This is an optimization exercise on Yosys and OpenROAD, whose aim is small area, a short achievable clock period and few clock cycles per item, not a production implementation.
The RTL was checked by simulation tests, not by an equivalence proof against the original design.
The series may have gaps, and a smaller design here may also do less where the tests do not look.

--- flow/run.sh ---
#!/bin/bash
# synth_recipe.tcl (not shown) runs the flow's synth.tcl, then flattens the netlist and writes it again
# the make line also repeats each setting of config.mk as NAME=value (left out here)
make -C /OpenROAD-flow-scripts/flow DESIGN_CONFIG=/design/flow/config.mk WORK_HOME=/design/flow/orfs CLKGATE_MAP_FILE= SYNTH_SCRIPT=/design/flow/synth_recipe.tcl finish
--- flow/config.mk ---
export PLATFORM = sky130hd
export DESIGN_NAME = rs_decoder_90_64
export DESIGN_NICKNAME = rs_decoder_90_64
export VERILOG_FILES = /design/flow/design.v
export SDC_FILE = /design/flow/constraint.sdc
export NUM_CORES = 4
export LEC_CHECK = 0
export CAP_MARGIN = 20
export CORE_AREA = 10 10 510 510
export DIE_AREA = 0 0 520 520
export SLEW_MARGIN = 20
--- flow/constraint.sdc ---
create_clock -name core_clock -period 12.0 [get_ports {clk}]
set_input_delay 2.4000 -clock core_clock [delete_from_list [all_inputs] [get_ports {clk}]]
set_output_delay 2.4000 -clock core_clock [all_outputs]
set_load 0.01 [all_outputs]
--- flow/design.v ---
module rs_decoder_90_64 (
    input  clk,
    input  rst_n,
    input  start,                      
    input  [719:0] received_code,      
    output [511:0] decoded_data,       
    output reg [4:0] errors_detected,  
    output reg error_corrected,        
    output reg [6:0] error_position,   
    output reg valid_out,              
    output reg decode_success          
);
    integer i, j, k, syndrome_idx, symbol_idx;
    wire [7:0] rx_sym0, rx_sym1, rx_sym2, rx_sym3, rx_sym4, rx_sym5, rx_sym6, rx_sym7, rx_sym8, rx_sym9;
    wire [7:0] rx_sym10, rx_sym11, rx_sym12, rx_sym13, rx_sym14, rx_sym15, rx_sym16, rx_sym17, rx_sym18, rx_sym19;
    wire [7:0] rx_sym20, rx_sym21, rx_sym22, rx_sym23, rx_sym24, rx_sym25, rx_sym26, rx_sym27, rx_sym28, rx_sym29;
    wire [7:0] rx_sym30, rx_sym31, rx_sym32, rx_sym33, rx_sym34, rx_sym35, rx_sym36, rx_sym37, rx_sym38, rx_sym39;
    wire [7:0] rx_sym40, rx_sym41, rx_sym42, rx_sym43, rx_sym44, rx_sym45, rx_sym46, rx_sym47, rx_sym48, rx_sym49;
    wire [7:0] rx_sym50, rx_sym51, rx_sym52, rx_sym53, rx_sym54, rx_sym55, rx_sym56, rx_sym57, rx_sym58, rx_sym59;
    wire [7:0] rx_sym60, rx_sym61, rx_sym62, rx_sym63, rx_sym64, rx_sym65, rx_sym66, rx_sym67, rx_sym68, rx_sym69;
    wire [7:0] rx_sym70, rx_sym71, rx_sym72, rx_sym73, rx_sym74, rx_sym75, rx_sym76, rx_sym77, rx_sym78, rx_sym79;
    wire [7:0] rx_sym80, rx_sym81, rx_sym82, rx_sym83, rx_sym84, rx_sym85, rx_sym86, rx_sym87, rx_sym88, rx_sym89;
    assign rx_sym0  = received_code[7:0];     assign rx_sym1  = received_code[15:8];
    assign rx_sym2  = received_code[23:16];   assign rx_sym3  = received_code[31:24];
    assign rx_sym4  = received_code[39:32];   assign rx_sym5  = received_code[47:40];
    assign rx_sym6  = received_code[55:48];   assign rx_sym7  = received_code[63:56];
    assign rx_sym8  = received_code[71:64];   assign rx_sym9  = received_code[79:72];
    assign rx_sym10 = received_code[87:80];   assign rx_sym11 = received_code[95:88];
    assign rx_sym12 = received_code[103:96];  assign rx_sym13 = received_code[111:104];
    assign rx_sym14 = received_code[119:112]; assign rx_sym15 = received_code[127:120];
    assign rx_sym16 = received_code[135:128]; assign rx_sym17 = received_code[143:136];
    assign rx_sym18 = received_code[151:144]; assign rx_sym19 = received_code[159:152];
    assign rx_sym20 = received_code[167:160]; assign rx_sym21 = received_code[175:168];
    assign rx_sym22 = received_code[183:176]; assign rx_sym23 = received_code[191:184];
    assign rx_sym24 = received_code[199:192]; assign rx_sym25 = received_code[207:200];
    assign rx_sym26 = received_code[215:208]; assign rx_sym27 = received_code[223:216];
    assign rx_sym28 = received_code[231:224]; assign rx_sym29 = received_code[239:232];
    assign rx_sym30 = received_code[247:240]; assign rx_sym31 = received_code[255:248];
    assign rx_sym32 = received_code[263:256]; assign rx_sym33 = received_code[271:264];
    assign rx_sym34 = received_code[279:272]; assign rx_sym35 = received_code[287:280];
    assign rx_sym36 = received_code[295:288]; assign rx_sym37 = received_code[303:296];
    assign rx_sym38 = received_code[311:304]; assign rx_sym39 = received_code[319:312];
    assign rx_sym40 = received_code[327:320]; assign rx_sym41 = received_code[335:328];
    assign rx_sym42 = received_code[343:336]; assign rx_sym43 = received_code[351:344];
    assign rx_sym44 = received_code[359:352]; assign rx_sym45 = received_code[367:360];
    assign rx_sym46 = received_code[375:368]; assign rx_sym47 = received_code[383:376];
    assign rx_sym48 = received_code[391:384]; assign rx_sym49 = received_code[399:392];
    assign rx_sym50 = received_code[407:400]; assign rx_sym51 = received_code[415:408];
    assign rx_sym52 = received_code[423:416]; assign rx_sym53 = received_code[431:424];
    assign rx_sym54 = received_code[439:432]; assign rx_sym55 = received_code[447:440];
    assign rx_sym56 = received_code[455:448]; assign rx_sym57 = received_code[463:456];
    assign rx_sym58 = received_code[471:464]; assign rx_sym59 = received_code[479:472];
    assign rx_sym60 = received_code[487:480]; assign rx_sym61 = received_code[495:488];
    assign rx_sym62 = received_code[503:496]; assign rx_sym63 = received_code[511:504];
    assign rx_sym64 = received_code[519:512]; assign rx_sym65 = received_code[527:520];
    assign rx_sym66 = received_code[535:528]; assign rx_sym67 = received_code[543:536];
    assign rx_sym68 = received_code[551:544]; assign rx_sym69 = received_code[559:552];
    assign rx_sym70 = received_code[567:560]; assign rx_sym71 = received_code[575:568];
    assign rx_sym72 = received_code[583:576]; assign rx_sym73 = received_code[591:584];
    assign rx_sym74 = received_code[599:592]; assign rx_sym75 = received_code[607:600];
    assign rx_sym76 = received_code[615:608]; assign rx_sym77 = received_code[623:616];
    assign rx_sym78 = received_code[631:624]; assign rx_sym79 = received_code[639:632];
    assign rx_sym80 = received_code[647:640]; assign rx_sym81 = received_code[655:648];
    assign rx_sym82 = received_code[663:656]; assign rx_sym83 = received_code[671:664];
    assign rx_sym84 = received_code[679:672]; assign rx_sym85 = received_code[687:680];
    assign rx_sym86 = received_code[695:688]; assign rx_sym87 = received_code[703:696];
    assign rx_sym88 = received_code[711:704]; assign rx_sym89 = received_code[719:712];
    reg [7:0] corrected_symbol_0, corrected_symbol_1, corrected_symbol_2, corrected_symbol_3;
    reg [7:0] corrected_symbol_4, corrected_symbol_5, corrected_symbol_6, corrected_symbol_7;
    reg [7:0] corrected_symbol_8, corrected_symbol_9, corrected_symbol_10, corrected_symbol_11;
    reg [7:0] corrected_symbol_12, corrected_symbol_13, corrected_symbol_14, corrected_symbol_15;
    reg [7:0] corrected_symbol_16, corrected_symbol_17, corrected_symbol_18, corrected_symbol_19;
    reg [7:0] corrected_symbol_20, corrected_symbol_21, corrected_symbol_22, corrected_symbol_23;
    reg [7:0] corrected_symbol_24, corrected_symbol_25, corrected_symbol_26, corrected_symbol_27;
    reg [7:0] corrected_symbol_28, corrected_symbol_29, corrected_symbol_30, corrected_symbol_31;
    reg [7:0] corrected_symbol_32, corrected_symbol_33, corrected_symbol_34, corrected_symbol_35;
    reg [7:0] corrected_symbol_36, corrected_symbol_37, corrected_symbol_38, corrected_symbol_39;
    reg [7:0] corrected_symbol_40, corrected_symbol_41, corrected_symbol_42, corrected_symbol_43;
    reg [7:0] corrected_symbol_44, corrected_symbol_45, corrected_symbol_46, corrected_symbol_47;
    reg [7:0] corrected_symbol_48, corrected_symbol_49, corrected_symbol_50, corrected_symbol_51;
    reg [7:0] corrected_symbol_52, corrected_symbol_53, corrected_symbol_54, corrected_symbol_55;
    reg [7:0] corrected_symbol_56, corrected_symbol_57, corrected_symbol_58, corrected_symbol_59;
    reg [7:0] corrected_symbol_60, corrected_symbol_61, corrected_symbol_62, corrected_symbol_63;
    reg [3:0] state;
    parameter IDLE = 4'd0;
    parameter CALC_SYNDROME = 4'd1;
    parameter CHECK_ERROR = 4'd2;
    parameter CALC_ERROR_POSITION = 4'd3;
    parameter CALC_ERROR_VALUE = 4'd4;
    parameter CORRECT_ERROR = 4'd5;
    parameter DONE = 4'd6;
    reg [6:0] calc_cnt;     
    reg [3:0] syndrome_cnt;  
    reg [7:0] syndrome_0, syndrome_1, syndrome_2, syndrome_3;
    reg [7:0] syndrome_4, syndrome_5, syndrome_6, syndrome_7;
    reg [7:0] error_value;
    reg [7:0] gf_mult_a, gf_mult_b;
    wire [7:0] gf_mult_result;
    reg [7:0] gf_inv_a;
    wire [7:0] gf_inv_result;
    reg [7:0] gf_pow_base;
    reg [7:0] gf_pow_exp;
    wire [7:0] gf_pow_result;
    gf256_mult gf_mult_inst (
        .a(gf_mult_a),
        .b(gf_mult_b),
        .result(gf_mult_result)
    );
    gf256_inverse gf_inv_inst (
        .a(gf_inv_a),
        .result(gf_inv_result)
    );
    gf256_power gf_pow_inst (
        .base(gf_pow_base),
        .exp(gf_pow_exp),
        .result(gf_pow_result)
    );
    reg [7:0] current_rx_symbol;
    always @(*) begin
        case (calc_cnt)
            7'd0:  current_rx_symbol = rx_sym0;   7'd1:  current_rx_symbol = rx_sym1;
            7'd2:  current_rx_symbol = rx_sym2;   7'd3:  current_rx_symbol = rx_sym3;
            7'd4:  current_rx_symbol = rx_sym4;   7'd5:  current_rx_symbol = rx_sym5;
            7'd6:  current_rx_symbol = rx_sym6;   7'd7:  current_rx_symbol = rx_sym7;
            7'd8:  current_rx_symbol = rx_sym8;   7'd9:  current_rx_symbol = rx_sym9;
            7'd10: current_rx_symbol = rx_sym10;  7'd11: current_rx_symbol = rx_sym11;
            7'd12: current_rx_symbol = rx_sym12;  7'd13: current_rx_symbol = rx_sym13;
            7'd14: current_rx_symbol = rx_sym14;  7'd15: current_rx_symbol = rx_sym15;
            7'd16: current_rx_symbol = rx_sym16;  7'd17: current_rx_symbol = rx_sym17;
            7'd18: current_rx_symbol = rx_sym18;  7'd19: current_rx_symbol = rx_sym19;
            7'd20: current_rx_symbol = rx_sym20;  7'd21: current_rx_symbol = rx_sym21;
            7'd22: current_rx_symbol = rx_sym22;  7'd23: current_rx_symbol = rx_sym23;
            7'd24: current_rx_symbol = rx_sym24;  7'd25: current_rx_symbol = rx_sym25;
            7'd26: current_rx_symbol = rx_sym26;  7'd27: current_rx_symbol = rx_sym27;
            7'd28: current_rx_symbol = rx_sym28;  7'd29: current_rx_symbol = rx_sym29;
            7'd30: current_rx_symbol = rx_sym30;  7'd31: current_rx_symbol = rx_sym31;
            7'd32: current_rx_symbol = rx_sym32;  7'd33: current_rx_symbol = rx_sym33;
            7'd34: current_rx_symbol = rx_sym34;  7'd35: current_rx_symbol = rx_sym35;
            7'd36: current_rx_symbol = rx_sym36;  7'd37: current_rx_symbol = rx_sym37;
            7'd38: current_rx_symbol = rx_sym38;  7'd39: current_rx_symbol = rx_sym39;
            7'd40: current_rx_symbol = rx_sym40;  7'd41: current_rx_symbol = rx_sym41;
            7'd42: current_rx_symbol = rx_sym42;  7'd43: current_rx_symbol = rx_sym43;
            7'd44: current_rx_symbol = rx_sym44;  7'd45: current_rx_symbol = rx_sym45;
            7'd46: current_rx_symbol = rx_sym46;  7'd47: current_rx_symbol = rx_sym47;
            7'd48: current_rx_symbol = rx_sym48;  7'd49: current_rx_symbol = rx_sym49;
            7'd50: current_rx_symbol = rx_sym50;  7'd51: current_rx_symbol = rx_sym51;
            7'd52: current_rx_symbol = rx_sym52;  7'd53: current_rx_symbol = rx_sym53;
            7'd54: current_rx_symbol = rx_sym54;  7'd55: current_rx_symbol = rx_sym55;
            7'd56: current_rx_symbol = rx_sym56;  7'd57: current_rx_symbol = rx_sym57;
            7'd58: current_rx_symbol = rx_sym58;  7'd59: current_rx_symbol = rx_sym59;
            7'd60: current_rx_symbol = rx_sym60;  7'd61: current_rx_symbol = rx_sym61;
            7'd62: current_rx_symbol = rx_sym62;  7'd63: current_rx_symbol = rx_sym63;
            7'd64: current_rx_symbol = rx_sym64;  7'd65: current_rx_symbol = rx_sym65;
            7'd66: current_rx_symbol = rx_sym66;  7'd67: current_rx_symbol = rx_sym67;
            7'd68: current_rx_symbol = rx_sym68;  7'd69: current_rx_symbol = rx_sym69;
            7'd70: current_rx_symbol = rx_sym70;  7'd71: current_rx_symbol = rx_sym71;
            7'd72: current_rx_symbol = rx_sym72;  7'd73: current_rx_symbol = rx_sym73;
            7'd74: current_rx_symbol = rx_sym74;  7'd75: current_rx_symbol = rx_sym75;
            7'd76: current_rx_symbol = rx_sym76;  7'd77: current_rx_symbol = rx_sym77;
            7'd78: current_rx_symbol = rx_sym78;  7'd79: current_rx_symbol = rx_sym79;
            7'd80: current_rx_symbol = rx_sym80;  7'd81: current_rx_symbol = rx_sym81;
            7'd82: current_rx_symbol = rx_sym82;  7'd83: current_rx_symbol = rx_sym83;
            7'd84: current_rx_symbol = rx_sym84;  7'd85: current_rx_symbol = rx_sym85;
            7'd86: current_rx_symbol = rx_sym86;  7'd87: current_rx_symbol = rx_sym87;
            7'd88: current_rx_symbol = rx_sym88;  7'd89: current_rx_symbol = rx_sym89;
            default: current_rx_symbol = 8'h00;
        endcase
    end
    wire all_syndromes_zero;
    assign all_syndromes_zero = (syndrome_0 == 8'd0) && (syndrome_1 == 8'd0) && 
                               (syndrome_2 == 8'd0) && (syndrome_3 == 8'd0) &&
                               (syndrome_4 == 8'd0) && (syndrome_5 == 8'd0) &&
                               (syndrome_6 == 8'd0) && (syndrome_7 == 8'd0);
    wire single_error_detected;
    assign single_error_detected = (syndrome_0 != 8'd0) && (syndrome_1 == 8'd0) && 
                                  (syndrome_2 == 8'd0) && (syndrome_3 == 8'd0) &&
                                  (syndrome_4 == 8'd0) && (syndrome_5 == 8'd0) &&
                                  (syndrome_6 == 8'd0) && (syndrome_7 == 8'd0);
    always @(posedge clk or negedge rst_n) begin
        if (!rst_n) begin
            state <= IDLE;
            calc_cnt <= 7'd0;
            syndrome_cnt <= 4'd0;
            errors_detected <= 5'd0;
            error_corrected <= 1'b0;
            error_position <= 7'd0;
            valid_out <= 1'b0;
            decode_success <= 1'b0;
            error_value <= 8'd0;
            syndrome_0 <= 8'd0; syndrome_1 <= 8'd0; syndrome_2 <= 8'd0; syndrome_3 <= 8'd0;
            syndrome_4 <= 8'd0; syndrome_5 <= 8'd0; syndrome_6 <= 8'd0; syndrome_7 <= 8'd0;
            corrected_symbol_0 <= 8'd0; corrected_symbol_1 <= 8'd0; corrected_symbol_2 <= 8'd0; corrected_symbol_3 <= 8'd0;
            corrected_symbol_4 <= 8'd0; corrected_symbol_5 <= 8'd0; corrected_symbol_6 <= 8'd0; corrected_symbol_7 <= 8'd0;
            corrected_symbol_8 <= 8'd0; corrected_symbol_9 <= 8'd0; corrected_symbol_10 <= 8'd0; corrected_symbol_11 <= 8'd0;
            corrected_symbol_12 <= 8'd0; corrected_symbol_13 <= 8'd0; corrected_symbol_14 <= 8'd0; corrected_symbol_15 <= 8'd0;
            corrected_symbol_16 <= 8'd0; corrected_symbol_17 <= 8'd0; corrected_symbol_18 <= 8'd0; corrected_symbol_19 <= 8'd0;
            corrected_symbol_20 <= 8'd0; corrected_symbol_21 <= 8'd0; corrected_symbol_22 <= 8'd0; corrected_symbol_23 <= 8'd0;
            corrected_symbol_24 <= 8'd0; corrected_symbol_25 <= 8'd0; corrected_symbol_26 <= 8'd0; corrected_symbol_27 <= 8'd0;
            corrected_symbol_28 <= 8'd0; corrected_symbol_29 <= 8'd0; corrected_symbol_30 <= 8'd0; corrected_symbol_31 <= 8'd0;
            corrected_symbol_32 <= 8'd0; corrected_symbol_33 <= 8'd0; corrected_symbol_34 <= 8'd0; corrected_symbol_35 <= 8'd0;
            corrected_symbol_36 <= 8'd0; corrected_symbol_37 <= 8'd0; corrected_symbol_38 <= 8'd0; corrected_symbol_39 <= 8'd0;
            corrected_symbol_40 <= 8'd0; corrected_symbol_41 <= 8'd0; corrected_symbol_42 <= 8'd0; corrected_symbol_43 <= 8'd0;
            corrected_symbol_44 <= 8'd0; corrected_symbol_45 <= 8'd0; corrected_symbol_46 <= 8'd0; corrected_symbol_47 <= 8'd0;
            corrected_symbol_48 <= 8'd0; corrected_symbol_49 <= 8'd0; corrected_symbol_50 <= 8'd0; corrected_symbol_51 <= 8'd0;
            corrected_symbol_52 <= 8'd0; corrected_symbol_53 <= 8'd0; corrected_symbol_54 <= 8'd0; corrected_symbol_55 <= 8'd0;
            corrected_symbol_56 <= 8'd0; corrected_symbol_57 <= 8'd0; corrected_symbol_58 <= 8'd0; corrected_symbol_59 <= 8'd0;
            corrected_symbol_60 <= 8'd0; corrected_symbol_61 <= 8'd0; corrected_symbol_62 <= 8'd0; corrected_symbol_63 <= 8'd0;
        end else begin
            case (state)
                IDLE: begin
                    valid_out <= 1'b0;
                    decode_success <= 1'b0;
                    errors_detected <= 5'd0;
                    error_corrected <= 1'b0;
                    error_position <= 7'd0;
                    calc_cnt <= 7'd0;
                    syndrome_cnt <= 4'd0;
                    error_value <= 8'd0;
                    syndrome_0 <= 8'd0; syndrome_1 <= 8'd0; syndrome_2 <= 8'd0; syndrome_3 <= 8'd0;
                    syndrome_4 <= 8'd0; syndrome_5 <= 8'd0; syndrome_6 <= 8'd0; syndrome_7 <= 8'd0;
                    corrected_symbol_0 <= rx_sym0; corrected_symbol_1 <= rx_sym1; corrected_symbol_2 <= rx_sym2; corrected_symbol_3 <= rx_sym3;
                    corrected_symbol_4 <= rx_sym4; corrected_symbol_5 <= rx_sym5; corrected_symbol_6 <= rx_sym6; corrected_symbol_7 <= rx_sym7;
                    corrected_symbol_8 <= rx_sym8; corrected_symbol_9 <= rx_sym9; corrected_symbol_10 <= rx_sym10; corrected_symbol_11 <= rx_sym11;
                    corrected_symbol_12 <= rx_sym12; corrected_symbol_13 <= rx_sym13; corrected_symbol_14 <= rx_sym14; corrected_symbol_15 <= rx_sym15;
                    corrected_symbol_16 <= rx_sym16; corrected_symbol_17 <= rx_sym17; corrected_symbol_18 <= rx_sym18; corrected_symbol_19 <= rx_sym19;
                    corrected_symbol_20 <= rx_sym20; corrected_symbol_21 <= rx_sym21; corrected_symbol_22 <= rx_sym22; corrected_symbol_23 <= rx_sym23;
                    corrected_symbol_24 <= rx_sym24; corrected_symbol_25 <= rx_sym25; corrected_symbol_26 <= rx_sym26; corrected_symbol_27 <= rx_sym27;
                    corrected_symbol_28 <= rx_sym28; corrected_symbol_29 <= rx_sym29; corrected_symbol_30 <= rx_sym30; corrected_symbol_31 <= rx_sym31;
                    corrected_symbol_32 <= rx_sym32; corrected_symbol_33 <= rx_sym33; corrected_symbol_34 <= rx_sym34; corrected_symbol_35 <= rx_sym35;
                    corrected_symbol_36 <= rx_sym36; corrected_symbol_37 <= rx_sym37; corrected_symbol_38 <= rx_sym38; corrected_symbol_39 <= rx_sym39;
                    corrected_symbol_40 <= rx_sym40; corrected_symbol_41 <= rx_sym41; corrected_symbol_42 <= rx_sym42; corrected_symbol_43 <= rx_sym43;
                    corrected_symbol_44 <= rx_sym44; corrected_symbol_45 <= rx_sym45; corrected_symbol_46 <= rx_sym46; corrected_symbol_47 <= rx_sym47;
                    corrected_symbol_48 <= rx_sym48; corrected_symbol_49 <= rx_sym49; corrected_symbol_50 <= rx_sym50; corrected_symbol_51 <= rx_sym51;
                    corrected_symbol_52 <= rx_sym52; corrected_symbol_53 <= rx_sym53; corrected_symbol_54 <= rx_sym54; corrected_symbol_55 <= rx_sym55;
                    corrected_symbol_56 <= rx_sym56; corrected_symbol_57 <= rx_sym57; corrected_symbol_58 <= rx_sym58; corrected_symbol_59 <= rx_sym59;
                    corrected_symbol_60 <= rx_sym60; corrected_symbol_61 <= rx_sym61; corrected_symbol_62 <= rx_sym62; corrected_symbol_63 <= rx_sym63;
                    if (start) begin
                        state <= CALC_SYNDROME;
                    end
                end
                CALC_SYNDROME: begin
                    if (syndrome_cnt < 8) begin
                        if (calc_cnt < 90) begin
                            case (syndrome_cnt)
                                4'd0: syndrome_0 <= syndrome_0 ^ gf_mult_result;  
                                4'd1: syndrome_1 <= syndrome_1 ^ gf_mult_result;  
                                4'd2: syndrome_2 <= syndrome_2 ^ gf_mult_result;  
                                4'd3: syndrome_3 <= syndrome_3 ^ gf_mult_result;  
                                4'd4: syndrome_4 <= syndrome_4 ^ gf_mult_result;  
                                4'd5: syndrome_5 <= syndrome_5 ^ gf_mult_result;  
                                4'd6: syndrome_6 <= syndrome_6 ^ gf_mult_result;  
                                4'd7: syndrome_7 <= syndrome_7 ^ gf_mult_result;  
                                default: begin
                                end
                            endcase
                            calc_cnt <= calc_cnt + 1;
                        end else begin
                            syndrome_cnt <= syndrome_cnt + 1;
                            calc_cnt <= 7'd0;
                        end
                    end else begin
                        state <= CHECK_ERROR;
                        calc_cnt <= 7'd0;
                        syndrome_cnt <= 4'd0;
                    end
                end
                CHECK_ERROR: begin
                    if (all_syndromes_zero) begin
                        errors_detected <= 5'd0;
                        decode_success <= 1'b1;
                        state <= DONE;
                    end else if (single_error_detected) begin
                        errors_detected <= 5'd1;
                        state <= CALC_ERROR_POSITION;
                    end else begin
                        if ((syndrome_0 != 8'd0) && (syndrome_1 != 8'd0) && (syndrome_2 == 8'd0)) begin
                            errors_detected <= 5'd2;  
                        end else if ((syndrome_0 != 8'd0) && (syndrome_1 != 8'd0) && (syndrome_2 != 8'd0) && (syndrome_3 == 8'd0)) begin
                            errors_detected <= 5'd3;  
                        end else if ((syndrome_0 != 8'd0) && (syndrome_1 != 8'd0) && (syndrome_2 != 8'd0) && (syndrome_3 != 8'd0)) begin
                            errors_detected <= 5'd4;  
                        end else begin
                            errors_detected <= 5'd1;  
                        end
                        decode_success <= 1'b0;  
                        state <= DONE;
                    end
                end
                CALC_ERROR_POSITION: begin
                    if (syndrome_0 != 8'd0) begin
                        case (syndrome_0[3:0])  
                            4'h1: error_position <= 7'd1;
                            4'h2: error_position <= 7'd2;
                            4'h3: error_position <= 7'd3;
                            4'h4: error_position <= 7'd4;
                            4'h5: error_position <= 7'd5;
                            4'h6: error_position <= 7'd6;
                            4'h7: error_position <= 7'd7;
                            4'h8: error_position <= 7'd8;
                            4'h9: error_position <= 7'd9;
                            4'hA: error_position <= 7'd10;
                            4'hB: error_position <= 7'd11;
                            4'hC: error_position <= 7'd12;
                            4'hD: error_position <= 7'd13;
                            4'hE: error_position <= 7'd14;
                            4'hF: error_position <= 7'd15;
                            default: error_position <= 7'd0;
                        endcase
                    end else begin
                        error_position <= 7'd0;
                    end
                    state <= CALC_ERROR_VALUE;
                end
                CALC_ERROR_VALUE: begin
                    error_value <= syndrome_0;
                    state <= CORRECT_ERROR;
                end
                CORRECT_ERROR: begin
                    if (error_position < 64) begin
                        case (error_position)
                            7'd0:  corrected_symbol_0  <= corrected_symbol_0  ^ error_value;
                            7'd1:  corrected_symbol_1  <= corrected_symbol_1  ^ error_value;
                            7'd2:  corrected_symbol_2  <= corrected_symbol_2  ^ error_value;
                            7'd3:  corrected_symbol_3  <= corrected_symbol_3  ^ error_value;
                            7'd4:  corrected_symbol_4  <= corrected_symbol_4  ^ error_value;
                            7'd5:  corrected_symbol_5  <= corrected_symbol_5  ^ error_value;
                            7'd6:  corrected_symbol_6  <= corrected_symbol_6  ^ error_value;
                            7'd7:  corrected_symbol_7  <= corrected_symbol_7  ^ error_value;
                            7'd8:  corrected_symbol_8  <= corrected_symbol_8  ^ error_value;
                            7'd9:  corrected_symbol_9  <= corrected_symbol_9  ^ error_value;
                            7'd10: corrected_symbol_10 <= corrected_symbol_10 ^ error_value;
                            7'd11: corrected_symbol_11 <= corrected_symbol_11 ^ error_value;
                            7'd12: corrected_symbol_12 <= corrected_symbol_12 ^ error_value;
                            7'd13: corrected_symbol_13 <= corrected_symbol_13 ^ error_value;
                            7'd14: corrected_symbol_14 <= corrected_symbol_14 ^ error_value;
                            7'd15: corrected_symbol_15 <= corrected_symbol_15 ^ error_value;
                            7'd16: corrected_symbol_16 <= corrected_symbol_16 ^ error_value;
                            7'd17: corrected_symbol_17 <= corrected_symbol_17 ^ error_value;
                            7'd18: corrected_symbol_18 <= corrected_symbol_18 ^ error_value;
                            7'd19: corrected_symbol_19 <= corrected_symbol_19 ^ error_value;
                            7'd20: corrected_symbol_20 <= corrected_symbol_20 ^ error_value;
                            7'd21: corrected_symbol_21 <= corrected_symbol_21 ^ error_value;
                            7'd22: corrected_symbol_22 <= corrected_symbol_22 ^ error_value;
                            7'd23: corrected_symbol_23 <= corrected_symbol_23 ^ error_value;
                            7'd24: corrected_symbol_24 <= corrected_symbol_24 ^ error_value;
                            7'd25: corrected_symbol_25 <= corrected_symbol_25 ^ error_value;
                            7'd26: corrected_symbol_26 <= corrected_symbol_26 ^ error_value;
                            7'd27: corrected_symbol_27 <= corrected_symbol_27 ^ error_value;
                            7'd28: corrected_symbol_28 <= corrected_symbol_28 ^ error_value;
                            7'd29: corrected_symbol_29 <= corrected_symbol_29 ^ error_value;
                            7'd30: corrected_symbol_30 <= corrected_symbol_30 ^ error_value;
                            7'd31: corrected_symbol_31 <= corrected_symbol_31 ^ error_value;
                            7'd32: corrected_symbol_32 <= corrected_symbol_32 ^ error_value;
                            7'd33: corrected_symbol_33 <= corrected_symbol_33 ^ error_value;
                            7'd34: corrected_symbol_34 <= corrected_symbol_34 ^ error_value;
                            7'd35: corrected_symbol_35 <= corrected_symbol_35 ^ error_value;
                            7'd36: corrected_symbol_36 <= corrected_symbol_36 ^ error_value;
                            7'd37: corrected_symbol_37 <= corrected_symbol_37 ^ error_value;
                            7'd38: corrected_symbol_38 <= corrected_symbol_38 ^ error_value;
                            7'd39: corrected_symbol_39 <= corrected_symbol_39 ^ error_value;
                            7'd40: corrected_symbol_40 <= corrected_symbol_40 ^ error_value;
                            7'd41: corrected_symbol_41 <= corrected_symbol_41 ^ error_value;
                            7'd42: corrected_symbol_42 <= corrected_symbol_42 ^ error_value;
                            7'd43: corrected_symbol_43 <= corrected_symbol_43 ^ error_value;
                            7'd44: corrected_symbol_44 <= corrected_symbol_44 ^ error_value;
                            7'd45: corrected_symbol_45 <= corrected_symbol_45 ^ error_value;
                            7'd46: corrected_symbol_46 <= corrected_symbol_46 ^ error_value;
                            7'd47: corrected_symbol_47 <= corrected_symbol_47 ^ error_value;
                            7'd48: corrected_symbol_48 <= corrected_symbol_48 ^ error_value;
                            7'd49: corrected_symbol_49 <= corrected_symbol_49 ^ error_value;
                            7'd50: corrected_symbol_50 <= corrected_symbol_50 ^ error_value;
                            7'd51: corrected_symbol_51 <= corrected_symbol_51 ^ error_value;
                            7'd52: corrected_symbol_52 <= corrected_symbol_52 ^ error_value;
                            7'd53: corrected_symbol_53 <= corrected_symbol_53 ^ error_value;
                            7'd54: corrected_symbol_54 <= corrected_symbol_54 ^ error_value;
                            7'd55: corrected_symbol_55 <= corrected_symbol_55 ^ error_value;
                            7'd56: corrected_symbol_56 <= corrected_symbol_56 ^ error_value;
                            7'd57: corrected_symbol_57 <= corrected_symbol_57 ^ error_value;
                            7'd58: corrected_symbol_58 <= corrected_symbol_58 ^ error_value;
                            7'd59: corrected_symbol_59 <= corrected_symbol_59 ^ error_value;
                            7'd60: corrected_symbol_60 <= corrected_symbol_60 ^ error_value;
                            7'd61: corrected_symbol_61 <= corrected_symbol_61 ^ error_value;
                            7'd62: corrected_symbol_62 <= corrected_symbol_62 ^ error_value;
                            7'd63: corrected_symbol_63 <= corrected_symbol_63 ^ error_value;
                            default: begin
                            end
                        endcase
                        error_corrected <= 1'b1;
                    end
                    decode_success <= 1'b1;
                    state <= DONE;
                end
                DONE: begin
                    valid_out <= 1'b1;
                    if (!start) begin
                        state <= IDLE;
                        valid_out <= 1'b0;
                    end
                end
                default: state <= IDLE;
            endcase
        end
    end
    always @(*) begin
        case (state)
            CALC_SYNDROME: begin
                gf_mult_a = current_rx_symbol;
                case (syndrome_cnt)
                    4'd0: gf_mult_b = gf_pow_result;  
                    4'd1: gf_mult_b = gf_pow_result;  
                    4'd2: gf_mult_b = gf_pow_result;  
                    4'd3: gf_mult_b = gf_pow_result;  
                    4'd4: gf_mult_b = gf_pow_result;  
                    4'd5: gf_mult_b = gf_pow_result;  
                    4'd6: gf_mult_b = gf_pow_result;  
                    4'd7: gf_mult_b = gf_pow_result;  
                    default: gf_mult_b = 8'h01;
                endcase
                gf_pow_base = 8'h02;  
                gf_pow_exp = (syndrome_cnt + 1) * calc_cnt;  
                gf_inv_a = 8'h00;
            end
            CALC_ERROR_POSITION: begin
                gf_mult_a = syndrome_0;
                gf_mult_b = gf_inv_result;
                gf_inv_a = syndrome_1;
                gf_pow_base = 8'h02;
                gf_pow_exp = 8'h00;
            end
            default: begin
                gf_mult_a = 8'h00;
                gf_mult_b = 8'h00;
                gf_pow_base = 8'h02;
                gf_pow_exp = 8'h00;
                gf_inv_a = 8'h00;
            end
        endcase
    end
    assign decoded_data = {
        corrected_symbol_63, corrected_symbol_62, corrected_symbol_61, corrected_symbol_60,
        corrected_symbol_59, corrected_symbol_58, corrected_symbol_57, corrected_symbol_56,
        corrected_symbol_55, corrected_symbol_54, corrected_symbol_53, corrected_symbol_52,
        corrected_symbol_51, corrected_symbol_50, corrected_symbol_49, corrected_symbol_48,
        corrected_symbol_47, corrected_symbol_46, corrected_symbol_45, corrected_symbol_44,
        corrected_symbol_43, corrected_symbol_42, corrected_symbol_41, corrected_symbol_40,
        corrected_symbol_39, corrected_symbol_38, corrected_symbol_37, corrected_symbol_36,
        corrected_symbol_35, corrected_symbol_34, corrected_symbol_33, corrected_symbol_32,
        corrected_symbol_31, corrected_symbol_30, corrected_symbol_29, corrected_symbol_28,
        corrected_symbol_27, corrected_symbol_26, corrected_symbol_25, corrected_symbol_24,
        corrected_symbol_23, corrected_symbol_22, corrected_symbol_21, corrected_symbol_20,
        corrected_symbol_19, corrected_symbol_18, corrected_symbol_17, corrected_symbol_16,
        corrected_symbol_15, corrected_symbol_14, corrected_symbol_13, corrected_symbol_12,
        corrected_symbol_11, corrected_symbol_10, corrected_symbol_9, corrected_symbol_8,
        corrected_symbol_7, corrected_symbol_6, corrected_symbol_5, corrected_symbol_4,
        corrected_symbol_3, corrected_symbol_2, corrected_symbol_1, corrected_symbol_0
    };
endmodule
module gf256_inverse (
    input  [7:0] a,
    output [7:0] result
);
    reg [7:0] inv_result;
    always @(*) begin
        case (a)
            8'h00: inv_result = 8'h00;  
            8'h01: inv_result = 8'h01;  
            8'h02: inv_result = 8'h8D;  
            8'h03: inv_result = 8'hF6;  
            8'h04: inv_result = 8'hCB;  
            8'h05: inv_result = 8'h52;  
            8'h06: inv_result = 8'h7B;  
            8'h07: inv_result = 8'hD1;  
            8'h08: inv_result = 8'hE8;  
            8'h09: inv_result = 8'h4F;  
            8'h0A: inv_result = 8'h29;  
            8'h0B: inv_result = 8'hC0;  
            8'h0C: inv_result = 8'hB0;  
            8'h0D: inv_result = 8'hE1;  
            8'h0E: inv_result = 8'hE5;  
            8'h0F: inv_result = 8'hC7;  
            8'h10: inv_result = 8'h74;  
            8'h11: inv_result = 8'hB7;  
            8'h12: inv_result = 8'hA1;  
            8'h13: inv_result = 8'h87;  
            8'h14: inv_result = 8'h8F;  
            8'h15: inv_result = 8'h24;  
            8'h16: inv_result = 8'hC3;  
            8'h17: inv_result = 8'h78;  
            8'h18: inv_result = 8'hC1;  
            8'h19: inv_result = 8'h47;  
            8'h1A: inv_result = 8'h8B;  
            8'h1B: inv_result = 8'h69;  
            8'h1C: inv_result = 8'h2F;  
            8'h1D: inv_result = 8'h5B;  
            8'h1E: inv_result = 8'h6A;  
            8'h1F: inv_result = 8'h56;  
            default: inv_result = 8'h01;  
        endcase
    end
    assign result = inv_result;
endmodule
module gf256_power (
    input  [7:0] base,
    input  [7:0] exp,
    output [7:0] result
);
    reg [7:0] power_result;
    always @(*) begin
        if (exp == 8'h00) begin
            power_result = 8'h01;  
        end else if (base == 8'h00) begin
            power_result = 8'h00;  
        end else if (base == 8'h01) begin
            power_result = 8'h01;  
        end else if (base == 8'h02) begin
            case (exp[4:0])  
                5'h00: power_result = 8'h01;  
                5'h01: power_result = 8'h02;  
                5'h02: power_result = 8'h04;  
                5'h03: power_result = 8'h08;  
                5'h04: power_result = 8'h10;  
                5'h05: power_result = 8'h20;  
                5'h06: power_result = 8'h40;  
                5'h07: power_result = 8'h80;  
                5'h08: power_result = 8'h1D;  
                5'h09: power_result = 8'h3A;  
                5'h0A: power_result = 8'h74;  
                5'h0B: power_result = 8'hE8;  
                5'h0C: power_result = 8'hCD;  
                5'h0D: power_result = 8'h87;  
                5'h0E: power_result = 8'h13;  
                5'h0F: power_result = 8'h26;  
                5'h10: power_result = 8'h4C;  
                5'h11: power_result = 8'h98;  
                5'h12: power_result = 8'h2D;  
                5'h13: power_result = 8'h5A;  
                5'h14: power_result = 8'hB4;  
                5'h15: power_result = 8'h75;  
                5'h16: power_result = 8'hEA;  
                5'h17: power_result = 8'hC9;  
                5'h18: power_result = 8'h8F;  
                5'h19: power_result = 8'h03;  
                5'h1A: power_result = 8'h06;  
                5'h1B: power_result = 8'h0C;  
                5'h1C: power_result = 8'h18;  
                5'h1D: power_result = 8'h30;  
                5'h1E: power_result = 8'h60;  
                5'h1F: power_result = 8'hC0;  
                default: power_result = 8'h01;
            endcase
        end else begin
            power_result = base;  
        end
    end
    assign result = power_result;
endmodule
module gf256_mult (
    input  [7:0] a,
    input  [7:0] b,
    output [7:0] result
);
    wire [15:0] temp_mult;
    wire [7:0] reduced_result;
    assign temp_mult = a * b;
    wire [7:0] stage1, stage2, stage3, stage4, stage5, stage6, stage7;
    assign stage1 = temp_mult[15] ? (temp_mult[14:7] ^ 8'h1D) : temp_mult[14:7];
    assign stage2 = temp_mult[14] ? (stage1 ^ 8'h1D) : stage1;
    assign stage3 = temp_mult[13] ? (stage2 ^ 8'h0E) : stage2;
    assign stage4 = temp_mult[12] ? (stage3 ^ 8'h07) : stage3;
    assign stage5 = temp_mult[11] ? (stage4 ^ 8'h83) : stage4;
    assign stage6 = temp_mult[10] ? (stage5 ^ 8'hC1) : stage5;
    assign stage7 = temp_mult[9]  ? (stage6 ^ 8'hE0) : stage6;
    assign reduced_result = temp_mult[8] ? (stage7 ^ 8'h70) : stage7;
    assign result = reduced_result ^ temp_mult[7:0];
endmodule
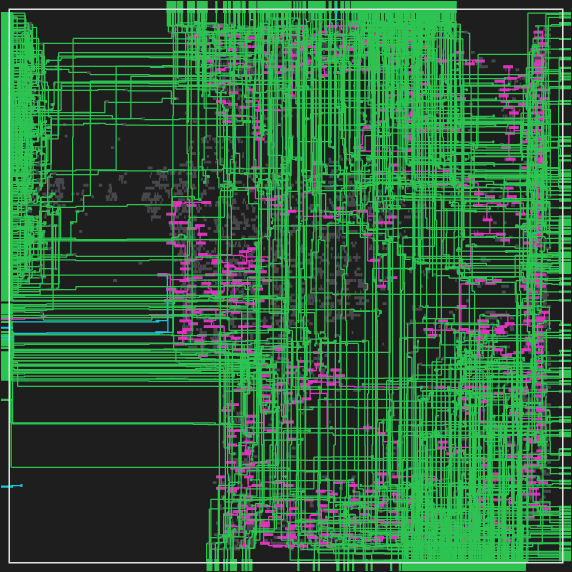
run_1/port_trees.png
[cyan] errors_detected | direction: output | edge: 4 left, 1 top | end cells: 5 | buffers: 3 | wire: 627 um
[green] received_code | direction: input | edge: 239 left, 200 top, 157 bottom, 124 right | end cells: 893 | buffers: 720 | wire: 132 mm
[magenta] rst_n | direction: input | edge: left | end cells: 608 | buffers: 6 | wire: 6870 um

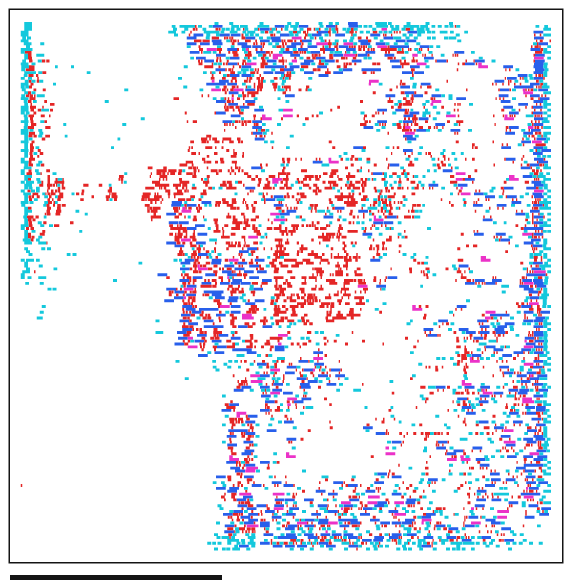
run_1/class_map.png
Scale bar: 200 um.
[cyan] remaining buffers and delay cells | cells: 1425
[blue] sequential cells | cells: 608
[magenta] clock drivers and dummy loads | cells: 141
[red] remaining logic cells | cells: 3403

==> results.toml, run 1 <==
[placed_design]
dp_cells = 8766
placed_area_sq_mm = 0.0520
place_hpwl_um = 316000

[yosys]
netlist-cell-type-count = 83
yosysMostFrequentCell = "nand2_1"
synth-seq-cells = 608
yosys.area_share.xor_xnor_pct = 1.25
netlist.top_cell.by_area = "dfrtp_1"
synthAdderAreaFrac_pct = 5.22
synth_simple_gate_area_share_pct = 25.9
synth_mux_area_share_pct = 0.521
ys.flop_type = "dfrtp_1"
yosysTopAreaCellShare_pct = 43.7
yosysWarnings = 3

[detailed_routing]
top_layer_used = "met5"
wl_met3_um = 31300
drt_iter0_drc = 4751
drc_errors = 0

[floorplanning]
die_area_sq_mm = 0.270
core_sq_mm = 0.249
die-width_um = 520

[clocking]
cts_tree = "done"
cts_resized = 0
cts_hold_buf = 0
clkLatencyLatePin_ps = 720

[final_layout]
instances_no_fill = 9000
final_cell_area_sq_mm = 0.0550
seq_area_sq_mm = 0.0152
multi_input_area_sq_mm = 0.0184
final_cell_mix = "nand2_1, clkdlybuf4s50_1, dfrtp_1"
clock_buffers = 96
mostFrequentLayoutCell = "nand2_1"
finalNetCount = 6355
num-nonclk-inverters = 90

[grt]
grt_pass1_vias = 41000

[sta]
totalNegativeSetupSlack_ps = 0
rsz0062_at_grt = "no"
fin_worst_skew_ps = 24.9

[status]
status = "finished clean"

[worst_setup_path]
startpoint_type = "primary input"
critPathCaptureType = "flop"
worstPathRequired_ps = 12570
crit_path_start = "received_code[77]"
crit_family = "simple AND/OR/NAND/NOR gates"

[min_path]
min_to = "corrected_symbol_33[6]"

[pwr]
Testbench counts for the RTL of run 1, summed over its fixed seeds: cycles 281,796, items 384.
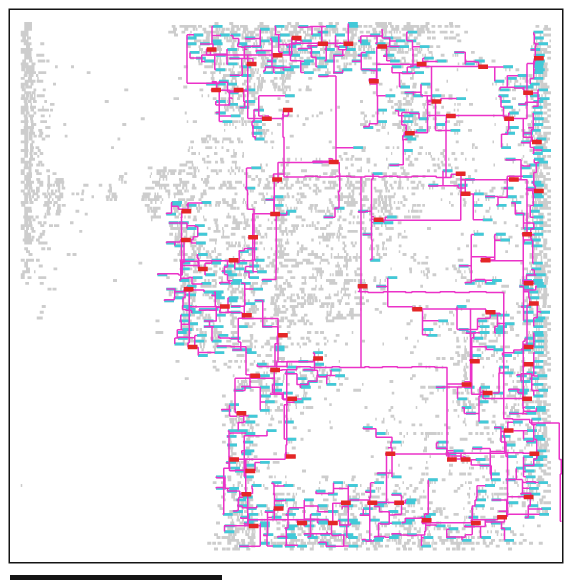
run_1/clock_wires.png
Scale bar: 200 um.
[red] clock-net drivers | count: 77
[cyan] flip-flops | count: 608
[magenta] clock wires | length: 11600 um
routed clock nets: 78

--- run 2: outline of the changes from run 1 ---
flow/design.v: 575 -> 491 lines; modules unchanged: 0
  rs_decoder_90_64: edited, 457 -> 491 lines
  removed: gf256_inverse, gf256_power, gf256_mult
==> flow/flow/run.sh (new file) <==
#!/bin/bash
# The standard layout (standard.sh: standard synthesis, floorplan, place, CTS, route),
# with one change on the make command line: the port buffers that global placement
# inserts use the smallest buffer cell (timing repair resizes the ones that matter).
# Every tool's output stays in orfs/logs; make's own output goes to standard.log.
set -euo pipefail
bash standard.sh "BUFFER_PORTS_ARGS=-buffer_cell sky130_fd_sc_hd__buf_1" finish > standard.log 2>&1
==> flow/standard.sh (new file) <==
#!/bin/bash
# synth_recipe.tcl (not shown) runs the flow's synth.tcl, then flattens the netlist and writes it again
# the make line also repeats each setting of config.mk as NAME=value (left out here)
make -C /OpenROAD-flow-scripts/flow DESIGN_CONFIG=/design/flow/config.mk WORK_HOME=/design/flow/orfs CLKGATE_MAP_FILE= SYNTH_SCRIPT=/design/flow/synth_recipe.tcl "${@:-finish}"
--- a/flow/config.mk
+++ b/flow/config.mk
@@ -6,6 +6,7 @@
 export NUM_CORES = 4
 export LEC_CHECK = 0
-export CAP_MARGIN = 20
-export CORE_AREA = 10 10 510 510
-export DIE_AREA = 0 0 520 520
-export SLEW_MARGIN = 20
+export CAP_MARGIN = 40
+export CORE_AREA = 10 10 690 690
+export DIE_AREA = 0 0 700 700
+export SETUP_SLACK_MARGIN = 5
+export SLEW_MARGIN = 40
removed: flow/run.sh
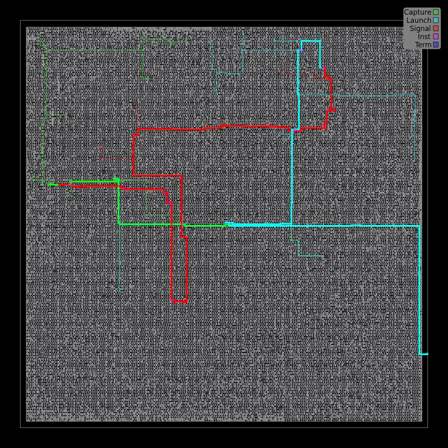
run_2/critical_path.png
final worst slack: 4700 ps
Non-Filler Instances: 19.8k
Period minus WS final: 7300 ps

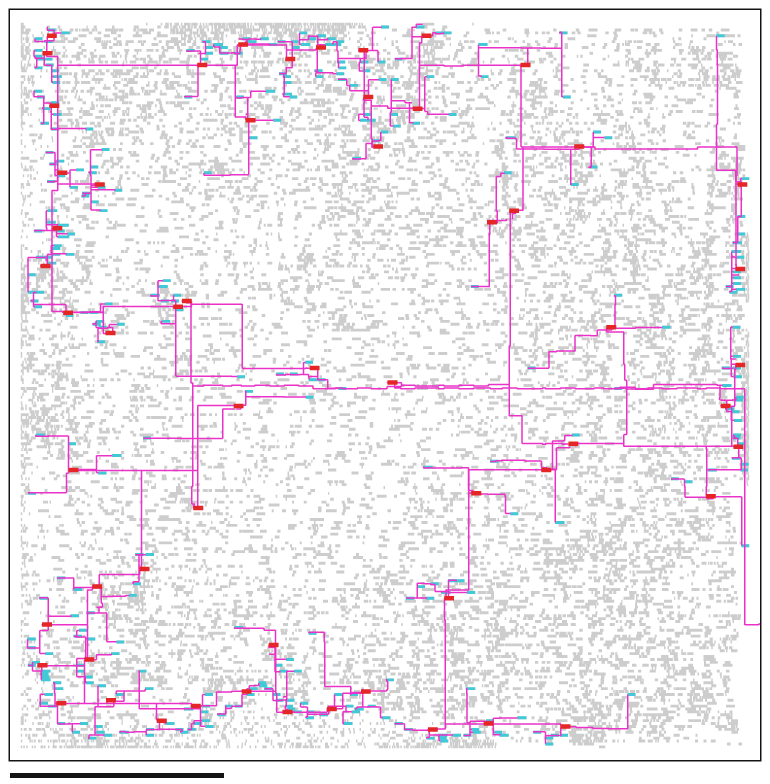
run_2/clock_wires.png
Scale bar: 200 um.
[cyan] flip-flops | count: 324
[magenta] clock wires | length: 11500 um
[red] clock-net drivers | count: 58
routed clock nets: 59

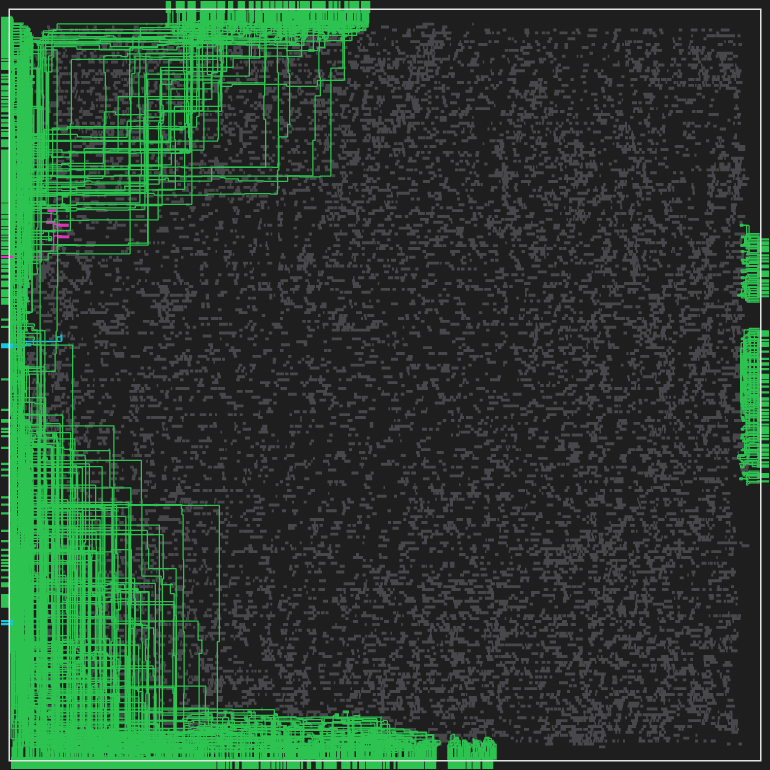
run_2/port_trees.png
[cyan] errors_detected | direction: output | edge: left | end cells: 5 | buffers: 3 | wire: 151 um
[green] received_code | direction: input | edge: 354 bottom, 186 left, 104 top, 76 right | end cells: 352 | buffers: 1137 | wire: 116 mm
[magenta] rst_n | direction: input | edge: left | end cells: 4 | buffers: 1 | wire: 97.6 um

==> run 2 against run 1 <==
Effect of this change: first-iteration DRC count increased to 4.6 times the previous value; flip-flop and latch count decreased by 284; utilization increased by 6.4 points; highest routed layer unchanged; via count increased to 2.8 times the previous value.
==> results.toml, run 2 <==
[detailed_routing]
drc_errors = 0
route.met2.wl_um = 517000
wl_met3_um = 186000
drt_iter0_drc = 22100

[yosys]
synth_area_sq_mm = 0.0995
synth_simple_gate_area_share_pct = 8.21
yosysMostFrequentCell = "xnor2_1"
netlist.top_cell.by_area = "xnor2_1"
yosysWarnings = 1
ys_seq_area_share_pct = 6.54
ys.flop_type = "dfxtp_1"
netlist-cell-type-count = 104
yosys.area_share.xor_xnor_pct = 40.7
synth_mux_area_share_pct = 0.112
synth-async-reset-ratio_pct = 1.23
synth_top_family_by_area = "XOR/XNOR gates"
yosysTopAreaCellShare_pct = 27.2

[floorplanning]
die_area_sq_mm = 0.490
die-width_um = 700
start_util_pct = 21.6
ios = 1250
core_sq_mm = 0.460

[final_layout]
clock_buffers = 80
num-nonclk-inverters = 1023
seq_area_sq_mm = 0.00674
multi_input_area_sq_mm = 0.0956
final_cell_mix = "xnor2_1, ha_1, buf_1"
final_cell_area_sq_mm = 0.131
buffers = 2350
mostFrequentLayoutCell = "xnor2_1"
finalNetCount = 15600

[placed_design]
place_hpwl_um = 1230000
dp_cells = 19200
placed_area_sq_mm = 0.122

[worst_setup_path]
crit_family = "XOR/XNOR gates"
critPathCaptureType = "flop"
crit_path_start = "u[49]"
worstPathRequired_ps = 12710
startpoint_type = "flop"

[clocking]
cts_tree = "done"
cts_hold_buf = 0
clkLatencyLatePin_ps = 890

[sta]
max_freq_mhz = 137
totalNegativeSetupSlack_ps = 0
fin_worst_skew_ps = 73.4

[status]
status = "finished clean"

[grt]
grt_pass1_vias = 104000
Testbench counts for the RTL of run 2, summed over its fixed seeds: cycles 1,920, items 384.
## Run 3: what changed since run 2
==> flow/run.sh (new file) <==
#!/bin/bash
# synth_recipe.tcl (not shown) runs the flow's synth.tcl, then flattens the netlist and writes it again
# the make line also repeats each setting of config.mk as NAME=value (left out here)
make -C /OpenROAD-flow-scripts/flow DESIGN_CONFIG=/design/flow/config.mk WORK_HOME=/design/flow/orfs CLKGATE_MAP_FILE= SYNTH_SCRIPT=/design/flow/synth_recipe.tcl finish
removed: flow/flow/run.sh
removed: flow/standard.sh
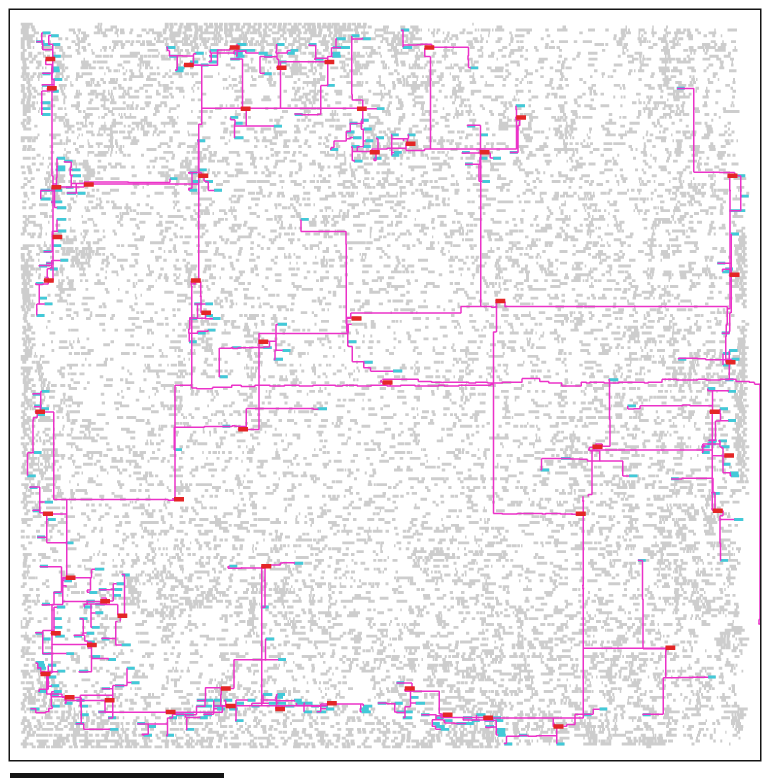
run_3/clock_wires.png
Scale bar: 200 um.
[magenta] clock wires | length: 11100 um
[red] clock-net drivers | count: 55
[cyan] flip-flops | count: 324
flops lie: widely spread

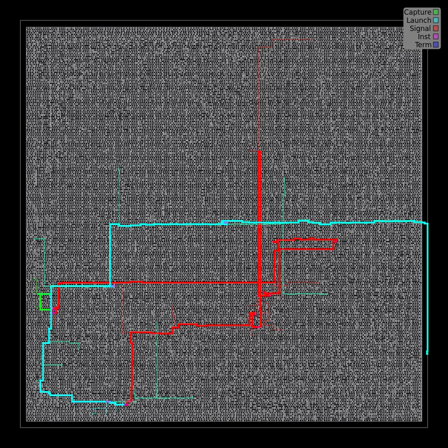
run_3/critical_path.png
Period minus WS final: 7470 ps
Final TNS setup: 0 ps

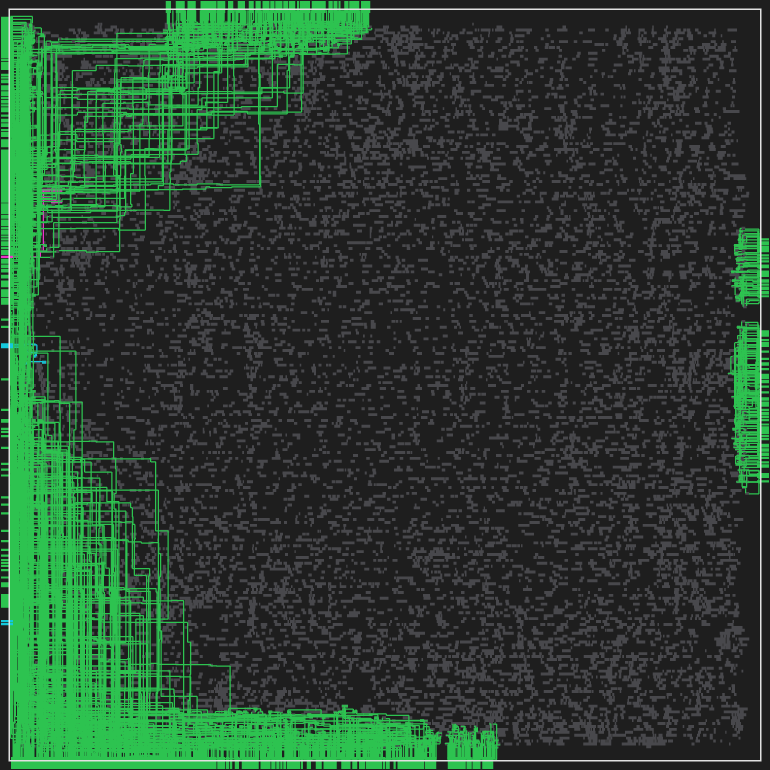
run_3/port_trees.png
[cyan] errors_detected | direction: output | edge: left | end cells: 5 | buffers: 3 | wire: 153 um
[green] received_code | direction: input | edge: 354 bottom, 186 left, 104 top, 76 right | end cells: 352 | buffers: 1136 | wire: 119 mm
[magenta] rst_n | direction: input | edge: left | end cells: 4 | buffers: 1 | wire: 108 um

==> run 3 against run 2 <==
Effect of this change: critical endpoint is now acc[24]; critical path depth rose by 1; synthesized area did not move; die area is the same; non-clock buffer count fell by 84; highest routed layer unchanged; flip-flop and latch count unchanged.
==> results.toml, run 3 <==
[worst_setup_path]
worstPathRequired_ps = 12770
startpoint_type = "flop"
critPathCaptureType = "flop"
cp_num_cells = 21
crit_path_start = "u[154]"
crit_family = "XOR/XNOR gates"

[detailed_routing]
drc_errors = 0
wl_met1_um = 492000
wl_met3_um = 186000

[sta]
fin_worst_skew_ps = 124
period_share_pct = 62.2
max_freq_mhz = 134
rsz0062_at_grt = "yes"
timing.final.ws_setup_ps = 4530
relSlewSlack_pct = 23.2

[yosys]
netlist-cell-type-count = 104
yosys.area_share.xor_xnor_pct = 40.7
yosysMostFrequentCell = "xnor2_1"
synth_simple_gate_area_share_pct = 8.21
yosysTopAreaCellShare_pct = 27.2
netlist.top_cell.by_area = "xnor2_1"
synth_top_family_by_area = "XOR/XNOR gates"
synth_mux_area_share_pct = 0.112
synth_area_sq_mm = 0.0995
yosysWarnings = 1
ys.flop_type = "dfxtp_1"

[floorplanning]
die_area_sq_mm = 0.490
core_sq_mm = 0.460
die-width_um = 700
start_util_pct = 21.6
ios = 1250

[clocking]
cts_tree = "done"
clkLatencyLatePin_ps = 960
cts.path.max_buffers = 3

[final_layout]
seq_area_sq_mm = 0.00679
num-nonclk-inverters = 1023
multi_input_area_sq_mm = 0.0948
clk_share_pct = 1.40
mostFrequentLayoutCell = "xnor2_1"
clock_buffers = 72
finalNetCount = 15500
buffers = 2266
final_cell_mix = "xnor2_1, ha_1, clkdlybuf4s50_1"

[status]
status = "finished clean"

[placed_design]
place.port_buffers = 1244
placed_area_sq_mm = 0.129
place_hpwl_um = 1220000
dp_cells = 19100

[grt]
grt_usage_pct = 53.0
grt_overflow = 0
grt_pass1_vias = 103000

[pwr]
--- run 4: outline of the changes from run 3 ---
flow/design.v: 491 -> 464 lines; modules unchanged: 0
  rs_decoder_90_64: edited, 491 -> 464 lines
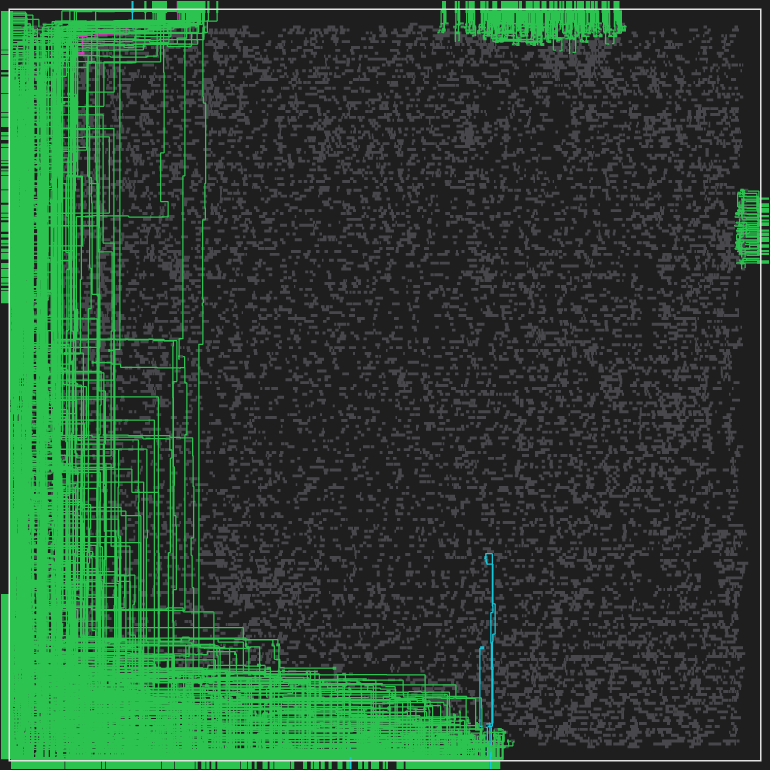
run_4/port_trees.png
[magenta] rst_n | direction: input | edge: top | end cells: 4 | buffers: 1 | wire: 140 um
[cyan] errors_detected | direction: output | edge: 4 bottom, 1 top | end cells: 5 | buffers: 3 | wire: 550 um
[green] received_code | direction: input | edge: 317 bottom, 265 left, 116 top, 22 right | end cells: 549 | buffers: 1140 | wire: 177 mm

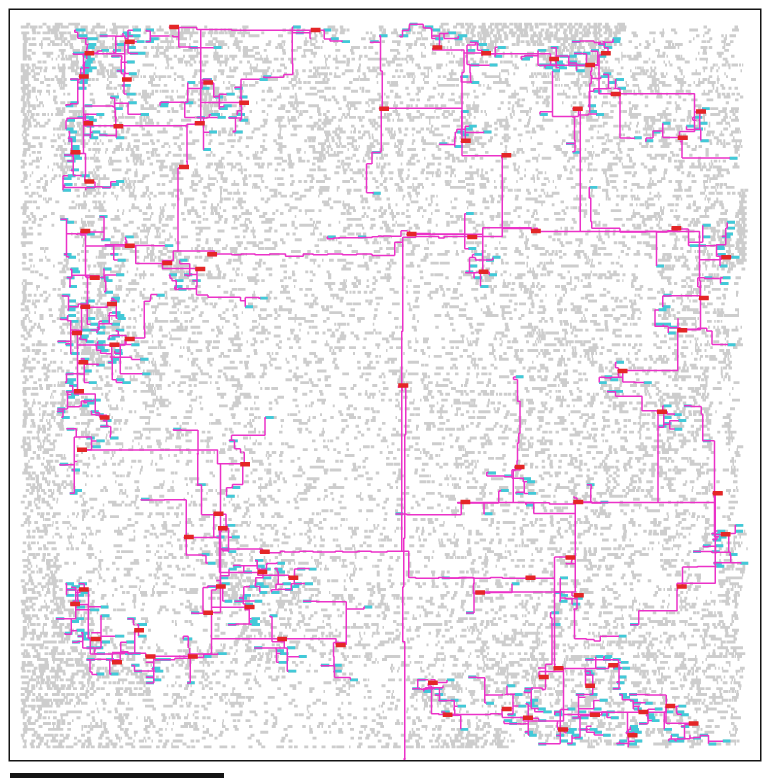
run_4/clock_wires.png
Scale bar: 200 um.
[red] clock-net drivers | count: 95
[cyan] flip-flops | count: 603
[magenta] clock wires | length: 15100 um
routed clock nets: 96

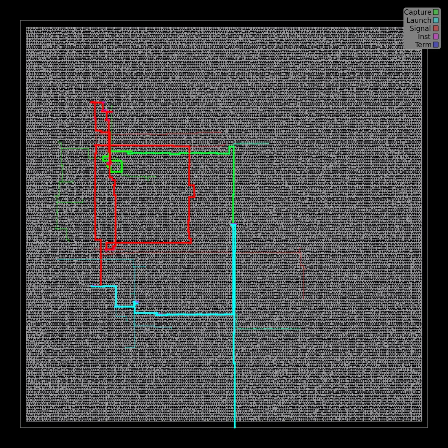
run_4/critical_path.png
final core utilization: 29.9%
Period minus WS final: 7280 ps
Non-Filler Instances: 20.5k
final worst slack: 4720 ps

==> run 4 against run 3 <==
Effect of this change: register-to-register slack better by 180 ps; die area unchanged; critical path depth down 5; routed wire length down 1.8%; non-clock buffer count down 272; sequential share of layout area up 4.1 points; global-route usage down 0.95 points; design area up 0.53%; synthesized area up 7.8%; still clean on timing, DRC and antenna; worst setup slack better by 180 ps; critical path type unchanged.
==> results.toml, run 4 <==
[clocking]
cts.path.max_buffers = 4
cts_max_level = 3
postCtsSetupBuffers = 24
cts-buffers-inserted = 95
cts_resized = 142
clkLatencyLatePin_ps = 960
cts_tree = "done"
cts_hold_buf = 0
cts_sinks = 603

[floorplanning]
tap_cells = 6149
ios = 1250
core_sq_mm = 0.460
start_util_pct = 23.3
chipHeight_um = 700
die_area_sq_mm = 0.490
die-width_um = 700

[worst_setup_path]
path_buf_inv = 2
cp_common_cell = "xnor3_1"
timing.rr.end = "acc[2]"
crit_family = "XOR/XNOR gates"
crit_path_end = "acc[2]"
startpoint_type = "flop"
worstPathRequired_ps = 12790
cp_num_cells = 16
r2r_setup_slack_ps = 4720
path_cells = "buf_4, clkinv_1, ha_1, ha_1, nor2b_1, o21ai_0, a21boi_0, o21ai_0, a21boi_0, nand4_1, nand3_1, xor3_1, xnor3_1, xnor3_1, xor2_2, xnor3_1"
critPathCaptureType = "flop"
crit_path_start = "t22[0]"

[yosys]
yosys.area_share.xor_xnor_pct = 35.9
synth_simple_gate_area_share_pct = 7.33
synth_area_leaders = "xnor2_1, ha_1, dfxtp_1"
ys.flop_type = "dfxtp_1"
synth_edf_count = 0
yosysWarnings = 1
avgSynthCellArea_sq_um = 8.58
yosysMostFrequentCell = "xnor2_1"
yosysTopAreaCellShare_pct = 26.6
synth_mux_area_share_pct = 0.0385
synth_area_sq_mm = 0.107
ys_seq_area_share_pct = 11.3
netlist-cell-type-count = 101
synth_top_family_by_area = "XOR/XNOR gates"
netlist.top_cell.by_area = "xnor2_1"

[final_layout]
multi_input_area_sq_mm = 0.0905
antenna_cells = 312
area_delta_synth_final_pct = 28.5
clk_share_pct = 2.40
buffers = 1994
fillers = 49400
mostFrequentLayoutCell = "xnor2_1"
final_cell_mix = "xnor2_1, ha_1, inv_1"
top_register = "u"
seq_area_sq_mm = 0.0124
clock_buffers = 116
finalNetCount = 16500
num-nonclk-inverters = 1276

[detailed_routing]
drt_iter0_drc = 21500
route.met2.wl_um = 507000
drc_errors = 0
viasPerCell = 5.89
wl_met1_um = 500000
wl_met3_um = 177000
finalWirelength_um = 1340000
drt-pass1-iter-count = 8
top_layer_used = "met5"

[grt]
grt_usage_pct = 52.0
grt_overflow = 0
grt_pass1_vias = 106000
grt_max_degree = 144
antenna_found_initial = 381
met3_usage_pct = 27.2

[placed_design]
place_hpwl_um = 1190000
place.port_buffers = 1244
placed_area_sq_mm = 0.133
dp_cells = 20000

[sta]
fin_worst_skew_ps = 98.1
rsz0062_at_grt = "yes"
relSlewSlack_pct = 21.3
totalNegativeSetupSlack_ps = 0
period_share_pct = 60.7
setup_violations = 0
max_freq_mhz = 137
worst_pin_slew_ps = 1180

[min_path]
holdPathStages = 1
worstHoldPathType = "flop to flop"

[status]
status = "finished clean"

[run]
cap_violations = 0
Testbench counts for the RTL of run 4, summed over its fixed seeds: cycles 1,920, items 384.
## Run 5: what changed since run 4
==> flow/flow/run.sh (new file) <==
#!/bin/bash
# The standard layout (standard.sh: standard synthesis, floorplan, place, CTS, route),
# with one change on the make command line: the port buffers that global placement
# inserts use the smallest buffer cell (timing repair resizes the ones that matter).
# Every tool's output stays in orfs/logs; make's own output goes to standard.log.
set -euo pipefail
bash standard.sh "BUFFER_PORTS_ARGS=-buffer_cell sky130_fd_sc_hd__buf_1" finish > standard.log 2>&1
==> flow/standard.sh (new file) <==
#!/bin/bash
# synth_recipe.tcl (not shown) runs the flow's synth.tcl, then flattens the netlist and writes it again
# the make line also repeats each setting of config.mk as NAME=value (left out here)
make -C /OpenROAD-flow-scripts/flow DESIGN_CONFIG=/design/flow/config.mk WORK_HOME=/design/flow/orfs CLKGATE_MAP_FILE= SYNTH_SCRIPT=/design/flow/synth_recipe.tcl "${@:-finish}"
removed: flow/run.sh
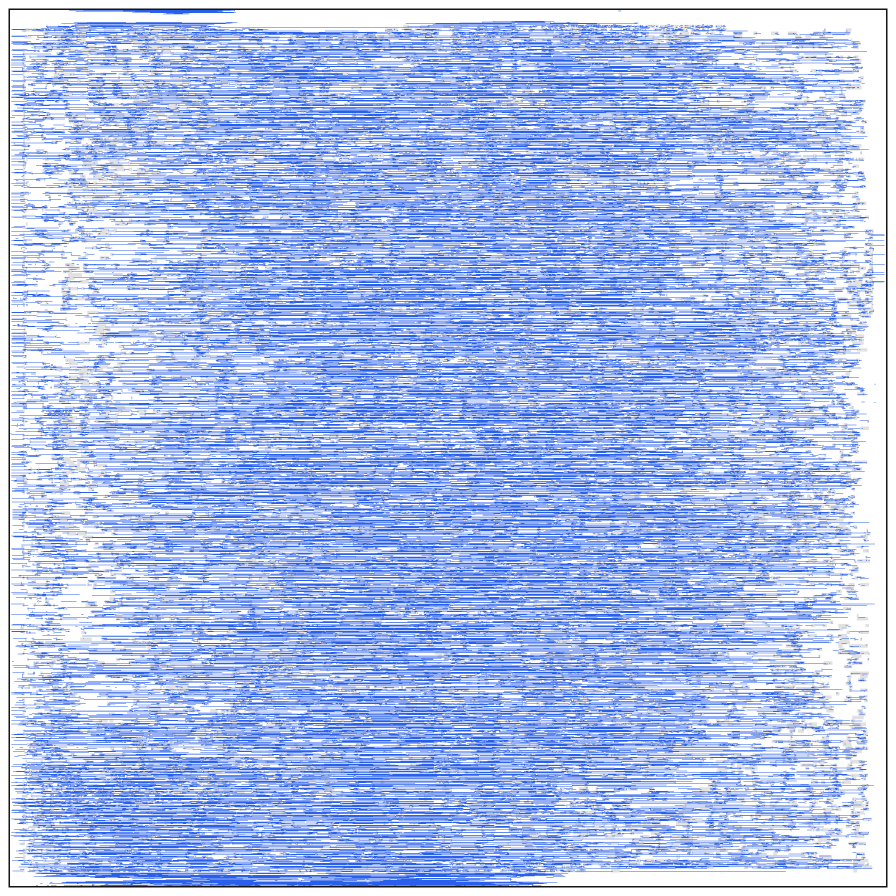
run_5/m1.png
main direction: horizontal
share of all routed wire: 38%
longest straight run: 303 um
nets with wire on the layer: 15629
wire length on this layer: 516 mm

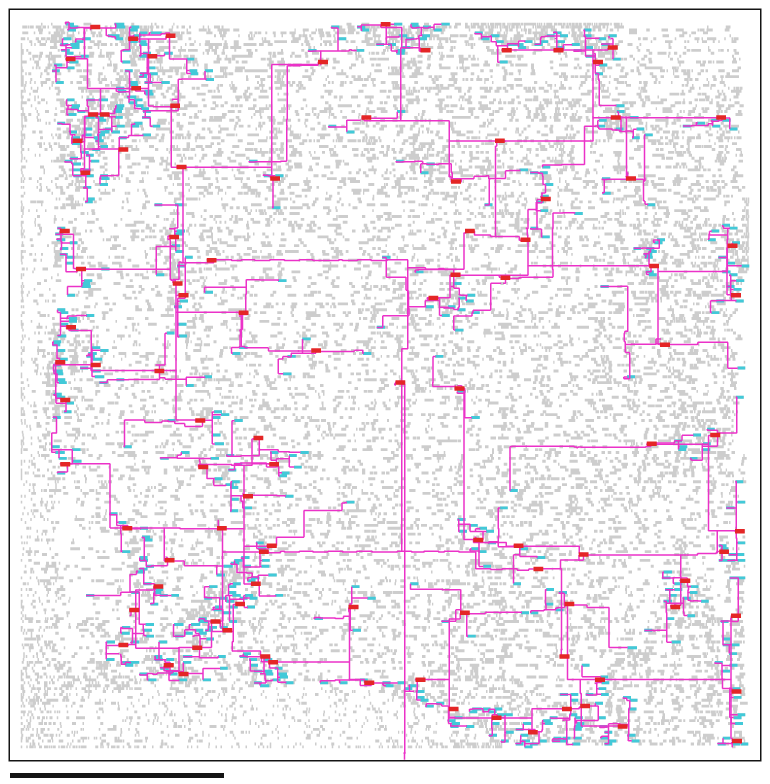
run_5/clock_wires.png
Scale bar: 200 um.
[red] clock-net drivers | count: 101
[cyan] flip-flops | count: 603
[magenta] clock wires | length: 16500 um
flops lie: widely spread
routed clock nets: 102

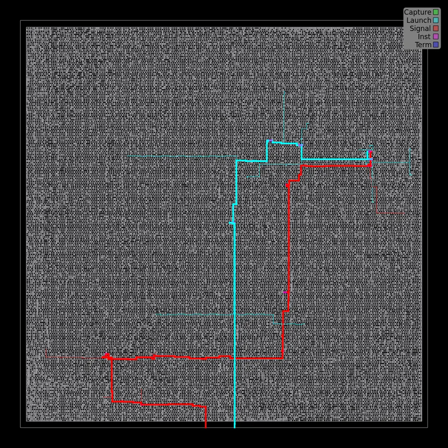
run_5/critical_path.png
Period minus WS final: 7370 ps
final worst slack: 4630 ps
final core utilization: 28.4%

==> run 5 against run 4 <==
Effect of this change: first-iteration DRC count rose by 4.7%; flip-flop and latch count unchanged; maximum frequency fell by 1.3%; sequential share of layout area is 0.49 points higher; global-route usage is 1.3 points higher; register-to-register slack better by 130 ps; synthesized cell count unchanged.
==> results.toml, run 5 <==
[worst_setup_path]
critPathCaptureType = "primary output"
cp_common_cell = "nor4_4"
cp_num_cells = 10
crit_family = "simple AND/OR/NAND/NOR gates"

[yosys]
yosysMostFrequentCell = "xnor2_1"
netlist.top_cell.by_area = "xnor2_1"
yosysWarnings = 1
netlist-cell-type-count = 101
yosys.area_share.xor_xnor_pct = 35.9
synth_simple_gate_area_share_pct = 7.33

[detailed_routing]
finalWirelength_um = 1380000
drc_errors = 0
wl_met1_um = 516000
drt_iter0_drc = 22500
viasPerCell = 5.96
top_layer_used = "met5"
drt-pass1-iter-count = 8

[clocking]
cts_max_level = 3
cts_resized = 55
cts_sinks = 603
cts_hold_buf = 0
cts.path.max_buffers = 4

[placed_design]
dp_cells = 20000
place_hpwl_um = 1220000

[final_layout]
mostFrequentLayoutCell = "xnor2_1"
num-nonclk-inverters = 1276
clk_share_pct = 2.61
top_register = "u"

[floorplanning]
die_area_sq_mm = 0.490
ios = 1250
die-width_um = 700

[sta]
max_freq_mhz = 136
fin_worst_skew_ps = 87.5
worst_pin_slew_ps = 1150

[min_path]
holdPathStages = 1
worstHoldPathType = "flop to flop"

[status]
status = "finished clean"
## Run 6: what changed since run 5
==> flow/flow/run.sh (replaced) <==
#!/bin/bash
# The standard layout (standard.sh: standard synthesis, floorplan, place, CTS, route),
# with two settings changed on the make command line:
#  - the port buffers that global placement inserts use the smallest buffer cell
#    (timing repair resizes the ones that matter);
set -euo pipefail
bash standard.sh "BUFFER_PORTS_ARGS=-buffer_cell sky130_fd_sc_hd__buf_1" \
    "SETUP_SLACK_MARGIN=5.5" finish > standard.log 2>&1
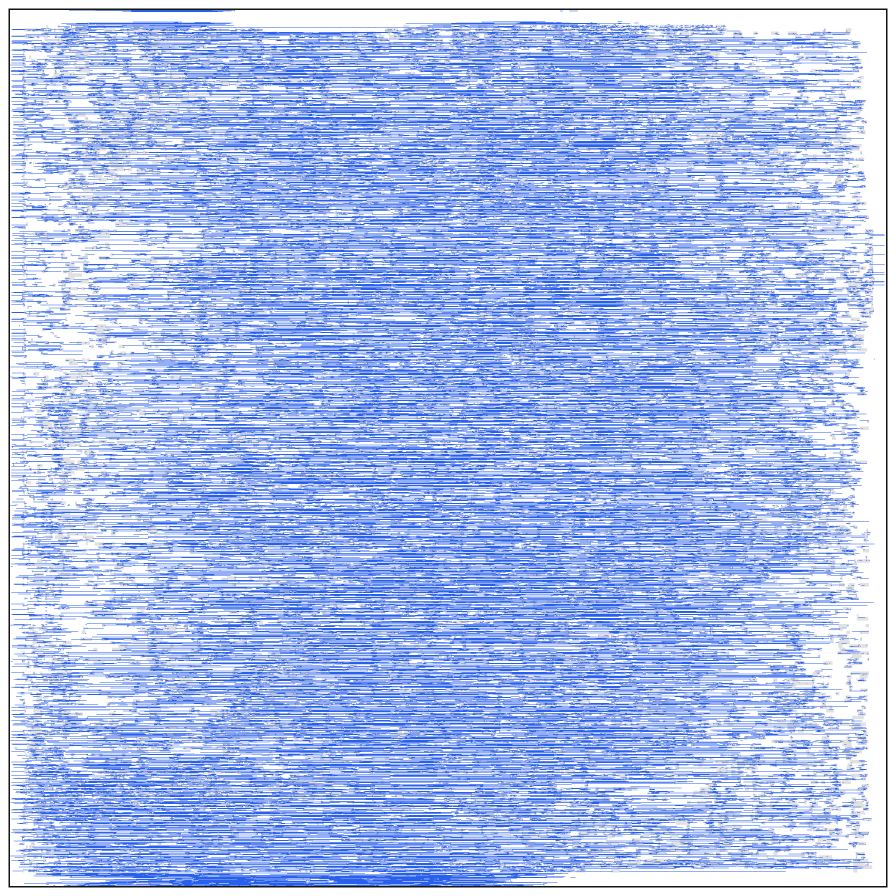
run_6/m1.png
wire length on this layer: 514 mm
main direction: horizontal
share of all routed wire: 37%
longest straight run: 248 um

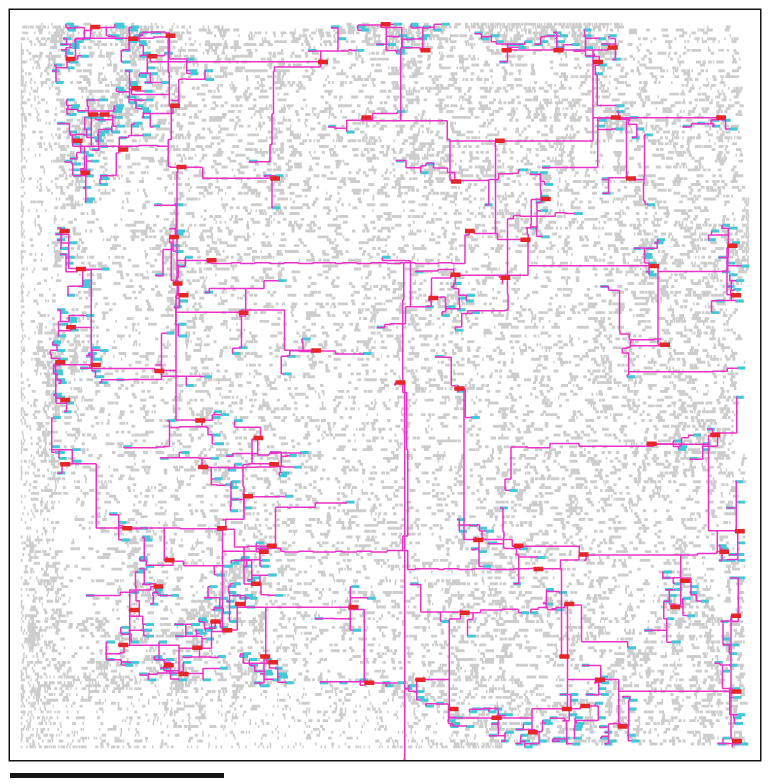
run_6/clock_wires.png
Scale bar: 200 um.
[cyan] flip-flops | count: 603
[magenta] clock wires | length: 16500 um
[red] clock-net drivers | count: 101
flops lie: widely spread
routed clock nets: 102

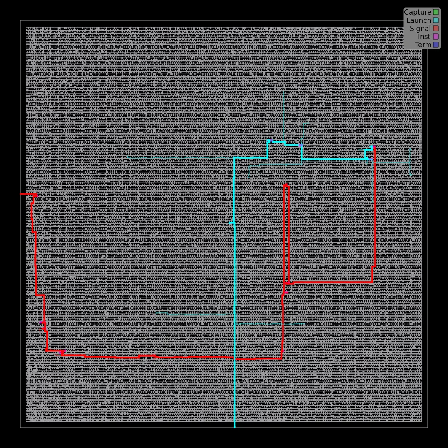
run_6/critical_path.png
final worst slack: 4830 ps
Period minus WS final: 7170 ps
final core utilization: 28.8%
Non-Filler Instances: 20.6k

==> run 6 against run 5 <==
Effect of this change: worst setup slack improved by 210 ps; utilization grew 0.43 points; sequential share of layout area down 0.14 points; critical path type unchanged; largest cell class unchanged; highest routed layer unchanged.
==> results.toml, run 6 <==
[status]
status = "finished clean"

[final_layout]
final_cell_mix = "xnor2_1, ha_1, inv_1"
buffers = 2103
top_area_cell_class = "multi-input gates"
top_register = "u"
clk_share_pct = 2.57
final_cell_area_sq_mm = 0.133
num-nonclk-inverters = 1276
comb.multi_input.count = 9975
largest_register_ffs = 225
clock_buffers = 133
layout-drive-gt1-share_pct = 14.6
mostFrequentLayoutCell = "xnor2_1"

[worst_setup_path]
crit_arrival_ps = 4770
max_stage_delay_ps = 620
worstPathRequired_ps = 9600
cp_num_cells = 11
timing.rr.end = "acc[42]"
cp_max_fo = 7
critPathCaptureType = "primary output"
crit_family = "simple AND/OR/NAND/NOR gates"
r2r_start = "t23[0]"
slowest_stage = "nor4_4"
path_cells = "nor4_4, nand4_1, nor4_4, buf_6, and2_4, nand2_4, nor3_4, buf_12, buf_12, xor2_4, buf_6"
path_class = "flop to primary output"

[detailed_routing]
route.met2.wl_um = 511000
drtAntennaViolNets = 0
drc_errors = 0
top_layer_used = "met5"
vias = 123000
drt-pass1-iter-count = 9
wl_met1_um = 514000
viasPerCell = 5.98
finalWirelength_um = 1380000
drt_iter0_drc = 21500

[placed_design]
place_hpwl_um = 1220000
place.port_buffers = 1244
dp_cells = 20000

[yosys]
synth_area_sq_mm = 0.107
netlist-cell-type-count = 101
synth-seq-cells = 603
ys_seq_area_share_pct = 11.3
synth_simple_gate_area_share_pct = 7.33
avgSynthCellArea_sq_um = 8.58
synthAdderAreaFrac_pct = 22.5
yosysTopAreaCellShare_pct = 26.6
yosysWarnings = 1
netlist.top_cell.by_area = "xnor2_1"
synth_edf_count = 0
ys.flop_type = "dfxtp_1"
yosys.area_share.xor_xnor_pct = 35.9
yosysMostFrequentCell = "xnor2_1"
synth_area_leaders = "xnor2_1, ha_1, dfxtp_1"

[sta]
period_share_pct = 59.7
setup_violations = 0
totalNegativeSetupSlack_ps = 0
max_freq_mhz = 139
timing.hold.ws_ps = 495
worst_pin_slew_ps = 1140
fin_worst_skew_ps = 100
rsz0062_at_grt = "yes"

[clocking]
cts.path.max_buffers = 4
cts_tree = "done"
clk_pin_slew_ps = 60
cts_max_level = 3
cts_hold_buf = 0
postCtsSetupBuffers = 34
cts_sinks = 603
cts_resized = 309
cts-buffers-inserted = 101

[grt]
grt_pass1_vias = 106000
grt_use_met1_pct = 60.0
grt_overflow = 0
met3_usage_pct = 29.2
grt_busiest_layer = "met2"

[min_path]
min_from = "valid_out"
holdPathStages = 1
worstHoldPathType = "flop to flop"

[floorplanning]
die-width_um = 700
ios = 1250
tap_cells = 6149
die_area_sq_mm = 0.490
start_util_pct = 23.3

[run]
cap_violations = 0
==> run 7: too many edits to list; what changed since run 6 <==
flow/design.v: 464 -> 13197 lines; modules unchanged: 0
  rs_decoder_90_64: edited, 464 -> 13197 lines
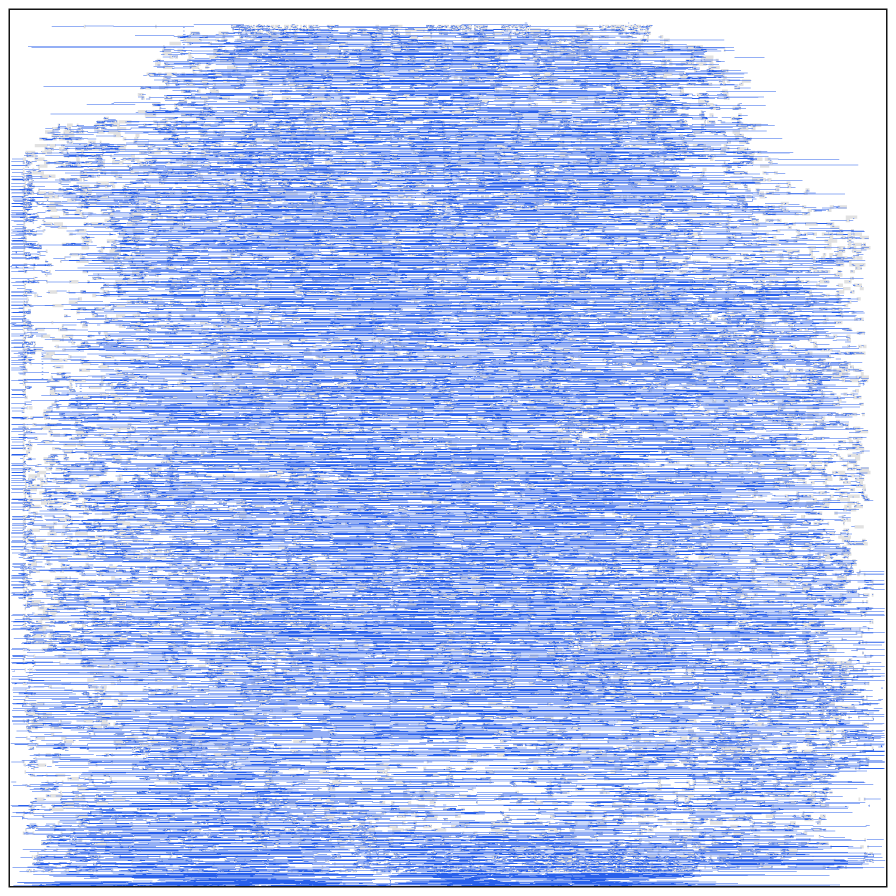
run_7/m1.png
nets with wire on the layer: 13399
wire length on this layer: 470 mm

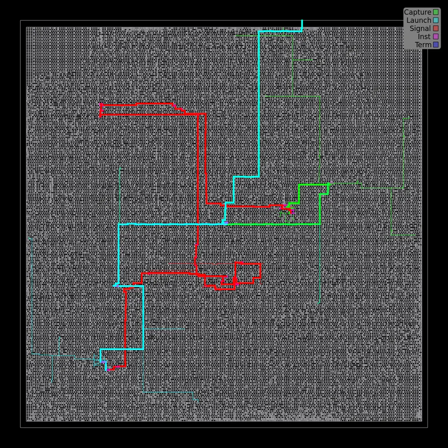
run_7/critical_path.png
final core utilization: 26.7%
Period minus WS final: 7110 ps
final worst slack: 4890 ps
Non-Filler Instances: 17.9k

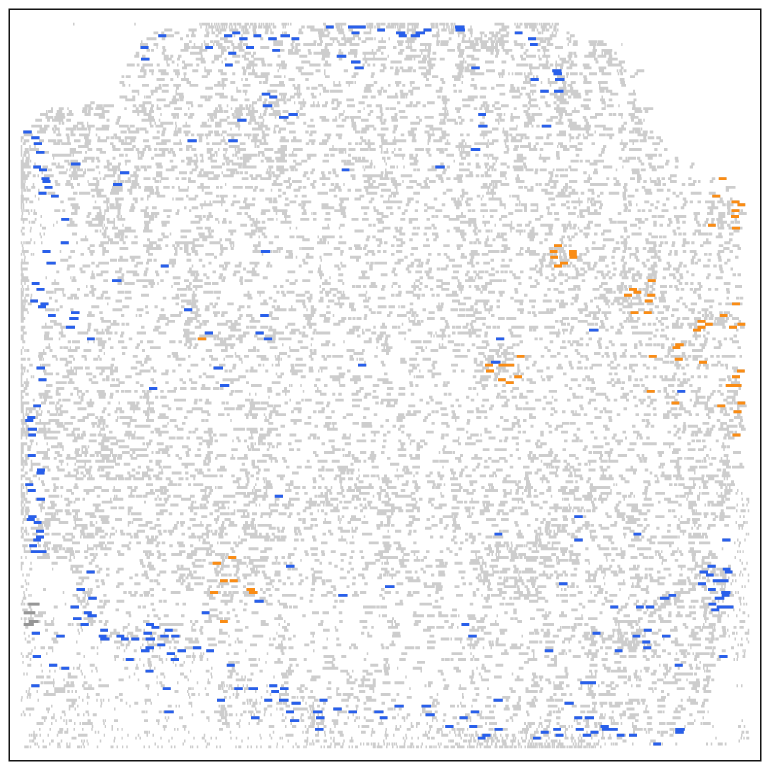
run_7/ff_map.png
Other sequential cells in the stronger gray, the rest of the logic in the fainter gray.
[blue] u | placed flops: 256 | where: widely spread
[orange] acc | placed flops: 64
not colored: 4

==> run 7 against run 6 <==
Effect of this change: first-iteration DRC count is 27% lower; clock-buffer cell count down 60; die area did not move; sequential share of layout area fell by 3.8 points; synthesized cell count is 22% lower; critical path depth up 13; design area is 7.5% lower; synthesized area decreased by 16%; final cell count decreased by 13%.
==> results.toml, run 7 <==
[clocking]
postCtsSetupBuffers = 361
cts_sinks = 324
cts-buffers-inserted = 61
clk_pin_slew_ps = 60
cts_tree = "done"
cts.path.max_buffers = 3
cts_resized = 1275

[final_layout]
mostFrequentLayoutCell = "xnor2_1"
final_cell_mix = "xnor2_1, ha_1, buf_1"
layout-drive-gt1-share_pct = 24.6
comb.multi_input.count = 7595
top_register = "u"
top_area_cell_class = "multi-input gates"
num-nonclk-inverters = 1209
clock_buffers = 73

[worst_setup_path]
timing.rr.end = "acc[18]"
slowest_stage = "xnor2_1"
worstPathRequired_ps = 12720
crit_arrival_ps = 7840
cp_max_fo = 6
cp_num_cells = 24
path_class = "flop to flop"
critPathCaptureType = "flop"
max_stage_delay_ps = 860
crit_family = "XOR/XNOR gates"

[placed_design]
place_hpwl_um = 1040000
dp_cells = 17000

[min_path]
min_from = "valid_out"
worstHoldPathType = "flop to flop"
holdPathStages = 1

[yosys]
synth_edf_count = 0
ys.flop_type = "dfxtp_1"
synth_simple_gate_area_share_pct = 3.52
netlist.top_cell.by_area = "xnor2_1"
netlist-cell-type-count = 74
synthAdderAreaFrac_pct = 33.4
yosys.area_share.xor_xnor_pct = 37.0
avgSynthCellArea_sq_um = 9.30
synth-seq-cells = 324
ys_seq_area_share_pct = 7.22

[detailed_routing]
route.met2.wl_um = 442000
drc_errors = 0
top_layer_used = "met5"
drtAntennaViolNets = 0
drt-pass1-iter-count = 9
drt_iter0_drc = 15700
finalWirelength_um = 1140000

[sta]
period_share_pct = 59.3
worst_pin_slew_ps = 1120
rsz0062_at_grt = "yes"
timing.hold.ws_ps = 523
fin_worst_skew_ps = 43.2
max_freq_mhz = 141
totalNegativeSetupSlack_ps = 0

[floorplanning]
ios = 1250
start_util_pct = 19.6
die_area_sq_mm = 0.490

[run]
cap_violations = 0

[grt]
grt_pass1_vias = 84900
met3_usage_pct = 14.2
grt_use_met1_pct = 56.8

[status]
status = "finished clean"
Testbench counts for the RTL of run 7, summed over its fixed seeds: cycles 1,920, items 384.
## Run 8: what changed since run 7
--- a/flow/config.mk
+++ b/flow/config.mk
@@ -6,7 +6,7 @@
 export NUM_CORES = 4
 export LEC_CHECK = 0
 export CAP_MARGIN = 40
-export CORE_AREA = 10 10 690 690
-export DIE_AREA = 0 0 700 700
+export CORE_AREA = 10 10 590 590
+export DIE_AREA = 0 0 600 600
 export SETUP_SLACK_MARGIN = 5
 export SLEW_MARGIN = 40
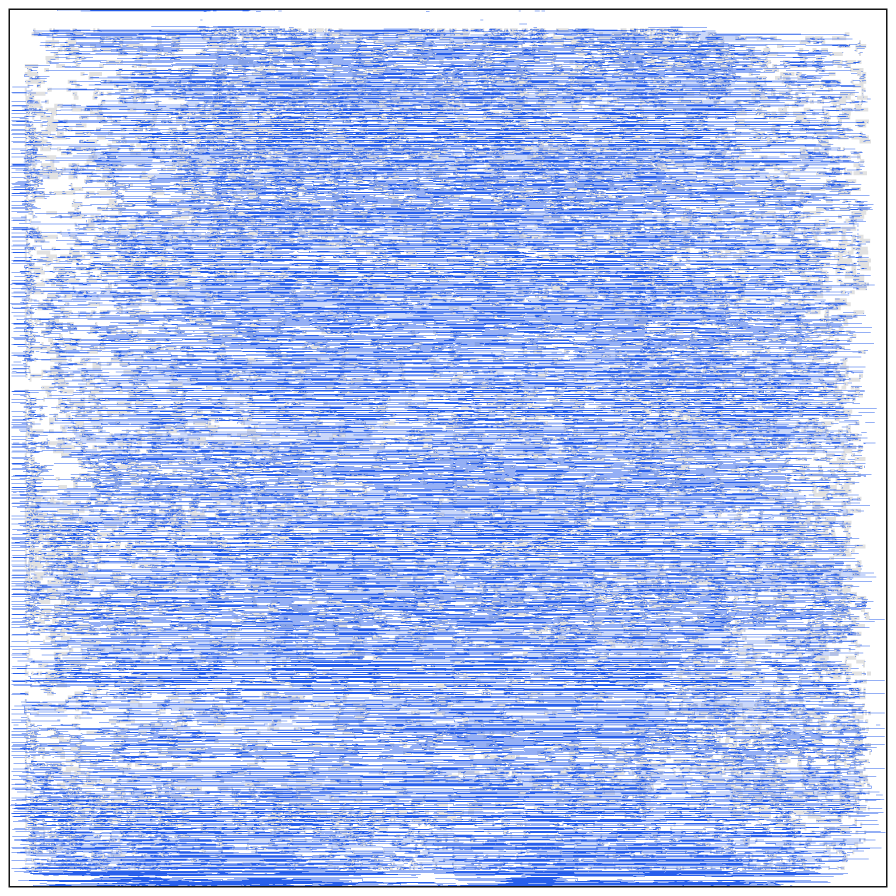
run_8/m1.png
main direction: horizontal
wire length on this layer: 392 mm
nets with wire on the layer: 13382
longest straight run: 250 um

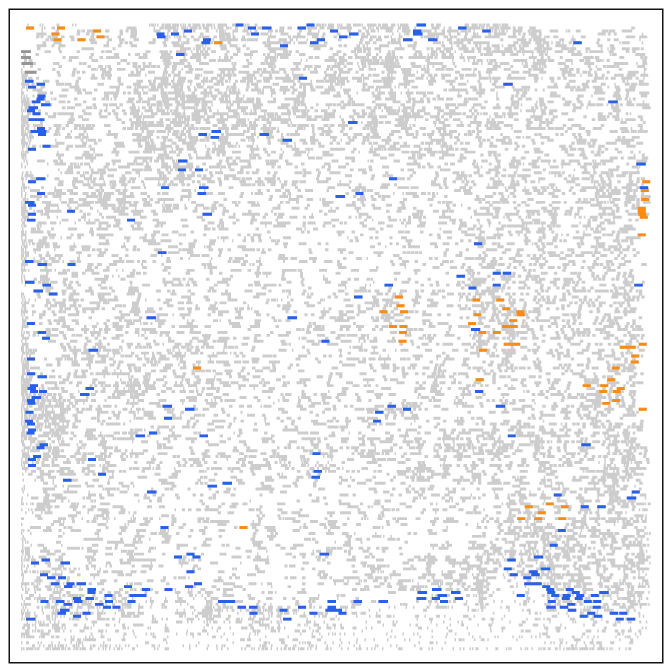
run_8/ff_map.png
Other sequential cells in the stronger gray, the rest of the logic in the fainter gray.
[orange] acc | placed flops: 64 | where: widely spread
[blue] u | placed flops: 256 | where: widely spread
not colored: 4

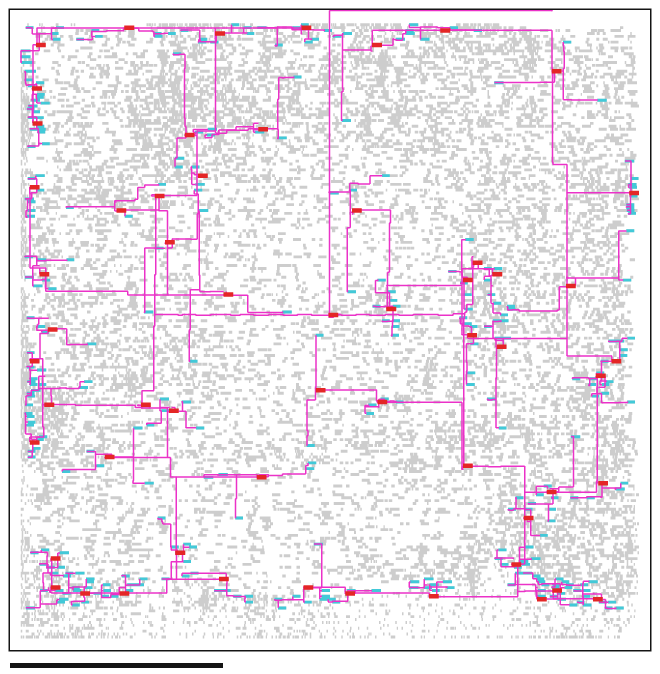
run_8/clock_wires.png
Scale bar: 200 um.
[magenta] clock wires | length: 10700 um
[red] clock-net drivers | count: 57
[cyan] flip-flops | count: 324
routed clock nets: 58
flops lie: widely spread

==> run 8 against run 7 <==
Effect of this change: design area shrank 2.5%; routed wire length fell by 5.9%; via count grew 6.1%; still clean.
==> results.toml, run 8 <==
[worst_setup_path]
cp_max_fo = 9
cp_num_cells = 23
path_class = "flop to flop"
critPathCaptureType = "flop"
crit_arrival_ps = 8020
crit_family = "XOR/XNOR gates"
slowest_stage = "xnor2_2"
max_stage_delay_ps = 640
timing.rr.end = "acc[35]"
worstPathRequired_ps = 12720

[clocking]
cts-buffers-inserted = 57
cts.path.max_buffers = 3
postCtsSetupBuffers = 355
cts_tree = "done"
cts_sinks = 324

[grt]
grt_busiest_layer = "met2"
grt_pass1_vias = 86700
met3_usage_pct = 33.6
grt_use_met1_pct = 64.9

[run]
cap_violations = 0

[final_layout]
comb.multi_input.count = 7595
top_area_cell_class = "multi-input gates"
finalCoreUtilization_pct = 35.8
num-nonclk-inverters = 1209
clock_buffers = 63
layout-drive-gt1-share_pct = 23.5
instances_no_fill = 16200
top_register = "u"
mostFrequentLayoutCell = "xnor2_1"

[yosys]
yosysWarnings = 1
synth-seq-cells = 324
ys_seq_area_share_pct = 7.22
synth_edf_count = 0
netlist-cell-type-count = 74
synthAdderAreaFrac_pct = 33.4
netlist.top_cell.by_area = "xnor2_1"
synth_simple_gate_area_share_pct = 3.52
ys.flop_type = "dfxtp_1"
yosys.area_share.xor_xnor_pct = 37.0
synth_cells = 9697

[status]
status = "finished clean"

[detailed_routing]
top_layer_used = "met5"
drt_iter0_drc = 18700
route.met2.wl_um = 382000
drt-pass1-iter-count = 14
finalWirelength_um = 1070000
drc_errors = 0

[min_path]
holdPathStages = 1
min_from = "valid_out"
worstHoldPathType = "flop to flop"

[sta]
timing.hold.ws_ps = 495
totalNegativeSetupSlack_ps = 0
max_freq_mhz = 137
fin_worst_skew_ps = 67.4
rsz0062_at_grt = "yes"
worst_pin_slew_ps = 1220
finalCriticalPeriod_ps = 7310
timing.final.ws_setup_ps = 4690

[floorplanning]
start_util_pct = 27.0
ios = 1250
die_area_sq_mm = 0.360
## Run 9: what changed since run 8
==> flow/flow/run.sh (replaced) <==
#!/bin/bash
# The standard layout (standard.sh: standard synthesis, floorplan, place, CTS, route),
# with one change on the make command line: the port buffers that global placement
# inserts use the smallest buffer cell (timing repair resizes the ones that matter).
# Every tool's output stays in orfs/logs; make's own output goes to standard.log.
set -euo pipefail
bash standard.sh "BUFFER_PORTS_ARGS=-buffer_cell sky130_fd_sc_hd__buf_1" finish > standard.log 2>&1
--- a/flow/config.mk
+++ b/flow/config.mk
@@ -6,7 +6,7 @@
 export NUM_CORES = 4
 export LEC_CHECK = 0
 export CAP_MARGIN = 40
-export CORE_AREA = 10 10 590 590
-export DIE_AREA = 0 0 600 600
+export CORE_AREA = 10 10 690 690
+export DIE_AREA = 0 0 700 700
 export SETUP_SLACK_MARGIN = 5
 export SLEW_MARGIN = 40
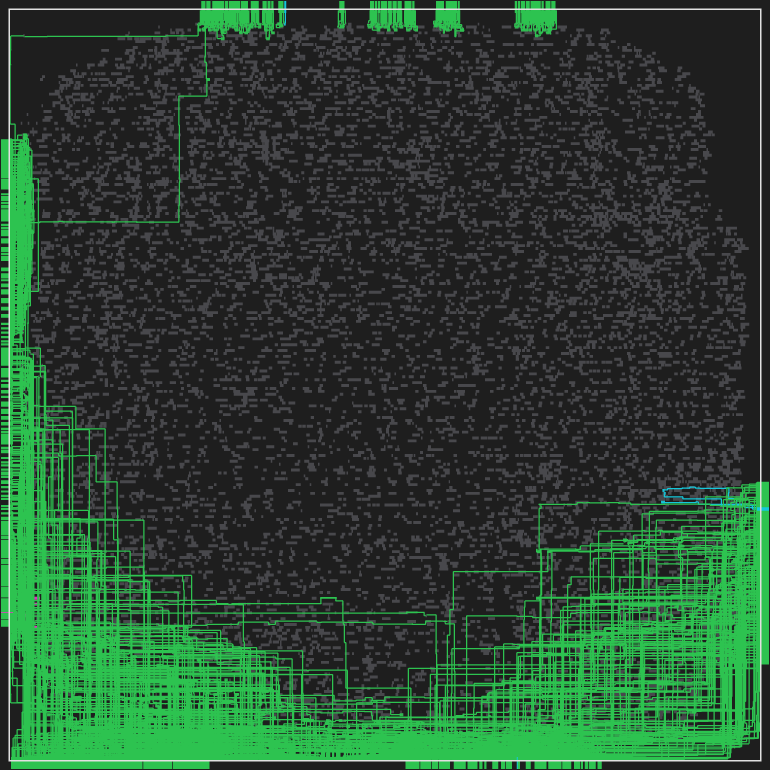
run_9/port_trees.png
[cyan] errors_detected | direction: output | edge: 3 right, 1 top, 1 bottom | end cells: 5 | buffers: 3 | wire: 341 um
[magenta] rst_n | direction: input | edge: left | end cells: 4 | buffers: 1 | wire: 48.0 um
[green] received_code | direction: input | edge: 286 bottom, 216 left, 122 right, 96 top | end cells: 352 | buffers: 1145 | wire: 150 mm

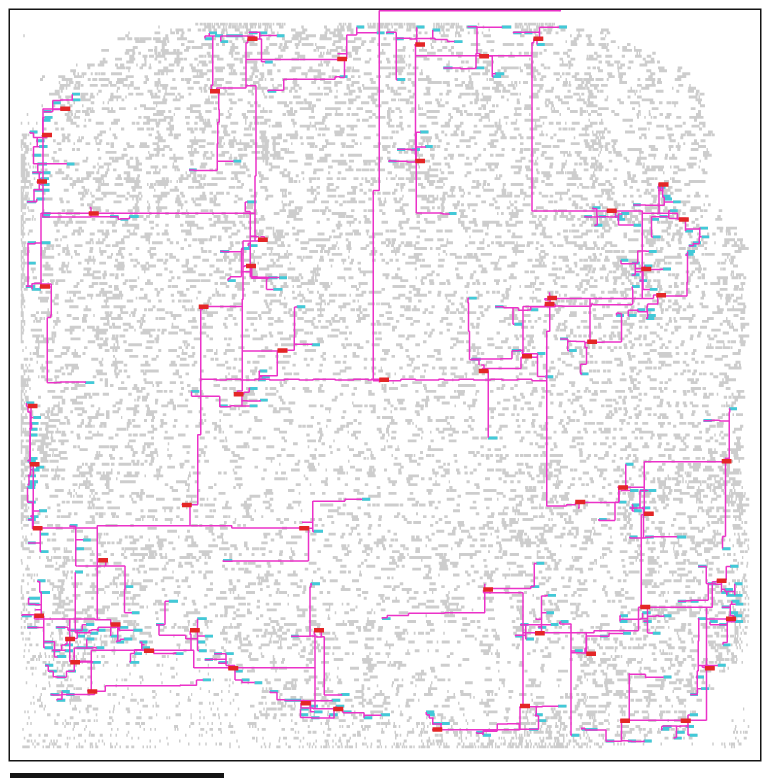
run_9/clock_wires.png
Scale bar: 200 um.
[red] clock-net drivers | count: 60
[magenta] clock wires | length: 11900 um
[cyan] flip-flops | count: 324
flops lie: widely spread

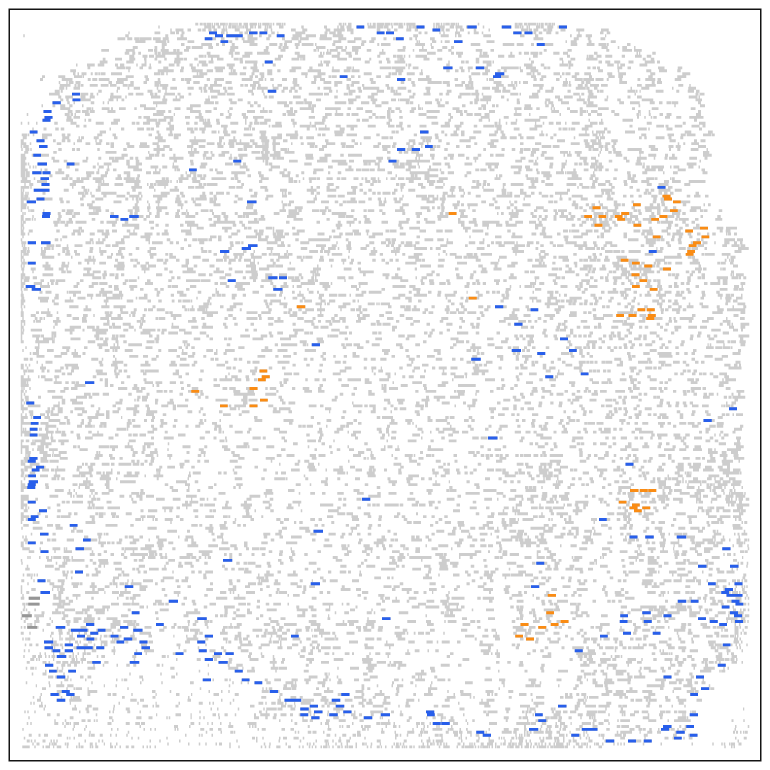
run_9/ff_map.png
Other sequential cells in the stronger gray, the rest of the logic in the fainter gray.
[blue] u | placed flops: 256 | where: widely spread
[orange] acc | placed flops: 64
not colored: 4

==> run 9 against run 8 <==
Effect of this change: non-clock buffer count decreased by 62; clock-buffer cell count increased by 9; still clean on timing, DRC and antenna; maximum frequency about the same.
==> results.toml, run 9 <==
[grt]
grt_pass1_vias = 85900
grt_max_degree = 79
grt_overflow = 0
antenna_found_initial = 257
grt_use_met1_pct = 58.7
grt_busiest_layer = "met2"
met3_usage_pct = 15.0

[final_layout]
top_area_cell_class = "multi-input gates"
seq_cell_count = 324
layout-drive-gt1-share_pct = 21.9
final_cell_area_sq_mm = 0.120
num-nonclk-inverters = 1209
largest_register_ffs = 256
mostFrequentLayoutCell = "xnor2_1"
clock_buffers = 72
top_register = "u"
finalCoreUtilization_pct = 26.0
instances_no_fill = 17800
comb.multi_input.count = 7595

[worst_setup_path]
crit_path_end = "acc[40]"
crit_arrival_ps = 8040
slowest_stage = "fa_1"
max_stage_delay_ps = 980
r2r_start = "u[145]"
crit_family = "adder cells"
critPathCaptureType = "flop"
path_class = "flop to flop"
cp_num_cells = 26
worstPathRequired_ps = 12730
cp_max_fo = 6
timing.rr.end = "acc[40]"

[clocking]
cts.path.max_buffers = 3
cts_tree = "done"
postCtsSetupBuffers = 218
cts_sinks = 324
cts-buffers-inserted = 60

[yosys]
netlist-cell-type-count = 74
netlist.top_cell.by_area = "xnor2_1"
synthAdderAreaFrac_pct = 33.4
synth-seq-cells = 324
synth_compound_area_share_pct = 9.77
ys.flop_type = "dfxtp_1"
synth_edf_count = 0
ys_seq_area_share_pct = 7.22
yosysWarnings = 1
synth_cells = 9697
yosysTopAreaCellShare_pct = 30.4
synth_simple_gate_area_share_pct = 3.52
yosys.area_share.xor_xnor_pct = 37.0

[sta]
worst_pin_slew_ps = 1180
timing.hold.ws_ps = 485
timing.final.ws_setup_ps = 4690
fin_worst_skew_ps = 32.2
max_freq_mhz = 137
finalCriticalPeriod_ps = 7310
totalNegativeSetupSlack_ps = 0
rsz0062_at_grt = "yes"

[floorplanning]
ios = 1250
start_util_pct = 19.6
die_area_sq_mm = 0.490

[detailed_routing]
drt-pass1-iter-count = 8
top_layer_used = "met5"
finalWirelength_um = 1190000
route.met2.wl_um = 456000
drt_iter0_drc = 15700
routedWlPerCell_um = 66.8
drtAntennaViolNets = 0
wl_met3_um = 117000
drc_errors = 0

[placed_design]
place_hpwl_um = 1090000
pre_cts_slack_ps = 2400

[run]
cap_violations = 0

[status]
status = "finished clean"

[min_path]
min_from = "valid_out"
holdPathStages = 1
worstHoldPathType = "flop to flop"

==> notes/layouts.md <==
Pictures saved along the way, in no particular order.

The metal 1 layer.
(a)
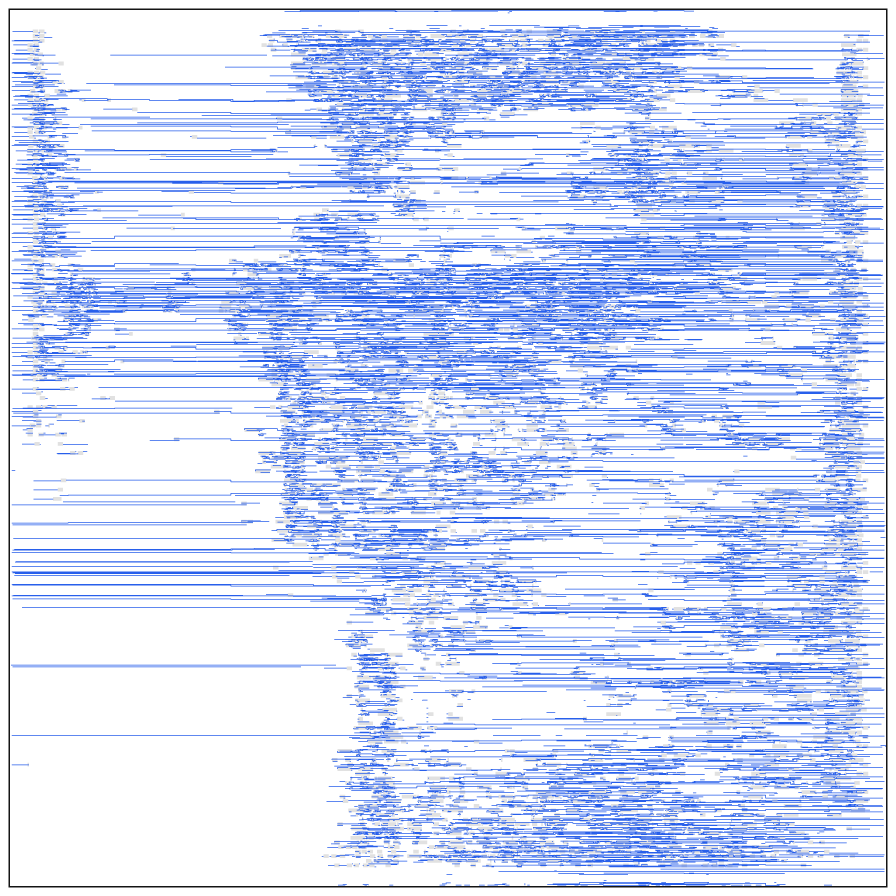
(b)
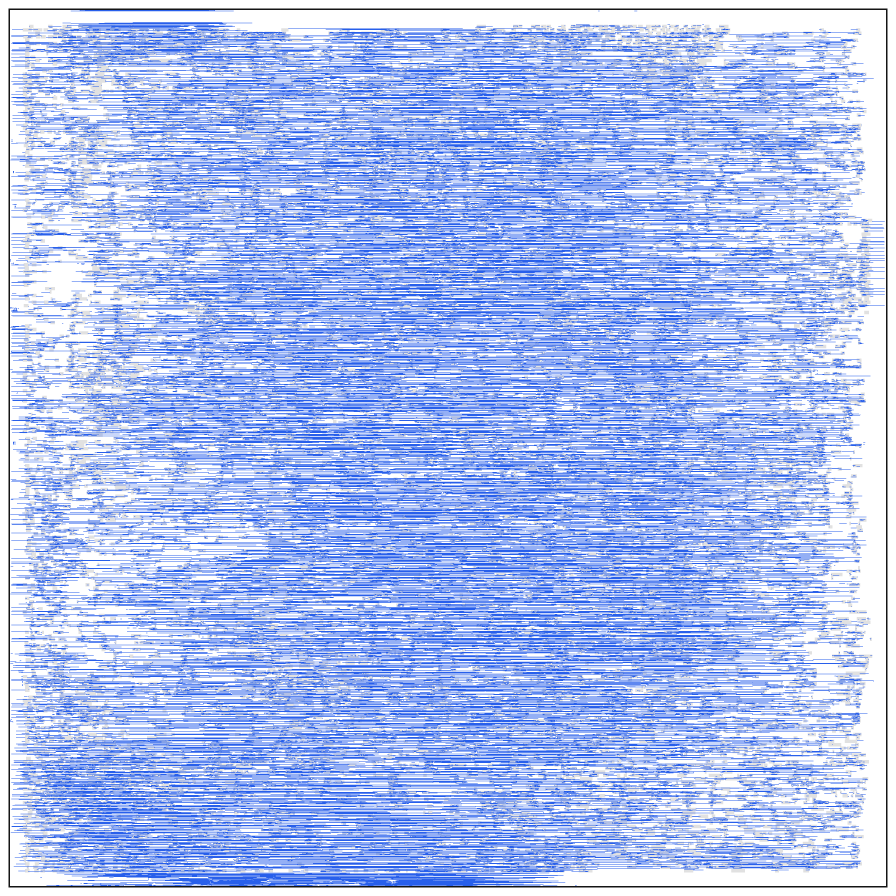
(c)
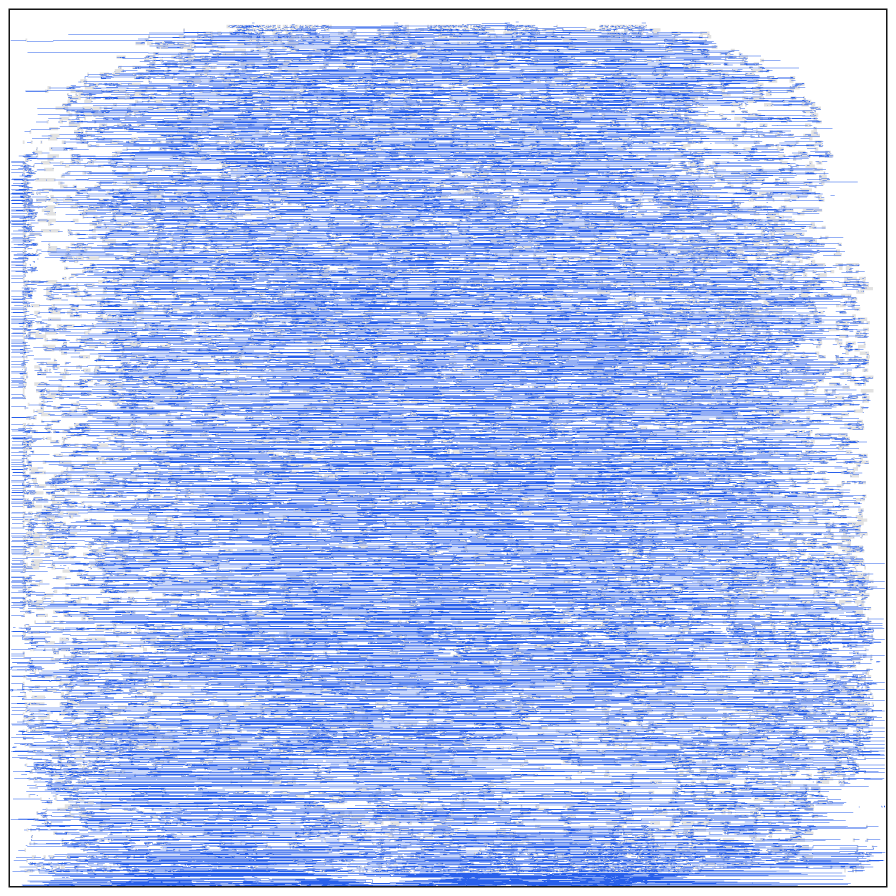
(d)
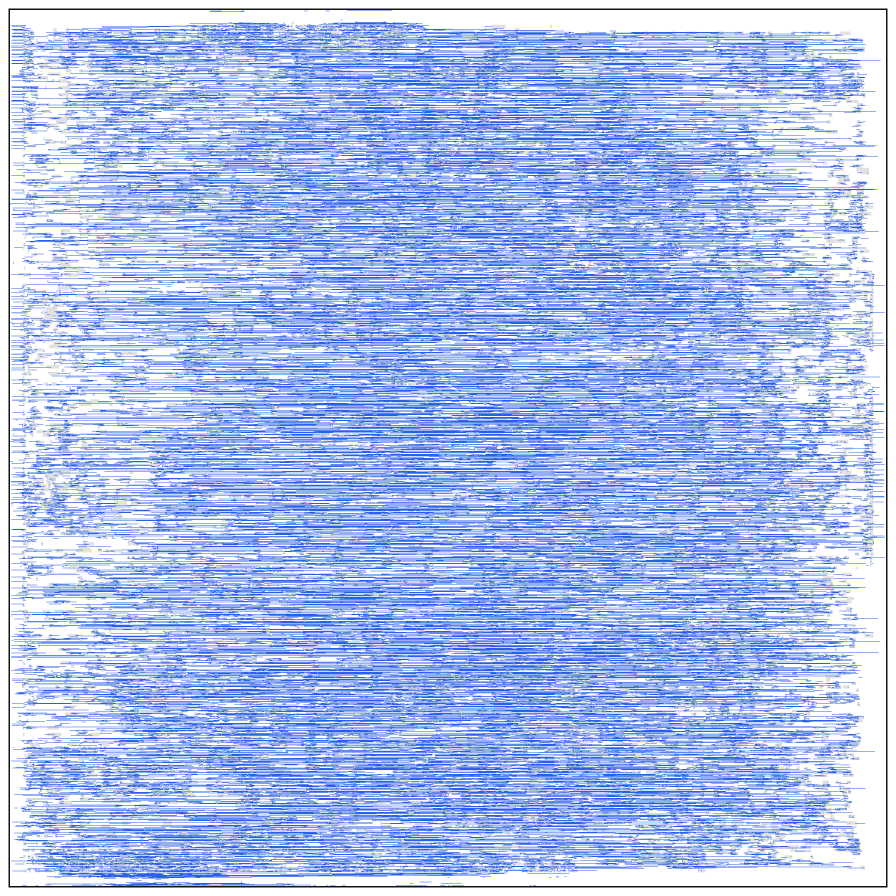
For run 1, see (a).
For run 9, see (c).
For run 2, see (d).
For run 4, see (b).

-- static timing again, ports no longer ideal --
How much do the figures lean on ideal ports? The routed layouts below were timed once more, with nothing changed but the port constraints.
Step 1 (the two cells are an assumption about what drives the block):
set clk [get_ports {clk}]
set_driving_cell -lib_cell sky130_fd_sc_hd__clkbuf_16 $clk
set_driving_cell -lib_cell sky130_fd_sc_hd__buf_2 [delete_from_list [all_inputs] $clk]
Step 2 moves the port delays by t, midway between the first and last clock arrival at a register: inputs arrive t later, outputs are due t later. That takes back most of the time a late clock gives input paths.
Slacks: no drivers / after step 1 / after step 2; pairs: no drivers / after step 1.
run | shift t [ns] | setup slack, ns | worst setup path at the end | worst slew at a driven data input, ns
run 1 | 0.792 | 0.963 / 1.012 / 0.220 | input to register | 0.39
run 2 | 0.980 | 4.704 / 4.605 / 4.704 | register to register | 0.33
run 3 | 1.005 | 4.533 / 4.533 / 4.533 | register to register | 0.29
run 4 | 1.000 | 4.718 / 4.718 / 4.718 | register to register | 0.86
run 5 | 1.022 | 4.625 / 4.534 / 4.847 | register to register | 0.53
run 6 | 1.025 | 4.831 / 4.739 / 5.177 | register to register | 0.58
run 7 | 0.949 | 4.885 / 4.885 / 4.885 | register to register | 0.45
run 8 | 0.934 | 4.692 / 4.692 / 4.692 | register to register | 0.42
run 9 | 0.951 | 4.687 / 4.687 / 4.687 | register to register | 0.53
After both steps every run listed still meets setup and hold. The setup slack of run 1, which loses most, moves by +0.049 ns with the drivers and by -0.743 ns with both steps.
